This design comes from an exercise in tuning for small area on the open sky130 flow, not from production work.
Only simulation tests tie the RTL to the original design; equivalence was not proved.
Not every run is shown, and edits may drop behaviour that the tests do not exercise.
No activity file was given, so power comes from the tool's default toggle rates.

### Finished layout with every layer on, run 1

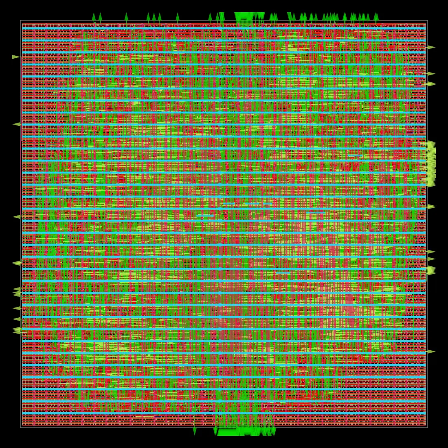
### Routed metal, one colour a layer, run 1

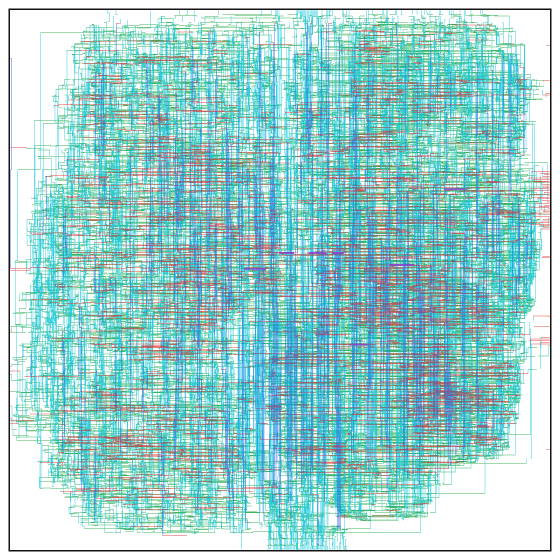
### Ports around the boundary, run 1

The bar under the picture is 100 µm long. Pins as bars across the die edge, other pins in grey.
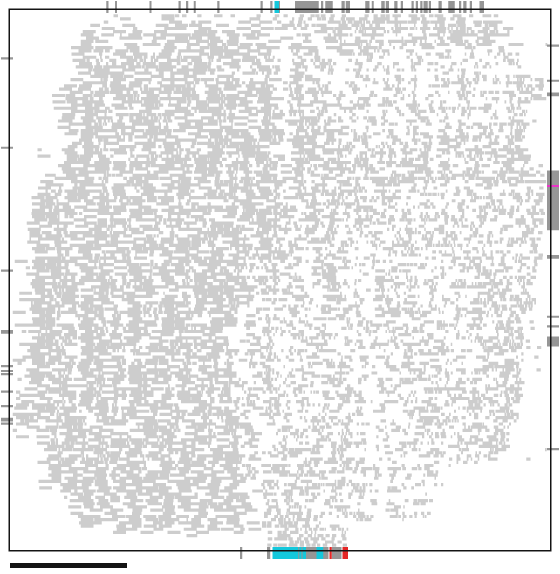
### Sequential cells coloured by netlist name, run 1

The bar under the picture is 100 µm long. Other sequential cells in the stronger grey, the rest of the logic in the fainter grey.
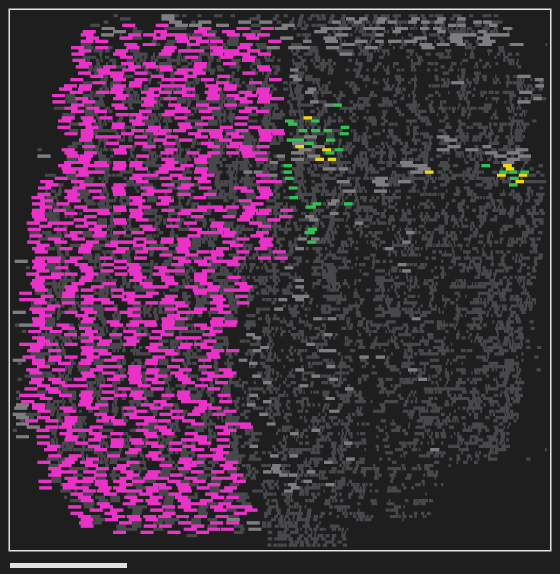
==> design/flow/design.v <==
module nerv #(
	parameter [31:0] RESET_ADDR = 32'h 0000_0000,
	parameter integer NUMREGS = 32
) (
	input clock,
	input reset,
	output trap,
    output logic [31:0] x10,
	output [31:0] imem_addr,
	input  [31:0] imem_data,
	output        dmem_valid,
	output [31:0] dmem_addr,
	output [ 3:0] dmem_wstrb,
	output [31:0] dmem_wdata,
	input  [31:0] dmem_rdata
);
	logic mem_wr_enable;
	logic [31:0] mem_wr_addr;
	logic [31:0] mem_wr_data;
	logic [3:0] mem_wr_strb;
	logic mem_rd_enable;
	logic [31:0] mem_rd_addr;
	logic [4:0] mem_rd_reg;
	logic [4:0] mem_rd_func;
	logic mem_rd_enable_q;
	logic [4:0] mem_rd_reg_q;
	logic [4:0] mem_rd_func_q;
	always @(posedge clock) begin
		mem_rd_enable_q <= mem_rd_enable;
		mem_rd_reg_q <= mem_rd_reg;
		mem_rd_func_q <= mem_rd_func;
		if (reset) begin
			mem_rd_enable_q <= 0;
		end
	end
	assign dmem_valid = mem_wr_enable || mem_rd_enable;
	assign dmem_addr  = mem_wr_enable ? mem_wr_addr : mem_rd_enable ? mem_rd_addr : 32'h 0;
	assign dmem_wstrb = mem_wr_enable ? mem_wr_strb : mem_rd_enable ? 4'h 0 : 4'h 0;
	assign dmem_wdata = mem_wr_enable ? mem_wr_data : 32'h 0;
	logic [31:0] regfile [0:NUMREGS-1];
	wire [31:0] insn;
	logic [31:0] npc;
	logic [31:0] pc;
	logic [31:0] imem_addr_q;  
	always @(posedge clock) begin
		imem_addr_q <= imem_addr;
	end
	assign imem_addr = (trap || mem_rd_enable) ? imem_addr_q : npc;
	assign insn = imem_data;
	logic isPCload;  
	logic load_freeze;  
	always_comb begin
		isPCload = (insn_opcode == 7'b0000011 && !load_freeze) ? 1:0;
	end
	always @(posedge clock) begin
		if (isPCload && !load_freeze)
			load_freeze <= 1;
		else if (load_freeze)  
			load_freeze <= 0;  
	end
	logic stall;
	always_comb begin
		case (insn_opcode)  
			7'b0100011:  
			begin
				stall = insn_rd_q == 0 ? 0 :((insn_rd_q == insn_rs1) || (insn_rd_q == insn_rs2));
				if (insn_opcode_q == 7'b1100011 || insn_opcode_q == 7'b0100011) stall = 0;
			end 
			7'b0000011,  
			7'b1100111:  
			begin
				stall = insn_rd_q == 0 ? 0 :(insn_rd_q == insn_rs1);
				if (insn_opcode_q == 7'b1100011 || insn_opcode_q == 7'b0100011) stall = 0;
			end
			default: stall = 0;
		endcase
	end
	logic Asrc;
	logic Bsrc;
	always_comb begin
		Asrc = 0;
		Bsrc = 0;
		case (insn_opcode)  
			7'b0110011,  
			7'b1100011:  
			begin
				if ( (insn_rd_q != 0 && mem_rd_enable_q == 0 ) && !(insn_opcode_q == 7'b1100011 || insn_opcode_q == 7'b0100011) )begin
					Asrc = (insn_rd_q == insn_rs1) ? 1 : 0;
					Bsrc = (insn_rd_q == insn_rs2) ? 1 : 0;
				end
			end 
			7'b0010011:  
			begin
				if ( (insn_rd_q != 0 && mem_rd_enable_q == 0 ) && !(insn_opcode_q == 7'b1100011 || insn_opcode_q == 7'b0100011) )begin
					Asrc = (insn_rd_q == insn_rs1) ? 1 : 0;
					Bsrc = 0;
				end
			end
		endcase
	end
	logic kill;
	logic [31:0] insn_q;  
	logic [31:0] ppc;
	always @(posedge clock) begin
		if ((stall || kill) && !reset && !reset_q) begin
			insn_q <= 32'h 00000013;
		end else begin
			insn_q <= insn;
			ppc <= pc;
		end
	end
	logic [31:0] rs1_value_q;
	logic [31:0] rs2_value_q;
	always @(posedge clock) begin
		if (Asrc) begin
			rs1_value_q <= next_rd;
			if (insn_opcode_q == OPCODE_LOAD)
				rs1_value_q <= mem_rdata;
		end else begin
			rs1_value_q <= !insn_rs1 ? 0 : regfile[insn_rs1];
		end 
		if (Bsrc) begin
			rs2_value_q <= next_rd;
			if (insn_opcode_q == OPCODE_LOAD)
				rs2_value_q <= mem_rdata;
		end else begin
			rs2_value_q <= !insn_rs2 ? 0 : regfile[insn_rs2];
		end 
	end
	wire [6:0] insn_funct7;
	wire [4:0] insn_rs2;
	wire [4:0] insn_rs1;
	wire [2:0] insn_funct3;
	wire [4:0] insn_rd;
	wire [6:0] insn_opcode;
	assign {insn_funct7, insn_rs2, insn_rs1, insn_funct3, insn_rd, insn_opcode} = insn;
	wire [6:0] insn_funct7_q;
	wire [4:0] insn_rs2_q;
	wire [4:0] insn_rs1_q;
	wire [2:0] insn_funct3_q;
	wire [4:0] insn_rd_q;
	wire [6:0] insn_opcode_q;
	assign {insn_funct7_q, insn_rs2_q, insn_rs1_q, insn_funct3_q, insn_rd_q, insn_opcode_q} = insn_q;
	wire [11:0] imm_i;
	assign imm_i = insn[31:20];
	wire [11:0] imm_s;
	assign imm_s[11:5] = insn_funct7, imm_s[4:0] = insn_rd;
	wire [12:0] imm_b;
	assign {imm_b[12], imm_b[10:5]} = insn_funct7, {imm_b[4:1], imm_b[11]} = insn_rd, imm_b[0] = 1'b0;
	wire [20:0] imm_j;
	assign {imm_j[20], imm_j[10:1], imm_j[11], imm_j[19:12], imm_j[0]} = {insn[31:12], 1'b0};
	logic [31:0] imm_i_sext_q;  
	logic [31:0] imm_s_sext_q;  
	logic [31:0] imm_b_sext_q;  
	logic [31:0] imm_j_sext_q;  
	always @(posedge clock) begin
		imm_i_sext_q <= $signed(imm_i);
		imm_s_sext_q <= $signed(imm_s);
		imm_b_sext_q <= $signed(imm_b);
		imm_j_sext_q <= $signed(imm_j);
	end
	localparam OPCODE_LOAD       = 7'b 00_000_11;
	localparam OPCODE_STORE      = 7'b 01_000_11;
	localparam OPCODE_MADD       = 7'b 10_000_11;
	localparam OPCODE_BRANCH     = 7'b 11_000_11;
	localparam OPCODE_LOAD_FP    = 7'b 00_001_11;
	localparam OPCODE_STORE_FP   = 7'b 01_001_11;
	localparam OPCODE_MSUB       = 7'b 10_001_11;
	localparam OPCODE_JALR       = 7'b 11_001_11;
	localparam OPCODE_CUSTOM_0   = 7'b 00_010_11;
	localparam OPCODE_CUSTOM_1   = 7'b 01_010_11;
	localparam OPCODE_NMSUB      = 7'b 10_010_11;
	localparam OPCODE_RESERVED_0 = 7'b 11_010_11;
	localparam OPCODE_MISC_MEM   = 7'b 00_011_11;
	localparam OPCODE_AMO        = 7'b 01_011_11;
	localparam OPCODE_NMADD      = 7'b 10_011_11;
	localparam OPCODE_JAL        = 7'b 11_011_11;
	localparam OPCODE_OP_IMM     = 7'b 00_100_11;
	localparam OPCODE_OP         = 7'b 01_100_11;
	localparam OPCODE_OP_FP      = 7'b 10_100_11;
	localparam OPCODE_SYSTEM     = 7'b 11_100_11;
	localparam OPCODE_AUIPC      = 7'b 00_101_11;
	localparam OPCODE_LUI        = 7'b 01_101_11;
	localparam OPCODE_RESERVED_1 = 7'b 10_101_11;
	localparam OPCODE_RESERVED_2 = 7'b 11_101_11;
	localparam OPCODE_OP_IMM_32  = 7'b 00_110_11;
	localparam OPCODE_OP_32      = 7'b 01_110_11;
	localparam OPCODE_CUSTOM_2   = 7'b 10_110_11;
	localparam OPCODE_CUSTOM_3   = 7'b 11_110_11;
	logic next_wr;
	logic [31:0] next_rd;
	logic illinsn;
	logic trapped;
	logic trapped_q;
	assign trap = trapped;
	always_comb begin
		npc = pc + 4;
		next_wr = 0;
		next_rd = 0;
		illinsn = 0;
		mem_wr_enable = 0;
		mem_wr_addr = 'h0;
		mem_wr_data = 'h0;
		mem_wr_strb = 'h0;
		mem_rd_enable = 0;
		mem_rd_addr = 'h0;
		mem_rd_reg = 'h0;
		mem_rd_func = 'h0;
		kill = 0;
		case (insn_opcode_q)
			OPCODE_LUI: begin
				next_wr = 1;
				next_rd = insn_q[31:12] << 12;
			end
			OPCODE_AUIPC: begin
				next_wr = 1;
				next_rd = (insn_q[31:12] << 12) + pc;
			end
			OPCODE_JAL: begin
				kill = 1;
				next_wr = 1;
				next_rd = ppc+4;
				npc = ppc + imm_j_sext_q;
				if (npc & 32'b 11) begin
					illinsn = 1;
					npc = npc & ~32'b 11;
				end
			end
			OPCODE_JALR: begin
				case (insn_funct3_q)
					3'b 000  : begin
						kill = 1;
						next_wr = 1;
						next_rd = ppc+4;
						npc = (rs1_value_q + imm_i_sext_q) & ~32'b 1;
					end
					default: illinsn = 1;
				endcase
				if (npc & 32'b 11) begin
					illinsn = 1;
					npc = npc & ~32'b 11;
				end
			end
			OPCODE_BRANCH: begin
				case (insn_funct3_q)
					3'b 000  : begin if (rs1_value_q == rs2_value_q) begin kill = 1; npc = ppc + imm_b_sext_q; end end
					3'b 001  : begin if (rs1_value_q != rs2_value_q) begin kill = 1; npc = ppc + imm_b_sext_q; end end
					3'b 100  : begin if ($signed(rs1_value_q) < $signed(rs2_value_q)) begin kill = 1; npc = ppc + imm_b_sext_q; end end
					3'b 101  : begin if ($signed(rs1_value_q) >= $signed(rs2_value_q)) begin kill = 1; npc = ppc + imm_b_sext_q; end end
					3'b 110  : begin if (rs1_value_q < rs2_value_q) begin kill = 1; npc = ppc + imm_b_sext_q; end end
					3'b 111  : begin if (rs1_value_q >= rs2_value_q) begin kill = 1; npc = ppc + imm_b_sext_q; end end
					default: illinsn = 1;
				endcase
				if (npc & 32'b 11) begin
					illinsn = 1;
					npc = npc & ~32'b 11;
				end
			end
			OPCODE_LOAD: begin
				mem_rd_addr = rs1_value_q + imm_i_sext_q;
				casez ({insn_funct3_q, mem_rd_addr[1:0]})
					5'b 000_zz  ,
					5'b 001_z0  ,
					5'b 010_00  ,
					5'b 100_zz  ,
					5'b 101_z0  : begin
						mem_rd_enable = 1;
						mem_rd_reg = insn_rd_q;
						mem_rd_func = {mem_rd_addr[1:0], insn_funct3_q};
						mem_rd_addr = {mem_rd_addr[31:2], 2'b 00};
					end
					default: illinsn = 1;
				endcase
			end
			OPCODE_STORE: begin
				mem_wr_addr = rs1_value_q + imm_s_sext_q;
				casez ({insn_funct3_q, mem_wr_addr[1:0]})
					5'b 000_zz  ,
					5'b 001_z0  ,
					5'b 010_00  : begin
						mem_wr_enable = 1;
						mem_wr_data = rs2_value_q;
						mem_wr_strb = 4'b 1111;
						case (insn_funct3_q)
							3'b 000  : begin mem_wr_strb = 4'b 0001; end
							3'b 001  : begin mem_wr_strb = 4'b 0011; end
							3'b 010  : begin mem_wr_strb = 4'b 1111; end
						endcase
						mem_wr_data = mem_wr_data << (8*mem_wr_addr[1:0]);
						mem_wr_strb = mem_wr_strb << mem_wr_addr[1:0];
						mem_wr_addr = {mem_wr_addr[31:2], 2'b 00};
					end
					default: illinsn = 1;
				endcase
			end
			OPCODE_OP_IMM: begin
				if ((stall && !reset && !reset_q))
					npc = npc - 4;  
				casez ({insn_funct7_q, insn_funct3_q})
					10'b zzzzzzz_000  : begin next_wr = 1; next_rd = rs1_value_q + imm_i_sext_q; end
					10'b zzzzzzz_010  : begin next_wr = 1; next_rd = $signed(rs1_value_q) < $signed(imm_i_sext_q); end
					10'b zzzzzzz_011  : begin next_wr = 1; next_rd = rs1_value_q < imm_i_sext_q; end
					10'b zzzzzzz_100  : begin next_wr = 1; next_rd = rs1_value_q ^ imm_i_sext_q; end
					10'b zzzzzzz_110  : begin next_wr = 1; next_rd = rs1_value_q | imm_i_sext_q; end
					10'b zzzzzzz_111  : begin next_wr = 1; next_rd = rs1_value_q & imm_i_sext_q; end
					10'b 0000000_001  : begin next_wr = 1; next_rd = rs1_value_q << insn_q[24:20]; end
					10'b 0000000_101  : begin next_wr = 1; next_rd = rs1_value_q >> insn_q[24:20]; end
					10'b 0100000_101  : begin next_wr = 1; next_rd = $signed(rs1_value_q) >>> insn_q[24:20]; end
					default: illinsn = 1;
				endcase
			end
			OPCODE_OP: begin
				if ((stall && !reset && !reset_q))
					npc = npc - 4;  
				case ({insn_funct7_q, insn_funct3_q})
					10'b 0000000_000  : begin next_wr = 1; next_rd = rs1_value_q + rs2_value_q; end
					10'b 0100000_000  : begin next_wr = 1; next_rd = rs1_value_q - rs2_value_q; end
					10'b 0000000_001  : begin next_wr = 1; next_rd = rs1_value_q << rs2_value_q[4:0]; end
					10'b 0000000_010  : begin next_wr = 1; next_rd = $signed(rs1_value_q) < $signed(rs2_value_q); end
					10'b 0000000_011  : begin next_wr = 1; next_rd = rs1_value_q < rs2_value_q; end
					10'b 0000000_100  : begin next_wr = 1; next_rd = rs1_value_q ^ rs2_value_q; end
					10'b 0000000_101  : begin next_wr = 1; next_rd = rs1_value_q >> rs2_value_q[4:0]; end
					10'b 0100000_101  : begin next_wr = 1; next_rd = $signed(rs1_value_q) >>> rs2_value_q[4:0]; end
					10'b 0000000_110  : begin next_wr = 1; next_rd = rs1_value_q | rs2_value_q; end
					10'b 0000000_111  : begin next_wr = 1; next_rd = rs1_value_q & rs2_value_q; end
					default: illinsn = 1;
				endcase
			end
			default: illinsn = 1;
		endcase
		if (!isPCload && load_freeze) begin
			npc = pc ;
		end 
		if (mem_rd_enable_q) begin
			next_wr = 0;
			illinsn = 0;
			mem_rd_enable = 0;
			mem_wr_enable = 0;
		end
		if (reset || reset_q) begin
			npc = RESET_ADDR;
			next_wr = 0;
			illinsn = 0;
			mem_rd_enable = 0;
			mem_wr_enable = 0;
		end
	end
	logic reset_q;
	logic [31:0] mem_rdata;
	always_comb begin
		mem_rdata = dmem_rdata >> (8*mem_rd_func_q[4:3]);
		case (mem_rd_func_q[2:0])
			3'b 000  : begin mem_rdata = $signed(mem_rdata[7:0]); end
			3'b 001  : begin mem_rdata = $signed(mem_rdata[15:0]); end
			3'b 100  : begin mem_rdata = mem_rdata[7:0]; end
			3'b 101  : begin mem_rdata = mem_rdata[15:0]; end
		endcase
	end
	always @(posedge clock) begin
		reset_q <= reset;
		trapped_q <= trapped;
		if (!trapped && !reset && !reset_q) begin
			if (illinsn)
				trapped <= 1;
			if (!stall ) begin
				pc <= npc;
			end 
			if (mem_rd_enable_q || next_wr)
				regfile[mem_rd_enable_q ? mem_rd_reg_q : insn_rd_q] <= mem_rd_enable_q ? mem_rdata : next_rd;
			x10 <= regfile[10];
		end
		if (reset || reset_q) begin
			pc <= RESET_ADDR - (reset ? 4 : 0);
			trapped <= 0;
		end
	end
endmodule
==> design/flow/run.sh <==
#!/bin/bash
# synth_recipe.tcl (not shown) runs the flow's synth.tcl, then flattens the netlist and writes it again
# the make line also repeats each setting of config.mk as NAME=value (left out here)
make -C /OpenROAD-flow-scripts/flow DESIGN_CONFIG=/design/flow/config.mk WORK_HOME=/design/flow/orfs CLKGATE_MAP_FILE= SYNTH_SCRIPT=/design/flow/synth_recipe.tcl finish
==> design/flow/config.mk <==
export PLATFORM = sky130hd
export DESIGN_NAME = nerv
export DESIGN_NICKNAME = nerv
export VERILOG_FILES = /design/flow/design.v
export SDC_FILE = /design/flow/constraint.sdc
export NUM_CORES = 4
export LEC_CHECK = 0
export CAP_MARGIN = 20
export CORE_MARGIN = 2
export CORE_UTILIZATION = 40
export SLEW_MARGIN = 20
==> design/flow/constraint.sdc <==
create_clock -name core_clock -period 10.0 [get_ports {clock}]
set_input_delay 2.0000 -clock core_clock [delete_from_list [all_inputs] [get_ports {clock}]]
set_output_delay 2.0000 -clock core_clock [all_outputs]
set_load 0.01 [all_outputs]
==> flow_metrics.env, run 1 <==
export IMPL_maxCapViolations=0
export IMPL_layout_common_cells="1120 x edfxtp_1, 587 x nor2_1, 579 x o21ai_0, 511 x a21oi_1, 471 x mux2i_1"
export IMPL_n_fill_cell=19000
export IMPL_crit_required_ns=8.00
export IMPL_tritoncts="yes"
export IMPL_cts_path_max_buffers=3
export IMPL_cp_top_family="compound AO/OA/AOI/OAI gates"
export IMPL_finalMaxSlewViolations=0
export IMPL_nonClockInverterCount=180
export IMPL_n_all_buffers=463
export IMPL_layout_area_seq_um2=37000
export IMPL_worstPathMaxFanout=10
export IMPL_multi_input_area_share_pct=46.8
export IMPL_final_min_clock_period_ns=8.97
export IMPL_grt_start_max_net_pins=91
export IMPL_drtIter0Drc=10600
export IMPL_layout_drive_gt1_share_pct=16.3
export IMPL_max_slew_worst_pin_slew_ns=1.32
export IMPL_crit_buf_inv=2
export IMPL_swShare_pct=33.3
export IMPL_seqPwrFrac_pct=39.0
export IMPL_grt_busiest_layer="met2"
export IMPL_clock_sinks=1287
export IMPL_ys_warn_count=1
export IMPL_grt_use_met1_pct=45.5
export IMPL_layout_commonest_cell="edfxtp_1"
export IMPL_vias_per_cell=6.88
export IMPL_synth_area_leaders="edfxtp_1 40%, mux4_2 11%, mux2i_1 5.9%"
export IMPL_ys_seq_area_share_pct=44.4
export IMPL_postCtsSetupRepairBufs=0
export IMPL_max_freq_mhz=111
export IMPL_clock_root_buffer="clkbuf_16"
export IMPL_status="no timing/DRC/antenna violations"
export IMPL_critPathCaptureType="output pin"
export IMPL_clock_area_share_pct=5.06
export IMPL_clock_power_share_pct=35.4
export IMPL_drtAntennaViolNets=0
Notes on 'Finished layout with every layer on' above:
IO Pins: 200
fin cells: 10400
Chip Height: 461 µm
DIE AREA: 212000 µm²
chip width: 461 µm

Notes on 'Routed metal, one colour a layer' above:
red -> metal 3  # wire length 39.8 mm
blue -> metal 4  # wire length 30.0 mm
cyan -> metal 2  # wire length 173 mm
green -> metal 1  # wire length 146 mm
purple -> metal 5  # wire length 98.4 µm

Notes on 'Ports around the boundary' above:
cyan -> dmem_rdata  # pins 32, direction input, edge 30 bottom, 2 top
red -> dmem_wstrb  # pins 4, direction output, edge bottom
magenta -> dmem_valid  # pins 1, direction output, edge right
Port Buffer Count: 197

Notes on 'Sequential cells coloured by netlist name' above:
yellow -> imm_s_sext_q  # placed flops 11
green -> insn_q  # placed flops 32
magenta -> regfile  # placed flops 1024
not coloured = 220

[run 1: worst min-delay path, delay by kind of cell, from the launching register on]
family,cells,cell delay (ns)
AOI/OAI and AO/OA,1,0.06
DFF,1,0.30
and+or+nand+nor,1,0.05
[run 1: power by group through the flow]
| stage | clock network [mW] | logic (mW) | registers [mW] |
|---|---|---|---|
| after floorplan | 0 | 2.26 | 6.06 |
| after CTS | 5.50 | 3.77 | 5.99 |
| after global placement | 0 | 3.77 | 6.10 |
| final | 5.44 | 3.93 | 6.00 |
| after global routing | 5.69 | 4.04 | 6.00 |
| after detailed placement | 0 | 3.75 | 6.10 |
[run 1: through the flow]
stage               hold slack (ns)  total power, mW  cell area [µm²]  utilization [%]  setup WS [ns]
floorplan                     0.421             8.32            83400                -           3.02
global placement              0.439             9.87            89200             43.1           1.34
detailed placement            0.440             9.85            89200             43.1           1.40
CTS                           0.456             15.3            94000             45.4           1.08
global route                  0.476             15.7            94000             45.4          0.847
finish                        0.449             15.4            94000             45.4           1.03
[run 1: worst paths after layout]
| kind | from | to | slack (ns) | cells past startpoint |
|---|---|---|---|---|
| worst min-delay path | imem_addr_q[25] | imem_addr_q[25] | 0.45 | 2 |
| worst min register to register | imem_addr_q[25] | imem_addr_q[25] | 0.45 | 2 |
| worst max-delay path | rs2_value_q[5] | imem_addr[17] | 1.03 | 13 |
| worst max register to register | rs1_value_q[1] | regfile[30][23] | 3.17 | 16 |
[run 1: cells by family after synthesis]
logic type | Yosys count | synth area share, %
flops | 1287 | 44.4
simple gates | 1608 | 8.78
other cells | 1 | 0.00450
xor+xnor | 199 | 2.09
fa+ha+maj | 269 | 4.10
compound gates | 2268 | 17.9
buf+inv | 783 | 3.59
mux | 1063 | 19.2
[run 1: layer usage]
metal	wire, µm	up-vias	share of wire, %
li1	-	29400	-
met1	146000	36300	38
met2	173000	4818	45
met3	39800	1111	10
met4	30000	14	7.7
met5	98	-	0.025
[run 1: registers in the layout (all words and copies together), names as in the netlist, 8 cells and up]
| register | flops |
|---|---|
| regfile | 1024 |
| imem_addr_q | 32 |
| insn_q | 32 |
| pc | 32 |
| ppc | 32 |
| rs1_value_q | 32 |
| rs2_value_q | 32 |
| x10 | 32 |
| imm_s_sext_q | 11 |
| imm_j_sext_q | 8 |
### I/O nets highlighted, run 1

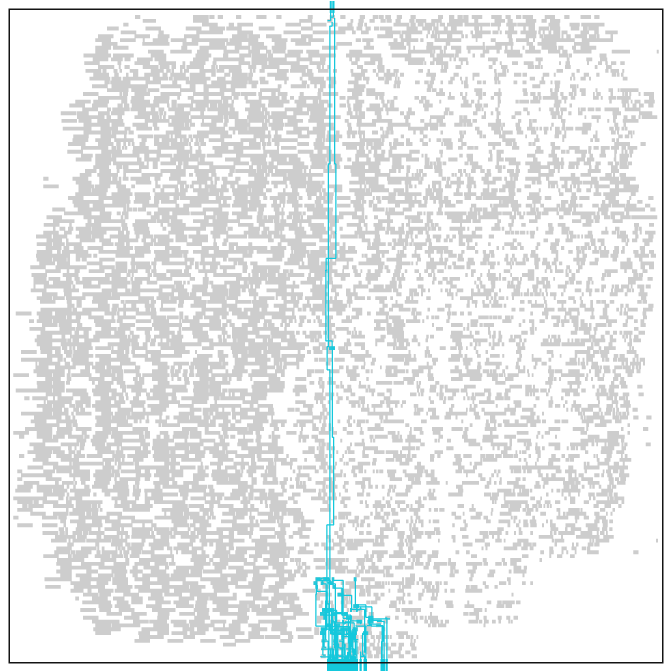

## Run 2: files that changed since run 1, shown whole
==> design/flow/design.v <==
module nerv #(
	parameter [31:0] RESET_ADDR = 32'h 0000_0000,
	parameter integer NUMREGS = 32
) (
	input clock,
	input reset,
	output trap,
	output logic [31:0] x10,
	output [31:0] imem_addr,
	input  [31:0] imem_data,
	output        dmem_valid,
	output [31:0] dmem_addr,
	output [ 3:0] dmem_wstrb,
	output [31:0] dmem_wdata,
	input  [31:0] dmem_rdata
);
	localparam OPCODE_LOAD   = 7'b 00_000_11;
	localparam OPCODE_STORE  = 7'b 01_000_11;
	localparam OPCODE_BRANCH = 7'b 11_000_11;
	localparam OPCODE_JALR   = 7'b 11_001_11;
	localparam OPCODE_JAL    = 7'b 11_011_11;
	localparam OPCODE_OP_IMM = 7'b 00_100_11;
	localparam OPCODE_OP     = 7'b 01_100_11;
	localparam OPCODE_AUIPC  = 7'b 00_101_11;
	localparam OPCODE_LUI    = 7'b 01_101_11;
	logic        reset_q;
	logic        trapped;
	logic [31:2] pc;           
	logic [31:2] ppc;          
	logic [31:2] imem_addr_q;
	logic [31:0] insn_q;       
	logic [31:0] rs1_value_q;
	logic [31:0] rs2_value_q;
	logic        load_freeze;
	logic        mem_rd_enable_q;
	logic [4:0]  mem_rd_reg_q;
	logic [4:0]  mem_rd_func_q;
	logic [31:0] regfile [1:31];
	wire running = !trapped && !reset && !reset_q;
	wire in_reset = reset || reset_q;
	assign trap = trapped;
	wire [31:0] insn = imem_data;
	wire [6:0] f_opcode = insn[6:0];
	wire [4:0] f_rs1 = insn[19:15];
	wire [4:0] f_rs2 = insn[24:20];
	wire [6:0] opcode_q = insn_q[6:0];
	wire [4:0] rd_q     = insn_q[11:7];
	wire [2:0] funct3_q = insn_q[14:12];
	wire [6:0] funct7_q = insn_q[31:25];
	wire q_lui    = opcode_q == OPCODE_LUI;
	wire q_auipc  = opcode_q == OPCODE_AUIPC;
	wire q_jal    = opcode_q == OPCODE_JAL;
	wire q_jalr   = opcode_q == OPCODE_JALR;
	wire q_branch = opcode_q == OPCODE_BRANCH;
	wire q_load   = opcode_q == OPCODE_LOAD;
	wire q_store  = opcode_q == OPCODE_STORE;
	wire q_opimm  = opcode_q == OPCODE_OP_IMM;
	wire q_op     = opcode_q == OPCODE_OP;
	wire q_nowrite = q_branch || q_store;
	wire hz1 = rd_q != 0 && rd_q == f_rs1 && !q_nowrite;
	wire hz2 = rd_q != 0 && rd_q == f_rs2 && !q_nowrite;
	wire f_store = f_opcode == OPCODE_STORE;
	wire f_lj    = f_opcode == OPCODE_LOAD || f_opcode == OPCODE_JALR;
	wire f_rr    = f_opcode == OPCODE_OP || f_opcode == OPCODE_BRANCH;
	wire f_ri    = f_opcode == OPCODE_OP_IMM;
	wire stall = f_store ? (hz1 || hz2) : f_lj ? hz1 : 1'b0;
	wire Asrc = (f_rr || f_ri) && hz1 && !mem_rd_enable_q;
	wire Bsrc = f_rr && hz2 && !mem_rd_enable_q;
	wire [31:0] imm_i = {{20{insn_q[31]}}, insn_q[31:20]};
	wire [31:0] imm_s = {{20{insn_q[31]}}, insn_q[31:25], insn_q[11:7]};
	wire [31:2] imm_b = {{20{insn_q[31]}}, insn_q[7], insn_q[30:25], insn_q[11:9]};
	wire        imm_b1 = insn_q[8];
	wire [31:2] imm_j = {{12{insn_q[31]}}, insn_q[19:12], insn_q[20], insn_q[30:22]};
	wire        imm_j1 = insn_q[21];
	wire use_rs2 = q_op || q_branch;
	wire [31:0] op2 = use_rs2 ? rs2_value_q : q_store ? imm_s : imm_i;
	wire is_sub = q_branch || ((q_op || q_opimm) && funct3_q[2:1] == 2'b01) ||
	              (q_op && funct3_q == 3'b000 && funct7_q[5]);
	wire [32:0] sum = {1'b0, rs1_value_q} + {1'b0, op2 ^ {32{is_sub}}} + {32'b0, is_sub};
	wire [31:0] add_res = sum[31:0];
	wire ltu = !sum[32];
	wire lt  = (rs1_value_q[31] != op2[31]) ? rs1_value_q[31] : sum[31];
	wire eq  = add_res == 32'b0;
	wire [4:0] shamt = q_op ? rs2_value_q[4:0] : insn_q[24:20];
	wire sh_left = !funct3_q[2];
	logic [31:0] sh_in, sh_out, sh_res;
	always_comb begin
		for (int k = 0; k < 32; k++)
			sh_in[k] = sh_left ? rs1_value_q[31-k] : rs1_value_q[k];
		sh_out = $signed({funct7_q[5] && !sh_left && rs1_value_q[31], sh_in}) >>> shamt;
		for (int k = 0; k < 32; k++)
			sh_res[k] = sh_left ? sh_out[31-k] : sh_out[k];
	end
	logic alu_valid;
	logic [31:0] alu_res;
	always_comb begin
		case (funct3_q)
			3'b000: alu_res = add_res;
			3'b001: alu_res = sh_res;
			3'b010: alu_res = {31'b0, lt};
			3'b011: alu_res = {31'b0, ltu};
			3'b100: alu_res = rs1_value_q ^ op2;
			3'b101: alu_res = sh_res;
			3'b110: alu_res = rs1_value_q | op2;
			3'b111: alu_res = rs1_value_q & op2;
		endcase
		if (q_op)
			alu_valid = funct7_q == 7'b0000000 ||
			            (funct7_q == 7'b0100000 && (funct3_q == 3'b000 || funct3_q == 3'b101));
		else
			alu_valid = (funct3_q != 3'b001 && funct3_q != 3'b101) ||
			            funct7_q == 7'b0000000 ||
			            (funct7_q == 7'b0100000 && funct3_q == 3'b101);
	end
	wire [31:2] tgt_base = q_auipc ? pc : ppc;
	wire [31:2] tgt_imm  = q_auipc ? {insn_q[31:12], 10'b0} : q_jal ? imm_j : imm_b;
	wire [31:2] tgt = tgt_base + tgt_imm;
	wire [31:2] pc_inc  = pc + 30'd1;
	wire [31:2] ppc_inc = ppc + 30'd1;
	logic branch_taken;
	always_comb begin
		case (funct3_q)
			3'b000: branch_taken = eq;
			3'b001: branch_taken = !eq;
			3'b100: branch_taken = lt;
			3'b101: branch_taken = !lt;
			3'b110: branch_taken = ltu;
			3'b111: branch_taken = !ltu;
			default: branch_taken = 1'b0;
		endcase
	end
	wire branch_f3_ok = funct3_q[2:1] != 2'b01;
	wire ld_ok = (funct3_q == 3'b000 || funct3_q == 3'b100) ||
	             ((funct3_q == 3'b001 || funct3_q == 3'b101) && !add_res[0]) ||
	             (funct3_q == 3'b010 && add_res[1:0] == 2'b00);
	wire st_ok = funct3_q == 3'b000 ||
	             (funct3_q == 3'b001 && !add_res[0]) ||
	             (funct3_q == 3'b010 && add_res[1:0] == 2'b00);
	wire jalr_ok = funct3_q == 3'b000;
	wire q_jump = q_jal || (q_jalr && jalr_ok) || (q_branch && branch_f3_ok && branch_taken);
	wire kill = q_jump;
	wire [31:2] jump_tgt = q_jalr ? add_res[31:2] : tgt;
	wire jump_mis = q_jal ? imm_j1 : q_jalr ? add_res[1] : imm_b1;
	logic illinsn;
	logic next_wr;
	logic [31:0] next_rd;
	always_comb begin
		illinsn = 1'b0;
		next_wr = 1'b0;
		next_rd = 32'b0;
		if (q_lui) begin
			next_wr = 1'b1;
			next_rd = {insn_q[31:12], 12'b0};
		end else if (q_auipc) begin
			next_wr = 1'b1;
			next_rd = {tgt, 2'b00};
		end else if (q_jal) begin
			next_wr = 1'b1;
			next_rd = {ppc_inc, 2'b0};
			illinsn = jump_mis;
		end else if (q_jalr) begin
			if (jalr_ok) begin
				next_wr = 1'b1;
				next_rd = {ppc_inc, 2'b0};
				illinsn = jump_mis;
			end else
				illinsn = 1'b1;
		end else if (q_branch) begin
			illinsn = !branch_f3_ok || (branch_taken && jump_mis);
		end else if (q_load) begin
			illinsn = !ld_ok;
		end else if (q_store) begin
			illinsn = !st_ok;
		end else if (q_op || q_opimm) begin
			next_wr = alu_valid;
			next_rd = alu_valid ? alu_res : 32'b0;
			illinsn = !alu_valid;
		end else
			illinsn = 1'b1;
	end
	wire mem_rd = q_load && ld_ok;
	wire mem_wr = q_store && st_ok;
	wire mem_rd_enable = mem_rd && !mem_rd_enable_q && !in_reset;
	wire mem_wr_enable = mem_wr && !mem_rd_enable_q && !in_reset;
	logic [31:2] npc;
	always_comb begin
		if (in_reset)
			npc = RESET_ADDR[31:2];
		else if (load_freeze)
			npc = pc;
		else if (q_jump)
			npc = jump_tgt;
		else if (stall && (q_op || q_opimm))
			npc = pc;
		else
			npc = pc_inc;
	end
	assign imem_addr = {(trapped || mem_rd_enable) ? imem_addr_q : npc, 2'b00};
	assign dmem_valid = mem_rd_enable || mem_wr_enable;
	assign dmem_addr  = {add_res[31:2], 2'b00};
	logic [3:0] wstrb;
	always_comb begin
		case (funct3_q[1:0])
			2'b00: wstrb = 4'b0001 << add_res[1:0];
			2'b01: wstrb = add_res[1] ? 4'b1100 : 4'b0011;
			default: wstrb = 4'b1111;
		endcase
	end
	assign dmem_wstrb = mem_wr_enable ? wstrb : 4'b0000;
	assign dmem_wdata[7:0]   = rs2_value_q[7:0];
	assign dmem_wdata[15:8]  = funct3_q[1:0] == 2'b00 ? rs2_value_q[7:0] : rs2_value_q[15:8];
	assign dmem_wdata[23:16] = funct3_q[1] ? rs2_value_q[23:16] : rs2_value_q[7:0];
	assign dmem_wdata[31:24] = funct3_q[1] ? rs2_value_q[31:24] :
	                           funct3_q[0] ? rs2_value_q[15:8] : rs2_value_q[7:0];
	logic [31:0] mem_rdata;
	always_comb begin
		logic [15:0] h;
		logic [7:0] b;
		h = mem_rd_func_q[4] ? dmem_rdata[31:16] : dmem_rdata[15:0];
		b = mem_rd_func_q[3] ? h[15:8] : h[7:0];
		case (mem_rd_func_q[2:0])
			3'b000: mem_rdata = {{24{b[7]}}, b};
			3'b001: mem_rdata = {{16{h[15]}}, h};
			3'b100: mem_rdata = {24'b0, b};
			3'b101: mem_rdata = {16'b0, h};
			default: mem_rdata = dmem_rdata;
		endcase
	end
	wire [31:0] fwd = q_load ? mem_rdata : next_rd;
	logic [31:0] rs1_rd, rs2_rd;
	always_comb begin
		rs1_rd = {32{Asrc}} & fwd;
		rs2_rd = {32{Bsrc}} & fwd;
		for (int i = 1; i < 32; i++) begin
			rs1_rd = rs1_rd | ({32{!Asrc && f_rs1 == i}} & regfile[i]);
			rs2_rd = rs2_rd | ({32{!Bsrc && f_rs2 == i}} & regfile[i]);
		end
	end
	wire bubble = (stall || kill) && !in_reset;
	wire        rf_we    = running && (mem_rd_enable_q || next_wr);
	wire [4:0]  rf_waddr = mem_rd_enable_q ? mem_rd_reg_q : rd_q;
	wire [31:0] rf_wdata = mem_rd_enable_q ? mem_rdata : next_rd;
	always @(posedge clock) begin
		for (int i = 1; i < 32; i++)
			if (rf_we && rf_waddr == i)
				regfile[i] <= rf_wdata;
	end
	always @(posedge clock) begin
		reset_q <= reset;
		imem_addr_q <= imem_addr[31:2];
		rs1_value_q <= rs1_rd;
		rs2_value_q <= rs2_rd;
		mem_rd_reg_q <= rd_q;
		mem_rd_func_q <= mem_rd ? {add_res[1:0], funct3_q} : 5'b0;
		mem_rd_enable_q <= mem_rd_enable;
		load_freeze <= !load_freeze && f_opcode == OPCODE_LOAD;
		ppc <= pc;
		insn_q <= bubble ? 32'h 00000013 : insn;
		if (running) begin
			if (illinsn && !mem_rd_enable_q)
				trapped <= 1'b1;
			if (!stall)
				pc <= npc;
			x10 <= regfile[10];
		end
		if (in_reset) begin
			pc <= reset ? RESET_ADDR[31:2] - 30'd1 : RESET_ADDR[31:2];
			trapped <= 1'b0;
		end
	end
endmodule
### I/O nets highlighted, run 2

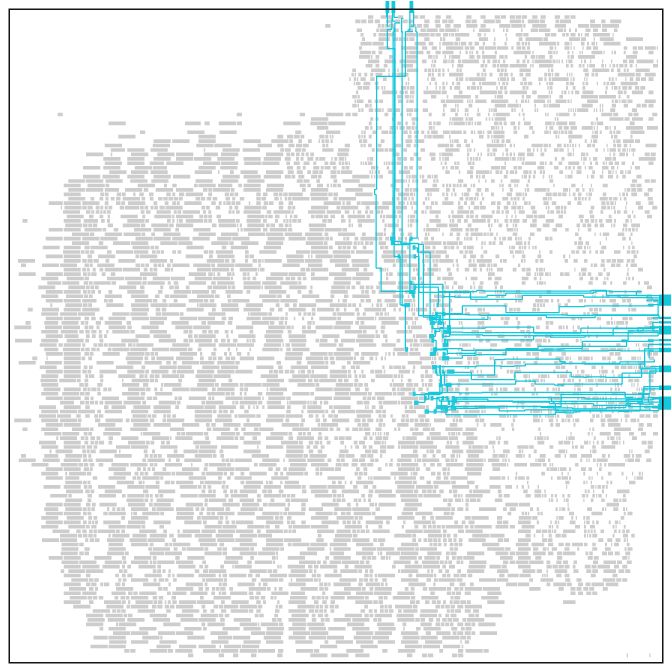
cyan -> dmem_rdata  # bits 32, direction input, edge 26 right, 6 top, end cells 62, buffers 32, wire 5500 µm
Port Buffer Count: 195

==> flow_metrics.env, run 2 <==
export IMPL_status="no timing/DRC/antenna violations"
export IMPL_wl_mm=344
export IMPL_largest_reg_flops=992
export IMPL_finalMaxSlewViolations=0
export IMPL_synth_area_leaders="edfxtp_1 50%, a22oi_1 6.2%, dfxtp_1 5.4%"
export IMPL_dpl_cell_area_um2=68600
export IMPL_fin_area_um2=73600
export IMPL_n_fill_cell=14000
export IMPL_die_w_um=400
export IMPL_synth_async_reset_ratio_pct=0
export IMPL_max_freq_mhz=103
export IMPL_synth_top_cell_area_share_pct=50.4
export IMPL_crit_required_ns=8.00
export IMPL_grt_start_max_net_pins=56
export IMPL_cts_path_max_buffers=3
export IMPL_drtIter0Drc=13800
export IMPL_final_min_clock_period_ns=9.70
export IMPL_ys_warn_count=2
export IMPL_timing_final_ws_setup_ns=0.296
export IMPL_vias_per_cell=7.61
export IMPL_critPathLaunchType="flop"
export IMPL_ys_seq_area_share_pct=55.9
export IMPL_worstPathMaxFanout=22
export IMPL_io_pins=200
export IMPL_setup_viol=0
export IMPL_drc=0
export IMPL_layout_drive_gt1_share_pct=13.8
export IMPL_maxCapViolations=0
export IMPL_avgSynthCellArea_um2=11.5
export IMPL_max_slew_worst_pin_slew_ns=1.33
export IMPL_critPathCaptureType="output pin"
export IMPL_final_util_pct=47.2
export IMPL_layout_area_seq_um2=35100
export IMPL_clock_sinks=1224
export IMPL_clock_root_buffer="clkbuf_16"
export IMPL_drtAntennaViolNets=0
export IMPL_tritoncts="yes"
export IMPL_wl_per_cell_um=44.0
export IMPL_crit_buf_inv=5
export IMPL_dr_total_vias=59600
export IMPL_regMostFlops="regfile"
export IMPL_post_place_ws_ns=0.504
export IMPL_grt_use_total_pct=41.5
export IMPL_cp_top_family="compound AO/OA/AOI/OAI gates"
export IMPL_cts_inserted_buffers=134
export IMPL_die_h_um=400
export IMPL_fin_cells=7829
export IMPL_layout_commonest_cell="edfxtp_1"
### Routed metal, one colour a layer, run 2

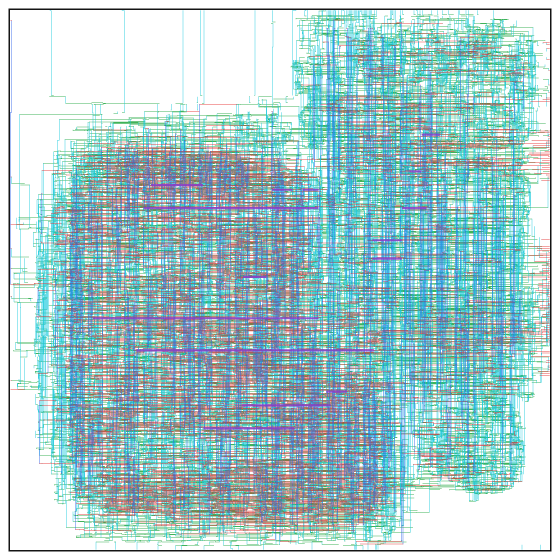
green -> metal 1  # wire length 115 mm
red -> metal 3  # wire length 58.3 mm
cyan -> metal 2  # wire length 136 mm
blue -> metal 4  # wire length 33.8 mm
purple -> metal 5  # wire length 765 µm

## run 2: cell types whose count changed in the layout (fill, tap and decap cells not counted), sizes merged, moves of 109 or more
cell    before  now
mux4       414   32
o211ai     135   26
a22oi      154  522
a21oi      522  210
nand4       54  179
nor2       628  320
mux2i      492  162
o21ai      591  284
a22o         8  209
mux2       157   23
ha         262  126
## run 2: routing by layer
metal	track usage (%)	share of wire [%]	up-vias
li1	-	-	22200
met1	50.5	33	28700
met2	58.0	40	6617
met3	18.2	17	1989
met4	30.2	9.8	30
met5	2.09	0.22	-
## run 2: where the power goes
| part | leakage [nW] | total, mW | switching (mW) | internal (mW) |
|---|---|---|---|---|
| Sequential | 11.2 | 5.79 | 0.212 | 5.58 |
| Combinational | 11.8 | 2.42 | 1.57 | 0.856 |
| Clock | 2.25 | 5.32 | 2.31 | 3.01 |
## run 2: cell type report
| type | instances | share of cell area, % |
|---|---|---|
| multi-input combinational | 3681 | 36.0 |
| clock inverter | 86 | 1.59 |
| sequential | 1224 | 47.6 |
| tap | 2058 | 3.50 |
| clock buffer | 160 | 4.77 |
| antenna | 16 | 0.0544 |
| inverter | 105 | 0.535 |
| timing repair buffer | 499 | 5.88 |
## run 2: through the flow
step | hold WS (ns) | total power [mW]
floorplan | 0.329 | 6.99
global placement | 0.363 | 8.17
detailed placement | 0.377 | 8.16
CTS | 0.394 | 13.4
global route | 0.406 | 13.7
finish | 0.389 | 13.5
## run 2: worst paths after layout
| check | from | endpoint | slack, ns | cells past startpoint |
|---|---|---|---|---|
| worst max-delay path | insn_q[0] | imem_addr[14] | 0.30 | 25 |
| worst min-delay path | pc[22] | ppc[22] | 0.39 | 0 |
| worst max register to register | insn_q[0] | regfile[29][29] | 2.84 | 24 |
| worst min register to register | pc[22] | ppc[22] | 0.39 | 0 |
## run 2: cells by family after synthesis
logic type / synth area share (%)
other: 0.00598
multiplexers: 4.15
flip-flops: 55.9
adder cells (fa/ha/maj): 2.58
AND/OR/NAND/NOR: 10.4
AO/OA/AOI/OAI: 21.8
XOR/XNOR: 1.72
buffers and inverters: 3.57
## run 2: repair_timing
item,in CTS,in global routing
pin swaps,1,2
gates cloned,0,0
setup buffers,4,2
setup endpoints to repair,26,30
hold buffers,0,0
resized for setup,4,26
### Ports around the boundary, run 2

The bar under the picture is 100 µm long. Pins as bars across the die edge, other pins in grey.
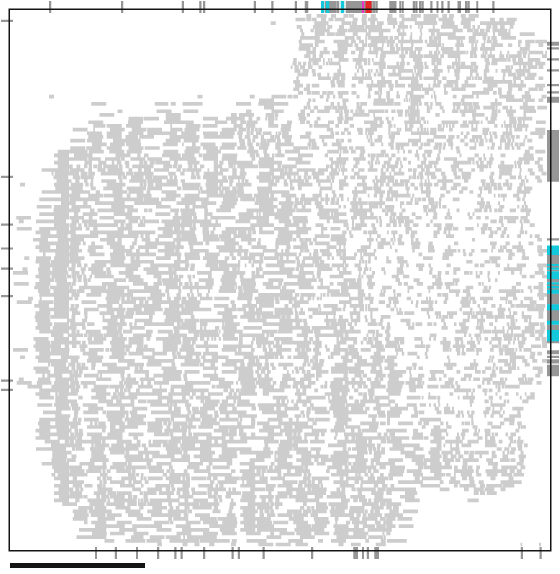

==> run 3: changes to the inputs <==
--- a/design/flow/design.v
+++ b/design/flow/design.v
@@ -29,3 +29,2 @@
 	logic [31:2] ppc;          
-	logic [31:2] imem_addr_q;
 	logic [31:0] insn_q;       
@@ -74,6 +73,5 @@
 	wire        imm_j1 = insn_q[21];
-	wire use_rs2 = q_op || q_branch;
-	wire [31:0] op2 = use_rs2 ? rs2_value_q : q_store ? imm_s : imm_i;
-	wire is_sub = q_branch || ((q_op || q_opimm) && funct3_q[2:1] == 2'b01) ||
-	              (q_op && funct3_q == 3'b000 && funct7_q[5]);
+	logic use_rs2_q, use_imm_s_q, is_sub_q;
+	wire [31:0] op2 = use_rs2_q ? rs2_value_q : use_imm_s_q ? imm_s : imm_i;
+	wire is_sub = is_sub_q;
 	wire [32:0] sum = {1'b0, rs1_value_q} + {1'b0, op2 ^ {32{is_sub}}} + {32'b0, is_sub};
@@ -82,6 +80,8 @@
 	wire lt  = (rs1_value_q[31] != op2[31]) ? rs1_value_q[31] : sum[31];
-	wire eq  = add_res == 32'b0;
+	wire [31:0] xor_res = rs1_value_q ^ op2;
+	wire eq  = (rs1_value_q ^ rs2_value_q) == 32'b0;
 	wire [4:0] shamt = q_op ? rs2_value_q[4:0] : insn_q[24:20];
 	wire sh_left = !funct3_q[2];
-	logic [31:0] sh_in, sh_out, sh_res;
+	wire sh_fill = funct7_q[5] && !sh_left && rs1_value_q[31];
+	logic [31:0] sh_in, sh_out, sh_rev;
 	always_comb begin
@@ -89,5 +89,10 @@
 			sh_in[k] = sh_left ? rs1_value_q[31-k] : rs1_value_q[k];
-		sh_out = $signed({funct7_q[5] && !sh_left && rs1_value_q[31], sh_in}) >>> shamt;
+		sh_out = sh_in;
+		if (shamt[0]) sh_out = {{ 1{sh_fill}}, sh_out[31:1]};
+		if (shamt[1]) sh_out = {{ 2{sh_fill}}, sh_out[31:2]};
+		if (shamt[2]) sh_out = {{ 4{sh_fill}}, sh_out[31:4]};
+		if (shamt[3]) sh_out = {{ 8{sh_fill}}, sh_out[31:8]};
+		if (shamt[4]) sh_out = {{16{sh_fill}}, sh_out[31:16]};
 		for (int k = 0; k < 32; k++)
-			sh_res[k] = sh_left ? sh_out[31-k] : sh_out[k];
+			sh_rev[k] = sh_out[31-k];
 	end
@@ -98,7 +103,7 @@
 			3'b000: alu_res = add_res;
-			3'b001: alu_res = sh_res;
+			3'b001: alu_res = sh_rev;
 			3'b010: alu_res = {31'b0, lt};
 			3'b011: alu_res = {31'b0, ltu};
-			3'b100: alu_res = rs1_value_q ^ op2;
-			3'b101: alu_res = sh_res;
+			3'b100: alu_res = xor_res;
+			3'b101: alu_res = sh_out;
 			3'b110: alu_res = rs1_value_q | op2;
@@ -197,3 +202,3 @@
 	end
-	assign imem_addr = {(trapped || mem_rd_enable) ? imem_addr_q : npc, 2'b00};
+	assign imem_addr = {(trapped || mem_rd_enable) ? pc : npc, 2'b00};
 	assign dmem_valid = mem_rd_enable || mem_wr_enable;
@@ -228,16 +233,23 @@
 	end
-	wire [31:0] fwd = q_load ? mem_rdata : next_rd;
-	logic [31:0] rs1_rd, rs2_rd;
-	always_comb begin
-		rs1_rd = {32{Asrc}} & fwd;
-		rs2_rd = {32{Bsrc}} & fwd;
-		for (int i = 1; i < 32; i++) begin
-			rs1_rd = rs1_rd | ({32{!Asrc && f_rs1 == i}} & regfile[i]);
-			rs2_rd = rs2_rd | ({32{!Bsrc && f_rs2 == i}} & regfile[i]);
-		end
-	end
+	wire [31:0] fwd = (q_load || mem_rd_enable_q) ? mem_rdata : next_rd;
+	wire [31:0] sel1, sel2;
+	wire [32*32-1:0] rdv;
+	assign sel1[0] = Asrc;
+	assign sel2[0] = Bsrc;
+	assign rdv[31:0] = fwd;
+	for (genvar i = 1; i < 32; i++) begin : g_sel
+		assign sel1[i] = !Asrc && f_rs1 == i;
+		assign sel2[i] = !Bsrc && f_rs2 == i;
+		assign rdv[32*i +: 32] = regfile[i];
+	end
+	wire [31:0] rs1_rd, rs2_rd;
+	nerv_rdport rp1 (.sel(sel1), .d(rdv), .q(rs1_rd));
+	nerv_rdport rp2 (.sel(sel2), .d(rdv), .q(rs2_rd));
 	wire bubble = (stall || kill) && !in_reset;
+	wire [31:0] insn_next = bubble ? 32'h 00000013 : insn;
+	wire [6:0] n_opcode = insn_next[6:0];
+	wire [2:0] n_funct3 = insn_next[14:12];
 	wire        rf_we    = running && (mem_rd_enable_q || next_wr);
 	wire [4:0]  rf_waddr = mem_rd_enable_q ? mem_rd_reg_q : rd_q;
-	wire [31:0] rf_wdata = mem_rd_enable_q ? mem_rdata : next_rd;
+	wire [31:0] rf_wdata = fwd;
 	always @(posedge clock) begin
@@ -249,3 +261,2 @@
 		reset_q <= reset;
-		imem_addr_q <= imem_addr[31:2];
 		rs1_value_q <= rs1_rd;
@@ -257,3 +268,8 @@
 		ppc <= pc;
-		insn_q <= bubble ? 32'h 00000013 : insn;
+		insn_q <= insn_next;
+		use_rs2_q <= n_opcode == OPCODE_OP || n_opcode == OPCODE_BRANCH;
+		use_imm_s_q <= n_opcode == OPCODE_STORE;
+		is_sub_q <= n_opcode == OPCODE_BRANCH ||
+		            ((n_opcode == OPCODE_OP || n_opcode == OPCODE_OP_IMM) && n_funct3[2:1] == 2'b01) ||
+		            (n_opcode == OPCODE_OP && n_funct3 == 3'b000 && insn_next[30]);
 		if (running) begin
@@ -261,3 +277,3 @@
 				trapped <= 1'b1;
-			if (!stall)
+			if (!stall || (illinsn && !mem_rd_enable_q))
 				pc <= npc;
@@ -271 +287,37 @@
 endmodule
+module nerv_rdport (
+	input  [31:0] sel,
+	input  [32*32-1:0] d,
+	output [31:0] q
+);
+	wire [32*11-1:0] n;
+	for (genvar g = 0; g < 10; g++) begin : g_aoi
+		nerv_aoi3 u (.s0(sel[3*g]), .s1(sel[3*g+1]), .s2(sel[3*g+2]),
+		             .d0(d[32*(3*g) +: 32]), .d1(d[32*(3*g+1) +: 32]), .d2(d[32*(3*g+2) +: 32]),
+		             .y_n(n[32*g +: 32]));
+	end
+	nerv_aoi2 u10 (.s0(sel[30]), .s1(sel[31]), .d0(d[32*30 +: 32]), .d1(d[32*31 +: 32]),
+	               .y_n(n[32*10 +: 32]));
+	nerv_nand11 uo (.n(n), .y(q));
+endmodule
+module nerv_aoi3 (
+	input s0, s1, s2,
+	input [31:0] d0, d1, d2,
+	output [31:0] y_n
+);
+	assign y_n = ~(({32{s0}} & d0) | ({32{s1}} & d1) | ({32{s2}} & d2));
+endmodule
+module nerv_aoi2 (
+	input s0, s1,
+	input [31:0] d0, d1,
+	output [31:0] y_n
+);
+	assign y_n = ~(({32{s0}} & d0) | ({32{s1}} & d1));
+endmodule
+module nerv_nand11 (
+	input [32*11-1:0] n,
+	output [31:0] y
+);
+	assign y = ~(n[0+:32] & n[32+:32] & n[64+:32] & n[96+:32] & n[128+:32] & n[160+:32] &
+	             n[192+:32] & n[224+:32] & n[256+:32] & n[288+:32] & n[320+:32]);
+endmodule
--- a/design/flow/config.mk
+++ b/design/flow/config.mk
@@ -11 +11,2 @@
 export SLEW_MARGIN = 20
+export SYNTH_HIERARCHICAL = 1
### Ports around the boundary, run 3

The bar under the picture is 100 µm long. Pins as bars across the die edge, other pins in grey.
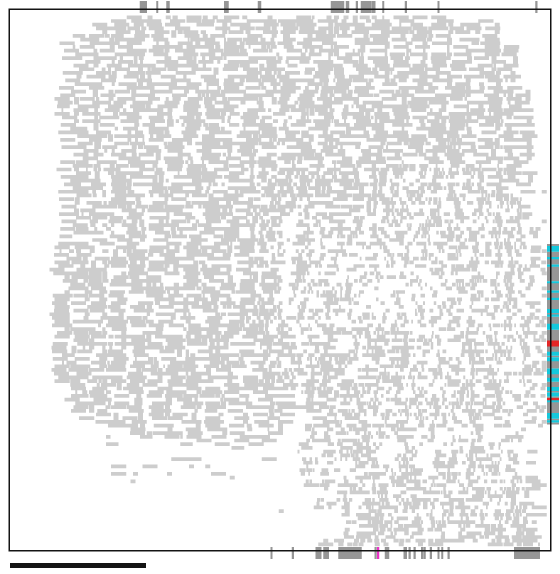
cyan -> dmem_rdata  # pins 32, direction input, edge right
red -> dmem_wstrb  # pins 4, direction output, edge right
magenta -> dmem_valid  # pins 1, direction output, edge bottom
Chip Height: 396 µm
chip width: 396 µm

### Routed metal, one colour a layer, run 3

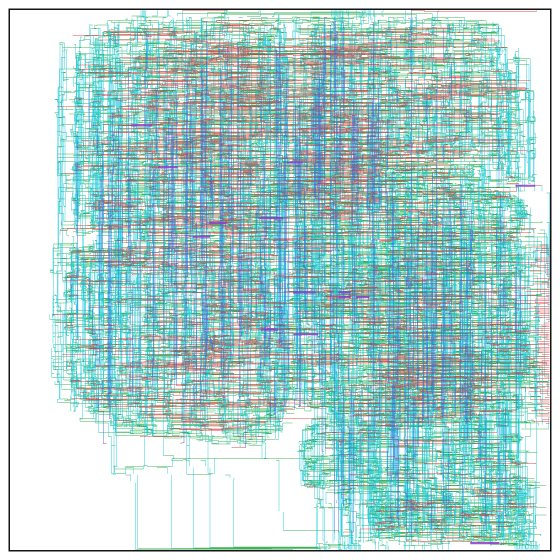
green -> metal 1  # wire length 101 mm
cyan -> metal 2  # wire length 119 mm
blue -> metal 4  # wire length 19600 µm
purple -> metal 5  # wire length 172 µm
red -> metal 3  # wire length 45.1 mm

==> flow_metrics.env, run 3 <==
export IMPL_io_buffers=195
export IMPL_clock_sinks=1197
export IMPL_p_switching_mw=3.79
export IMPL_setup_viol=0
export IMPL_hold_depth=0
export IMPL_regMostFlops="regfile"
export IMPL_n_fill_cell=13700
export IMPL_clock_root_buffer="clkbuf_16"
export IMPL_area_share_nonclk_buffers_pct=5.43
export IMPL_final_min_clock_period_ns=9.38
export IMPL_swShare_pct=29.9
export IMPL_die_area_um2=157000
export IMPL_worstPathMaxFanout=19
export IMPL_multi_input_area_share_pct=34.9
export IMPL_internal_power_mw=8.87
export IMPL_r2r_cells=19
export IMPL_n_all_buffers=435
export IMPL_status="no timing/DRC/antenna violations"
export IMPL_layout_area_seq_um2=34500
export IMPL_postCtsResizedCells=0
export IMPL_synth_area_leaders="edfxtp_1 52%, a222oi_1 10%, dfxtp_1 4.7%"
export IMPL_seq_cells=1197
export IMPL_regToRegEndpoint="rs2_value_q[30]"
export IMPL_ys_warn_count=8
export IMPL_cts_path_max_buffers=3
export IMPL_synth_top_cell_area_share_pct=51.6
export IMPL_synth_async_reset_ratio_pct=0
export IMPL_drc=0
export IMPL_sh_seq_area_pct=49.4
export IMPL_crit_buf_inv=1
export IMPL_critPathLaunchType="flop"
export IMPL_layout_commonest_cell="edfxtp_1"
export IMPL_grt_use_total_pct=35.0
export IMPL_multi_input_cells=3255
export IMPL_drtAntennaViolNets=0
export IMPL_wl_per_cell_um=39.1
export IMPL_fin_cells=7286
export IMPL_grt_start_max_net_pins=74
export IMPL_clockBufferCount=185
export IMPL_combPwrFrac_pct=18.3
export IMPL_avgSynthCellArea_um2=12.3
==> run 3: changes by cell type after synthesis, moves of 91 or more <==
cell / before / now
a221oi_1: 237 / 20
clkbuf_1: 339 / 132
a222oi_1: 31 / 641
buf_6: 2 / 134
o21ai_0: 278 / 187
a22o_1: 209 / 7
a22oi_1: 522 / 70
==> run 3: kinds of logic (layout without fill, tap and decap cells) <==
kind of cell,Yosys count,after routing,synth area share (%)
multiplexers,152,152,2.94
AO/OA/AOI/OAI,1558,1558,20.3
other,1,28,0.00611
XOR/XNOR,163,163,2.33
buffers and inverters,535,780,5.43
AND/OR/NAND/NOR,1250,1250,10.1
flip-flops,1197,1197,56.3
adder cells (fa/ha/maj),128,128,2.63
==> run 3: routing by layer <==
metal	GRT usage [%]	vias to the layer above	routed length, µm
met4	20.5	28	19600
met2	50.0	4648	119000
met5	0.0616	-	172
li1	-	21100	-
met3	12.9	828	45100
met1	45.3	25900	101000
==> run 3: worst max path at each step <==
stage                            from             to
after floorplan             insn_q[4]  imem_addr[30]
after global placement    use_imm_s_q  imem_addr[31]
after detailed placement  use_imm_s_q  imem_addr[31]
after CTS                 use_imm_s_q  imem_addr[31]
after global routing        insn_q[4]  imem_addr[30]
final                     use_imm_s_q  imem_addr[31]
==> run 3: power by group through the flow <==
stage | sequential, mW | combinational (mW) | clock [mW]
2_1_floorplan | 5.64 | 1.15 | 0
3_3_place_gp | 5.71 | 2.21 | 0
3_5_place_dp | 5.71 | 2.20 | 0
4_1_cts | 5.60 | 2.21 | 4.76
5_1_grt | 5.61 | 2.35 | 4.97
6_report | 5.62 | 2.31 | 4.73
==> run 3: metrics by stage <==
| step | instance area, µm² | setup WS, ns | hold slack (ns) | power [mW] |
|---|---|---|---|---|
| after floorplan | 61400 | 2.87 | 0.326 | 6.79 |
| after global placement | 65600 | 1.64 | 0.369 | 7.92 |
| after detailed placement | 65600 | 1.67 | 0.369 | 7.91 |
| after CTS | 69800 | 0.821 | 0.386 | 12.6 |
| after global routing | 69800 | 0.453 | 0.410 | 12.9 |
| final | 69800 | 0.622 | 0.398 | 12.7 |
==> run 3: modules after synthesis, one instance, submodules excluded, excerpt <==
module	copies in the design	cell area, µm²	flip-flops and latches	cells inside
nerv_aoi3	20	403	0	41
nerv_aoi2	2	289	0	38
nerv_nand11	2	761	0	128
nerv	1	51200	1197	3832
### I/O nets highlighted, run 3

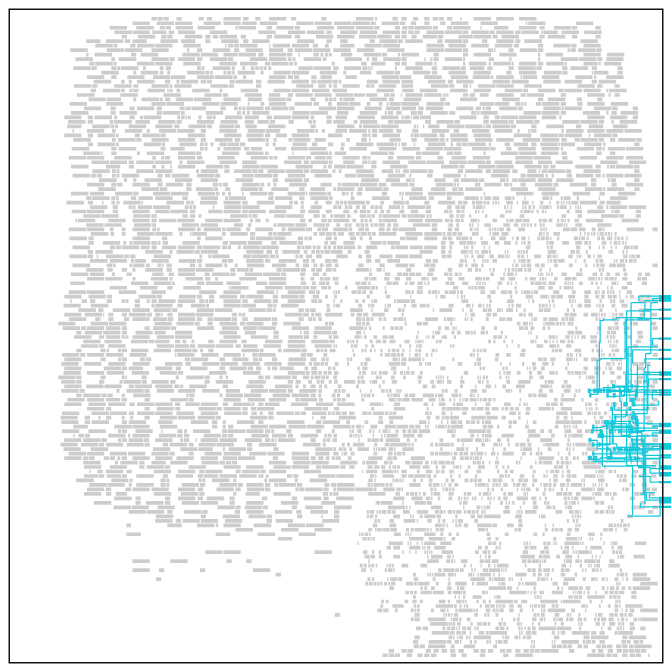

==> run 4: changes to the inputs <==
--- a/design/flow/config.mk
+++ b/design/flow/config.mk
@@ -9,3 +9,6 @@
 export CORE_MARGIN = 2
-export CORE_UTILIZATION = 40
+export CORE_UTILIZATION = 65
+export CTS_CLUSTER_DIAMETER = 60
+export CTS_CLUSTER_SIZE = 30
+export PLACE_DENSITY = 0.8
 export SLEW_MARGIN = 20
### I/O nets highlighted, run 4

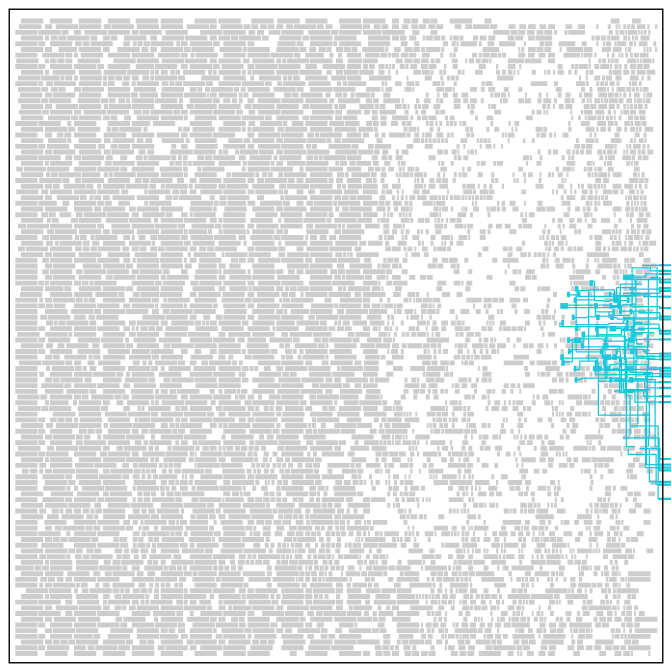
cyan -> dmem_rdata  # bits 32, direction input, edge right, end cells 61, buffers 32, wire 2010 µm

### Sequential cells coloured by netlist name, run 4

The bar under the picture is 100 µm long. Other sequential cells in the stronger grey, the rest of the logic in the fainter grey.
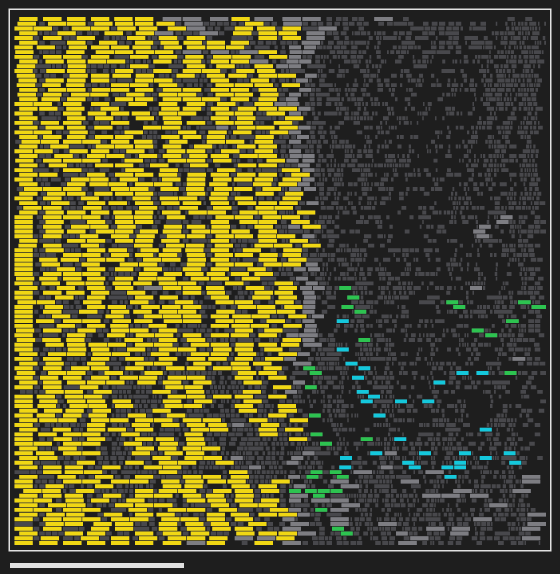
fraction of area in registers: 51.3%
Util after Layout: 72.1%
seq pwr: 5.67 mW
register area: 34500 µm²

==> flow_metrics.env, run 4 <==
export IMPL_status="no timing/DRC/antenna violations"
export IMPL_worstPathMaxFanout=36
export IMPL_whs_ns=0.373
export IMPL_drtAntennaViolNets=0
export IMPL_synth_compound_area_share_pct=20.3
export IMPL_clock_root_buffer="clkbuf_16"
export IMPL_seqPwrFrac_pct=48.9
export IMPL_die_area_um2=96900
export IMPL_clock_power_share_pct=32.8
export IMPL_holdPathEnd="ppc[13]"
export IMPL_dr_total_vias=54700
export IMPL_maxCapViolations=0
export IMPL_final_min_clock_period_ns=9.16
export IMPL_postCtsSetupRepairBufs=0
export IMPL_cts_inserted_buffers=80
export IMPL_r2r_slack_ns=2.55
export IMPL_grt_use_total_pct=52.4
export IMPL_p_switching_mw=3.69
export IMPL_synth_area_leaders="edfxtp_1 52%, a222oi_1 10%, dfxtp_1 4.7%"
export IMPL_regToRegEndpoint="rs1_value_q[27]"
export IMPL_vias_per_cell=8.57
export IMPL_timing_final_ws_setup_ns=0.844
export IMPL_synth_async_reset_ratio_pct=0
export IMPL_grt_start_max_net_pins=55
export IMPL_io_pins=200
export IMPL_swShare_pct=31.8
export IMPL_avgSynthCellArea_um2=12.3
export IMPL_regMostFlops="regfile"
export IMPL_layout_drive_gt1_share_pct=11.7
export IMPL_wl_mm=263
export IMPL_drc=0
export IMPL_crit_required_ns=8.00
export IMPL_die_w_um=311
export IMPL_r2r_start="insn_q[4]"
export IMPL_synthAdderAreaFrac_pct=2.63
export IMPL_hold_buffers=0
export IMPL_critPathCaptureType="output pin"
run 4: cell type report:
type,count,area (µm²)
Fill cell,6220,26100
Clock buffer,84,2060
Sequential cell,1197,34500
Multi-Input combinational cell,3255,24200
Antenna cell,19,47.5
Timing Repair Buffer,399,3500
Inverter,111,417
Tap cell,1254,1570
Clock inverter,66,1010
run 4: worst max-delay path, stage by stage (launching register included):
cell	delay, ns
dfxtp_1	0.58
nand4b_1	0.29
nor3b_2	0.24
buf_4	0.25
nor2b_4	0.71
nor2_1	0.12
ha_1	0.28
fa_1	0.47
a21oi_1	0.19
nand4b_1	0.18
a21oi_1	0.12
o311a_1	0.51
a211oi_1	0.49
a21oi_1	0.16
xnor2_1	0.23
nand2_1	0.08
a2111oi_0	0.80
o31a_1	0.23
clkdlybuf4s50_1	0.54
run 4: cell families (layout without fill, tap and decap cells):
logic type      Yosys count  count (layout)
compound gates         1558            1558
xor+xnor                163             163
fa+ha+maj               128             128
buf+inv                 535             660
flops                  1197            1197
mux                     152             152
other cells               1              23
simple gates           1250            1250
run 4: per-module statistics from Yosys (local to each module, per instance), excerpt:
module / cells / area, µm² / flip-flops and latches / copies in the design
nerv_aoi2: 38 / 289 / 0 / 2
nerv_nand11: 128 / 761 / 0 / 2
nerv_aoi3: 41 / 403 / 0 / 20
nerv: 3832 / 51200 / 1197 / 1
run 4: worst max-delay path by stage:
stage                          to  startpoint
finish              imem_addr[30]   insn_q[4]
global route        imem_addr[30]   insn_q[4]
CTS                 imem_addr[30]   insn_q[4]
detailed placement  imem_addr[30]   insn_q[4]
global placement    imem_addr[30]   insn_q[4]
floorplan           imem_addr[30]   insn_q[4]
run 4: metal layers:
metal	routed length [µm]	global-route usage, %	part of all wire (%)
met5	326	2.22	0.12
met4	26200	35.4	10
met3	45800	19.7	17
met2	109000	76.7	41
met1	81500	64.7	31
run 4: power groups by stage:
stage          clock network (mW)  registers, mW  logic [mW]
5_1_grt                      3.95           5.66        2.16
6_report                     3.81           5.67        2.13
2_1_floorplan                   0           5.64        1.15
3_5_place_dp                    0           5.76        2.00
3_3_place_gp                    0           5.76        1.99
4_1_cts                      3.77           5.65        2.01
run 4: stage by stage:
step           cells  power (mW)
4_1_cts         6365        11.4
2_1_floorplan   4987        6.79
6_report        6385        11.6
3_3_place_gp    6215        7.75
5_1_grt         6368        11.8
3_5_place_dp    6215        7.76
### Ports around the boundary, run 4

The bar under the picture is 100 µm long. Pins as bars across the die edge, other pins in grey.
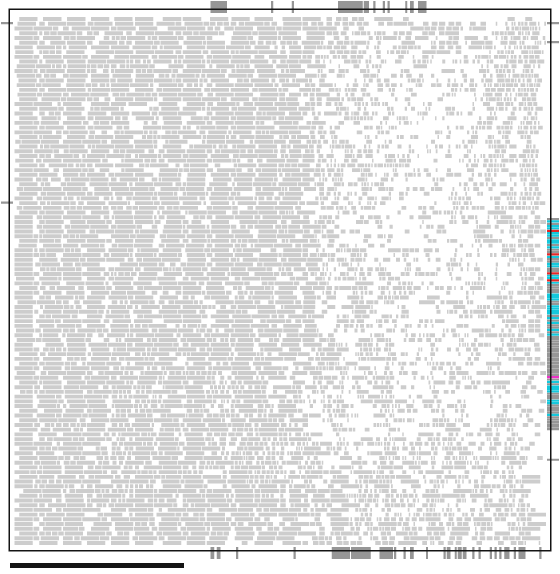

==> run 5: changes to the inputs <==
==> design/flow/flow/run.sh (new file) <==
#!/bin/bash
set -euo pipefail
export BUFFER_PORTS_ARGS="-buffer_cell sky130_fd_sc_hd__buf_2"
export CTS_ARGS="-sink_clustering_enable -repair_clock_nets -sink_clustering_size 30 -sink_clustering_max_diameter 60 -dont_use_dummy_load"
export RECOVER_POWER=100
bash standard.sh > flow.log 2>&1
==> design/flow/standard.sh (new file) <==
#!/bin/bash
# synth_recipe.tcl (not shown) runs the flow's synth.tcl, then flattens the netlist and writes it again
# the make line also repeats each setting of config.mk as NAME=value (left out here)
make -C /OpenROAD-flow-scripts/flow DESIGN_CONFIG=/design/flow/config.mk WORK_HOME=/design/flow/orfs CLKGATE_MAP_FILE= SYNTH_SCRIPT=/design/flow/synth_recipe.tcl "${@:-finish}"
--- a/design/flow/config.mk
+++ b/design/flow/config.mk
@@ -10,4 +10,2 @@
 export CORE_UTILIZATION = 65
-export CTS_CLUSTER_DIAMETER = 60
-export CTS_CLUSTER_SIZE = 30
 export PLACE_DENSITY = 0.8
removed: design/flow/run.sh
### Ports around the boundary, run 5

The bar under the picture is 100 µm long. Pins as bars across the die edge, other pins in grey.
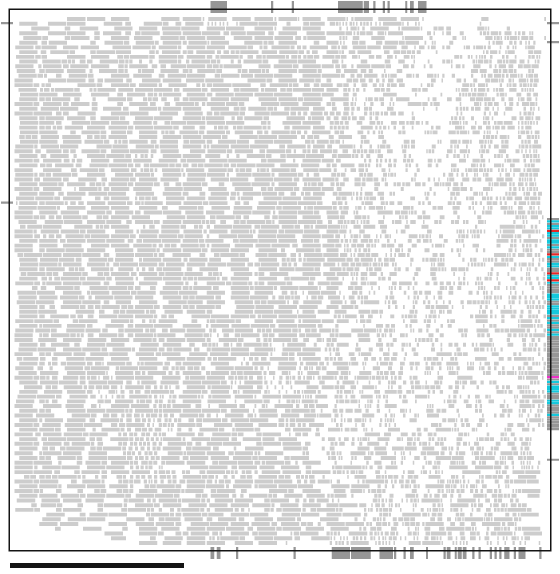
cyan -> dmem_rdata  # pins 32, direction input, edge right
red -> dmem_wstrb  # pins 4, direction output, edge right
magenta -> dmem_valid  # pins 1, direction output, edge right
all pins by edge = 93 right, 64 bottom, 41 top, 2 left
chip width: 311 µm
Chip Height: 311 µm

### I/O nets highlighted, run 5

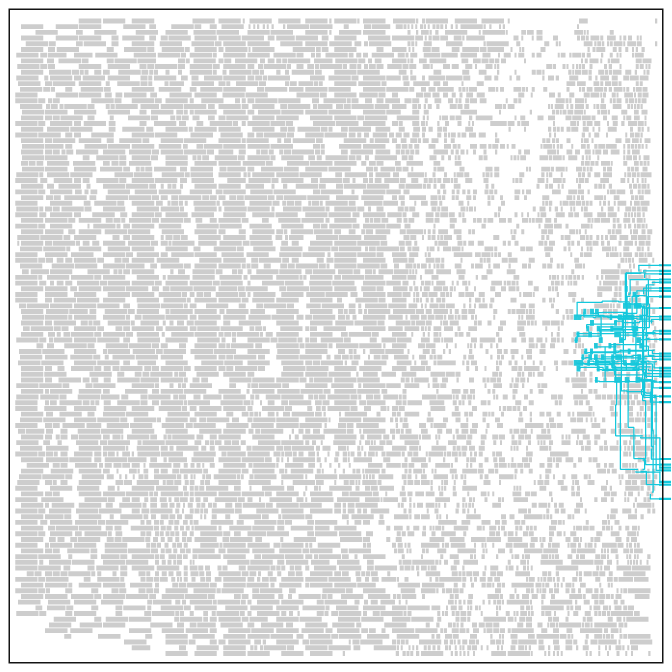
cyan -> dmem_rdata  # bits 32, direction input, edge right, end cells 61, buffers 32, wire 1760 µm

==> flow_metrics.env, run 5 <==
export IMPL_critPathCaptureType="flop"
export IMPL_layout_commonest_cell="edfxtp_1"
export IMPL_post_place_ws_ns=1.97
export IMPL_violations="capacitance limit, slew limit"
export IMPL_drc=0
export IMPL_dr_total_vias=53800
export IMPL_final_min_clock_period_ns=9.76
export IMPL_timing_final_ws_setup_ns=0.236
export IMPL_layout_common_cells="1054 x edfxtp_1, 641 x a222oi_1, 310 x nand2_1, 217 x nor2_1, 216 x a21oi_1"
export IMPL_hold_buffers=0
export IMPL_grt_use_total_pct=51.2
export IMPL_synth_async_reset_ratio_pct=0
export IMPL_regToRegEndpoint="insn_q[2]"
export IMPL_total_power_mw=10.8
export IMPL_ys_warn_count=8
export IMPL_die_area_um2=96900
export IMPL_fin_area_um2=64800
export IMPL_wl_per_cell_um=40.6
export IMPL_final_util_pct=69.3
export IMPL_largest_reg_flops=992
export IMPL_drtAntennaViolNets=0
export IMPL_hold_depth=0
export IMPL_maxCapViolations=77
export IMPL_dp_cells=6222
export IMPL_postCtsSetupRepairBufs=0
export IMPL_wl_mm=257
export IMPL_holdPathEnd="ppc[13]"
export IMPL_max_slew_worst_pin_slew_ns=3.47
export IMPL_tritoncts="yes"
export IMPL_status="complete, but fails checks"
export IMPL_synth_top_cell_area_share_pct=51.6
export IMPL_finalMaxSlewViolations=2166
export IMPL_critPathLaunchType="input pin"
export IMPL_grt_start_max_net_pins=66
export IMPL_whs_ns=0.396
export IMPL_setup_viol=0
==> run 5: cell count changes in the layout (fill, tap and decap cells not counted), sizes merged <==
| cell | before | now |
|---|---|---|
| buf | 204 | 219 |
| bufinv | 1 | 0 |
| clkbuf | 84 | 273 |
| clkdlybuf4s50 | 195 | 0 |
| clkinv | 23 | 2 |
| clkinvlp | 4 | 0 |
| diode | 19 | 11 |
| inv | 149 | 109 |
==> run 5: worst max-delay path by stage <==
stage / startpoint / end / slack (ns) / depth (start not counted)
after floorplan: insn_q[4] / imem_addr[30] / 2.87 / 19
after global placement: use_rs2_q / imem_addr[14] / 2.07 / 14
after detailed placement: use_rs2_q / imem_addr[14] / 1.97 / 14
after CTS: use_rs2_q / imem_addr[14] / 1.29 / 14
after global routing: reset / regfile[9][19] / 0.45 / 10
final: reset / regfile[9][19] / 0.24 / 10
==> run 5: cells by family after synthesis <==
group	Yosys count	share of synthesized area, %
AOI/OAI and AO/OA	1558	20.3
xor gates and xnor gates	163	2.33
adders and majority gates	128	2.63
buffers and inverters	535	5.43
DFF	1197	56.3
muxes	152	2.94
other	1	0.00611
and+or+nand+nor	1250	10.1
==> run 5: per-module statistics from Yosys, one instance, submodules excluded, excerpt <==
module / copies in the design / cells / flops+latches
nerv: 1 / 3832 / 1197
nerv_aoi3: 20 / 41 / 0
nerv_nand11: 2 / 128 / 0
nerv_aoi2: 2 / 38 / 0
==> run 5: per-layer routing <==
metal	global-route usage, %	share of wire (%)	vias up
met3	21.7	18	1718
met1	61.9	31	25100
met5	0.445	0.091	-
met2	73.5	41	6194
li1	-	-	20800
met4	37.0	11	26
==> run 5: area by class of cell <==
type                       instances  area share, %
timing repair buffer             406           3.25
sequential                      1197           53.3
antenna                           11         0.0425
multi-input combinational       3255           37.0
clock buffer                      86           3.32
inverter                         111          0.643
tap                             1254           2.42
==> run 5: critical path: stages <==
cell,delay (ns)
clkbuf_1,0.44
inv_1,0.59
nand2_1,0.49
nor2_4,0.18
clkbuf_1,2.04
o41a_1,0.53
nand2_1,0.15
or2_0,0.51
nor2_1,1.09
clkbuf_1,1.92
==> run 5: where the power goes <==
| group | internal [mW] | switching (mW) | total, mW |
|---|---|---|---|
| sequential | 5.46 | 0.199 | 5.66 |
| clock | 1.51 | 1.61 | 3.12 |
| combinational | 0.609 | 1.38 | 1.99 |
| total | 7.58 | 3.19 | 10.8 |
### Routed metal, one colour a layer, run 5

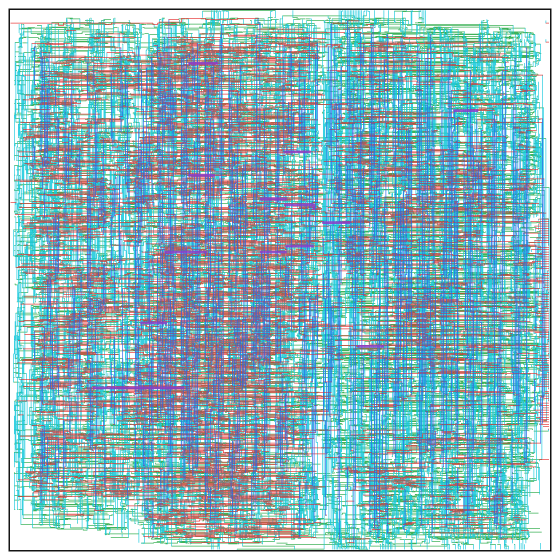

==> run 6: changes to the inputs <==
--- a/design/flow/design.v
+++ b/design/flow/design.v
@@ -25,2 +25,28 @@
 	localparam OPCODE_LUI    = 7'b 01_101_11;
+	function automatic [32:0] bk_add32(input [31:0] a, input [31:0] b, input cin);
+		logic [31:0] g, p, G, P;
+		logic [32:0] r;
+		g = a & b;
+		p = a ^ b;
+		G = g;
+		P = p;
+		G[0] = g[0] | (p[0] & cin);
+		for (int lv = 0; lv < 5; lv++)
+			for (int i = 0; i < 32; i++)
+				if (i % (2 << lv) == (2 << lv) - 1) begin
+					G[i] = G[i] | (P[i] & G[i - (1 << lv)]);
+					P[i] = P[i] & P[i - (1 << lv)];
+				end
+		for (int lv = 3; lv >= 0; lv--)
+			for (int i = 0; i < 32; i++)
+				if (i >= 3 * (1 << lv) - 1 && i % (2 << lv) == (1 << lv) - 1) begin
+					G[i] = G[i] | (P[i] & G[i - (1 << lv)]);
+					P[i] = P[i] & P[i - (1 << lv)];
+				end
+		r[0] = p[0] ^ cin;
+		for (int i = 1; i < 32; i++)
+			r[i] = p[i] ^ G[i-1];
+		r[32] = G[31];
+		bk_add32 = r;
+	endfunction
 	logic        reset_q;
@@ -28,3 +54,3 @@
 	logic [31:2] pc;           
-	logic [31:2] ppc;          
+	logic        ppc_same;     
 	logic [31:0] insn_q;       
@@ -76,3 +102,3 @@
 	wire is_sub = is_sub_q;
-	wire [32:0] sum = {1'b0, rs1_value_q} + {1'b0, op2 ^ {32{is_sub}}} + {32'b0, is_sub};
+	wire [32:0] sum = bk_add32(rs1_value_q, op2 ^ {32{is_sub}}, is_sub);
 	wire [31:0] add_res = sum[31:0];
@@ -81,3 +107,3 @@
 	wire [31:0] xor_res = rs1_value_q ^ op2;
-	wire eq  = (rs1_value_q ^ rs2_value_q) == 32'b0;
+	wire eq  = xor_res == 32'b0;
 	wire [4:0] shamt = q_op ? rs2_value_q[4:0] : insn_q[24:20];
@@ -119,7 +145,9 @@
 	end
-	wire [31:2] tgt_base = q_auipc ? pc : ppc;
+	wire [31:2] pc_dec  = pc - 30'd1;
+	wire [31:2] tgt_base = (q_auipc || ppc_same) ? pc : pc_dec;
 	wire [31:2] tgt_imm  = q_auipc ? {insn_q[31:12], 10'b0} : q_jal ? imm_j : imm_b;
-	wire [31:2] tgt = tgt_base + tgt_imm;
+	wire [32:0] tgt_sum = bk_add32({2'b0, tgt_base}, {2'b0, tgt_imm}, 1'b0);
+	wire [31:2] tgt = tgt_sum[29:0];
 	wire [31:2] pc_inc  = pc + 30'd1;
-	wire [31:2] ppc_inc = ppc + 30'd1;
+	wire [31:2] ppc_inc = ppc_same ? pc_inc : pc;
 	logic branch_taken;
@@ -267,3 +295,3 @@
 		load_freeze <= !load_freeze && f_opcode == OPCODE_LOAD;
-		ppc <= pc;
+		ppc_same <= in_reset ? reset : load_freeze || stall;
 		insn_q <= insn_next;
==> design/flow/flow/run.sh (replaced) <==
#!/bin/bash
set -euo pipefail
export BUFFER_PORTS_ARGS="-buffer_cell sky130_fd_sc_hd__buf_2"
export CTS_ARGS="-sink_clustering_enable -repair_clock_nets -sink_clustering_size 30 -sink_clustering_max_diameter 60 -dont_use_dummy_load"
bash standard.sh > flow.log 2>&1
### Routed metal, one colour a layer, run 6

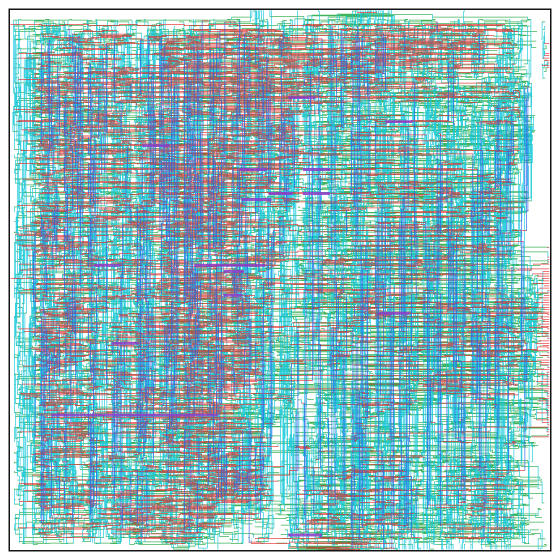
red -> metal 3  # wire length 44.3 mm
cyan -> metal 2  # wire length 99.9 mm
blue -> metal 4  # wire length 21.3 mm
green -> metal 1  # wire length 77.5 mm
purple -> metal 5  # wire length 322 µm
GRT Total Usage: 50.5%
routed len/inst: 41.3 µm
DR vias: 50300

### I/O nets highlighted, run 6

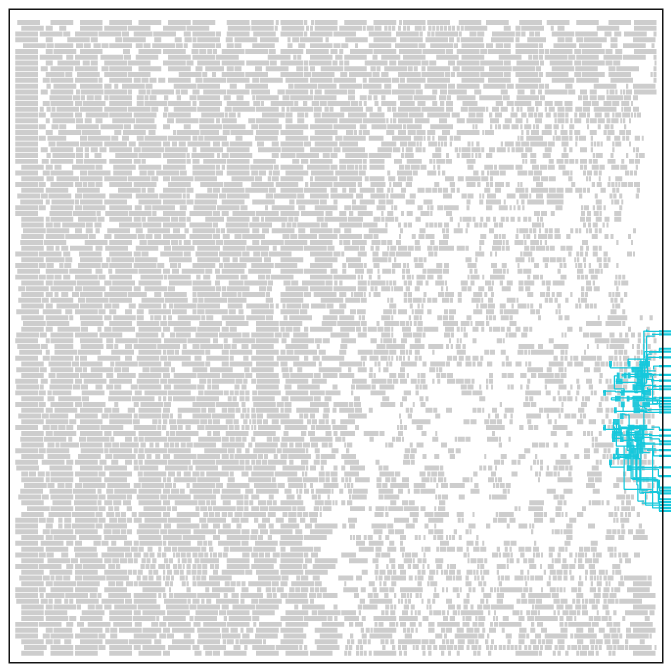
cyan -> dmem_rdata  # bits 32, direction input, edge right, end cells 55, buffers 32, wire 1150 µm

==> flow_metrics.env, run 6 <==
export IMPL_ys_seq_area_share_pct=57.1
export IMPL_io_pins=200
export IMPL_layout_area_seq_um2=33900
export IMPL_r2r_start="insn_q[5]"
export IMPL_drc=0
export IMPL_die_area_um2=93900
export IMPL_synth_compound_area_share_pct=19.0
export IMPL_seqPwrFrac_pct=53.2
export IMPL_critPathCaptureType="output pin"
export IMPL_postCtsResizedCells=0
export IMPL_layout_common_cells="1054 x edfxtp_1, 643 x a222oi_1, 209 x nand2_1, 201 x buf_4, 195 x buf_2"
export IMPL_die_h_um=306
export IMPL_synthAdderAreaFrac_pct=3.63
export IMPL_avgSynthCellArea_um2=12.8
export IMPL_clock_power_share_pct=28.2
export IMPL_layout_commonest_cell="edfxtp_1"
export IMPL_clock_sinks=1168
export IMPL_cp_slowest_cell="dfxtp_1"
export IMPL_internal_power_mw=7.32
export IMPL_crit_start="insn_q[5]"
export IMPL_finalMaxSlewViolations=0
export IMPL_synth_top_family_by_area="compound AO/OA/AOI/OAI gates"
export IMPL_status="no timing/DRC/antenna violations"
export IMPL_synth_xor_area_share_pct=2.31
export IMPL_hp_start="regfile[10][23]"
export IMPL_maxCapViolations=0
export IMPL_crit_buf_inv=2
export IMPL_synth_mux_area_fraction_pct=3.77
export IMPL_drtIter0Drc=15700
export IMPL_multiInputGateArea_um2=23000
export IMPL_crit_required_ns=8.00
export IMPL_hold_buffers=0
export IMPL_final_min_clock_period_ns=9.46
export IMPL_r2r_cells=29
[run 6: cell types whose count changed after synthesis, sizes merged, moves of 29 or more]
cell,previous run,this run
dfxtp,143,114
mux2i,100,158
a21oi,223,175
nand2,310,209
fa,2,31
nand3,147,99
[run 6: power by group through the flow]
stage | registers [mW] | clock network [mW] | logic [mW]
3_5_place_dp | 5.58 | 0 | 1.80
2_1_floorplan | 5.49 | 0 | 1.05
6_report | 5.48 | 2.91 | 1.92
3_3_place_gp | 5.58 | 0 | 1.80
5_1_grt | 5.48 | 3.03 | 1.93
4_1_cts | 5.47 | 2.87 | 1.80
[run 6: per-stage QoR]
stage | instance area, µm² | hold WS (ns) | util, % | worst slack (ns) | total power [mW]
finish | 63200 | 0.482 | 70.0 | 0.539 | 10.3
global route | 63200 | 0.501 | 70.0 | 0.131 | 10.4
CTS | 63100 | 0.478 | 69.9 | 0.665 | 10.1
detailed placement | 61200 | 0.468 | 67.8 | 1.37 | 7.37
global placement | 61200 | 0.460 | 67.8 | 1.36 | 7.38
floorplan | 59500 | 0.329 | - | 2.15 | 6.55
[run 6: layer usage]
metal | share of wire [%] | global-route usage (%) | routed length [µm] | vias up
met4 | 8.7 | 30.8 | 21300 | 32
li1 | - | - | - | 19400
met5 | 0.13 | 0.827 | 322 | -
met3 | 18 | 20.2 | 44300 | 1405
met2 | 41 | 72.6 | 99900 | 6052
met1 | 32 | 64.2 | 77500 | 23400
[run 6: final timing paths]
check               endpoint
max reg2reg  rs1_value_q[29]
min                  x10[23]
min reg2reg          x10[23]
max            imem_addr[31]
[run 6: Yosys stat by module (local to each module, per instance), a selection]
module	times used	flops+latches	cell area (µm²)
nerv	1	1168	49300
nerv_aoi2	2	0	289
nerv_aoi3	20	0	403
nerv_nand11	2	0	761
[run 6: layout make-up]
type	count	share of cell area [%]
Inverter	99	0.588
Clock buffer	78	3.09
Multi-Input combinational cell	2960	36.3
Tap cell	1176	2.33
Antenna cell	14	0.0554
Timing Repair Buffer	397	3.95
Sequential cell	1168	53.7
[run 6: logic make-up (layout without fill, tap and decap cells)]
family,count (synthesis),in the layout
buffers and inverters,532,574
flip-flops,1168,1168
XOR/XNOR,156,156
other,1,18
multiplexers,206,206
adder cells (fa/ha/maj),154,154
AO/OA/AOI/OAI,1398,1398
AND/OR/NAND/NOR,1042,1042

==> separate check: timing with driven ports <==
In the flow no input, the clock included, has a driving cell. The finished layouts below were timed again as built, in two steps. Step 1 assumes that a clkbuf_16 drives the clock port and a buf_2 every other input. Step 2 also shifts input and output timing later by t, the mid clock arrival at the registers, as if the neighbouring blocks saw the same clock. a / b / c = ideal / step 1 / step 2; a / b = the first two.
run | shift t [ns] | setup WS [ns] | hold WS [ns] | worst setup path after step 2 | clock arrival spread, ns
run 1 | 0.875 | 1.030 / 0.943 / 1.132 | 0.449 / 0.449 / 0.449 | input to output | 0.061 / 0.061
run 2 | 0.882 | 0.296 / 0.211 / 0.983 | 0.389 / 0.389 / 0.389 | input to output | 0.074 / 0.074
run 3 | 0.871 | 0.622 / 0.535 / 1.406 | 0.398 / 0.398 / 0.398 | register to output | 0.069 / 0.068
run 4 | 0.782 | 0.844 / 0.771 / 1.553 | 0.373 / 0.373 / 0.373 | register to output | 0.067 / 0.066
run 5 | 0.755 | 0.236 / 0.293 / -0.462 | 0.396 / 0.396 / 0.396 | input to register | 0.133 / 0.133
run 6 | 0.739 | 0.539 / 0.462 / 1.201 | 0.482 / 0.482 / 0.482 | register to output | 0.127 / 0.127
For run 5, which loses most, drivers alone change the setup slack by +0.057 ns; drivers and shift together by -0.698 ns.
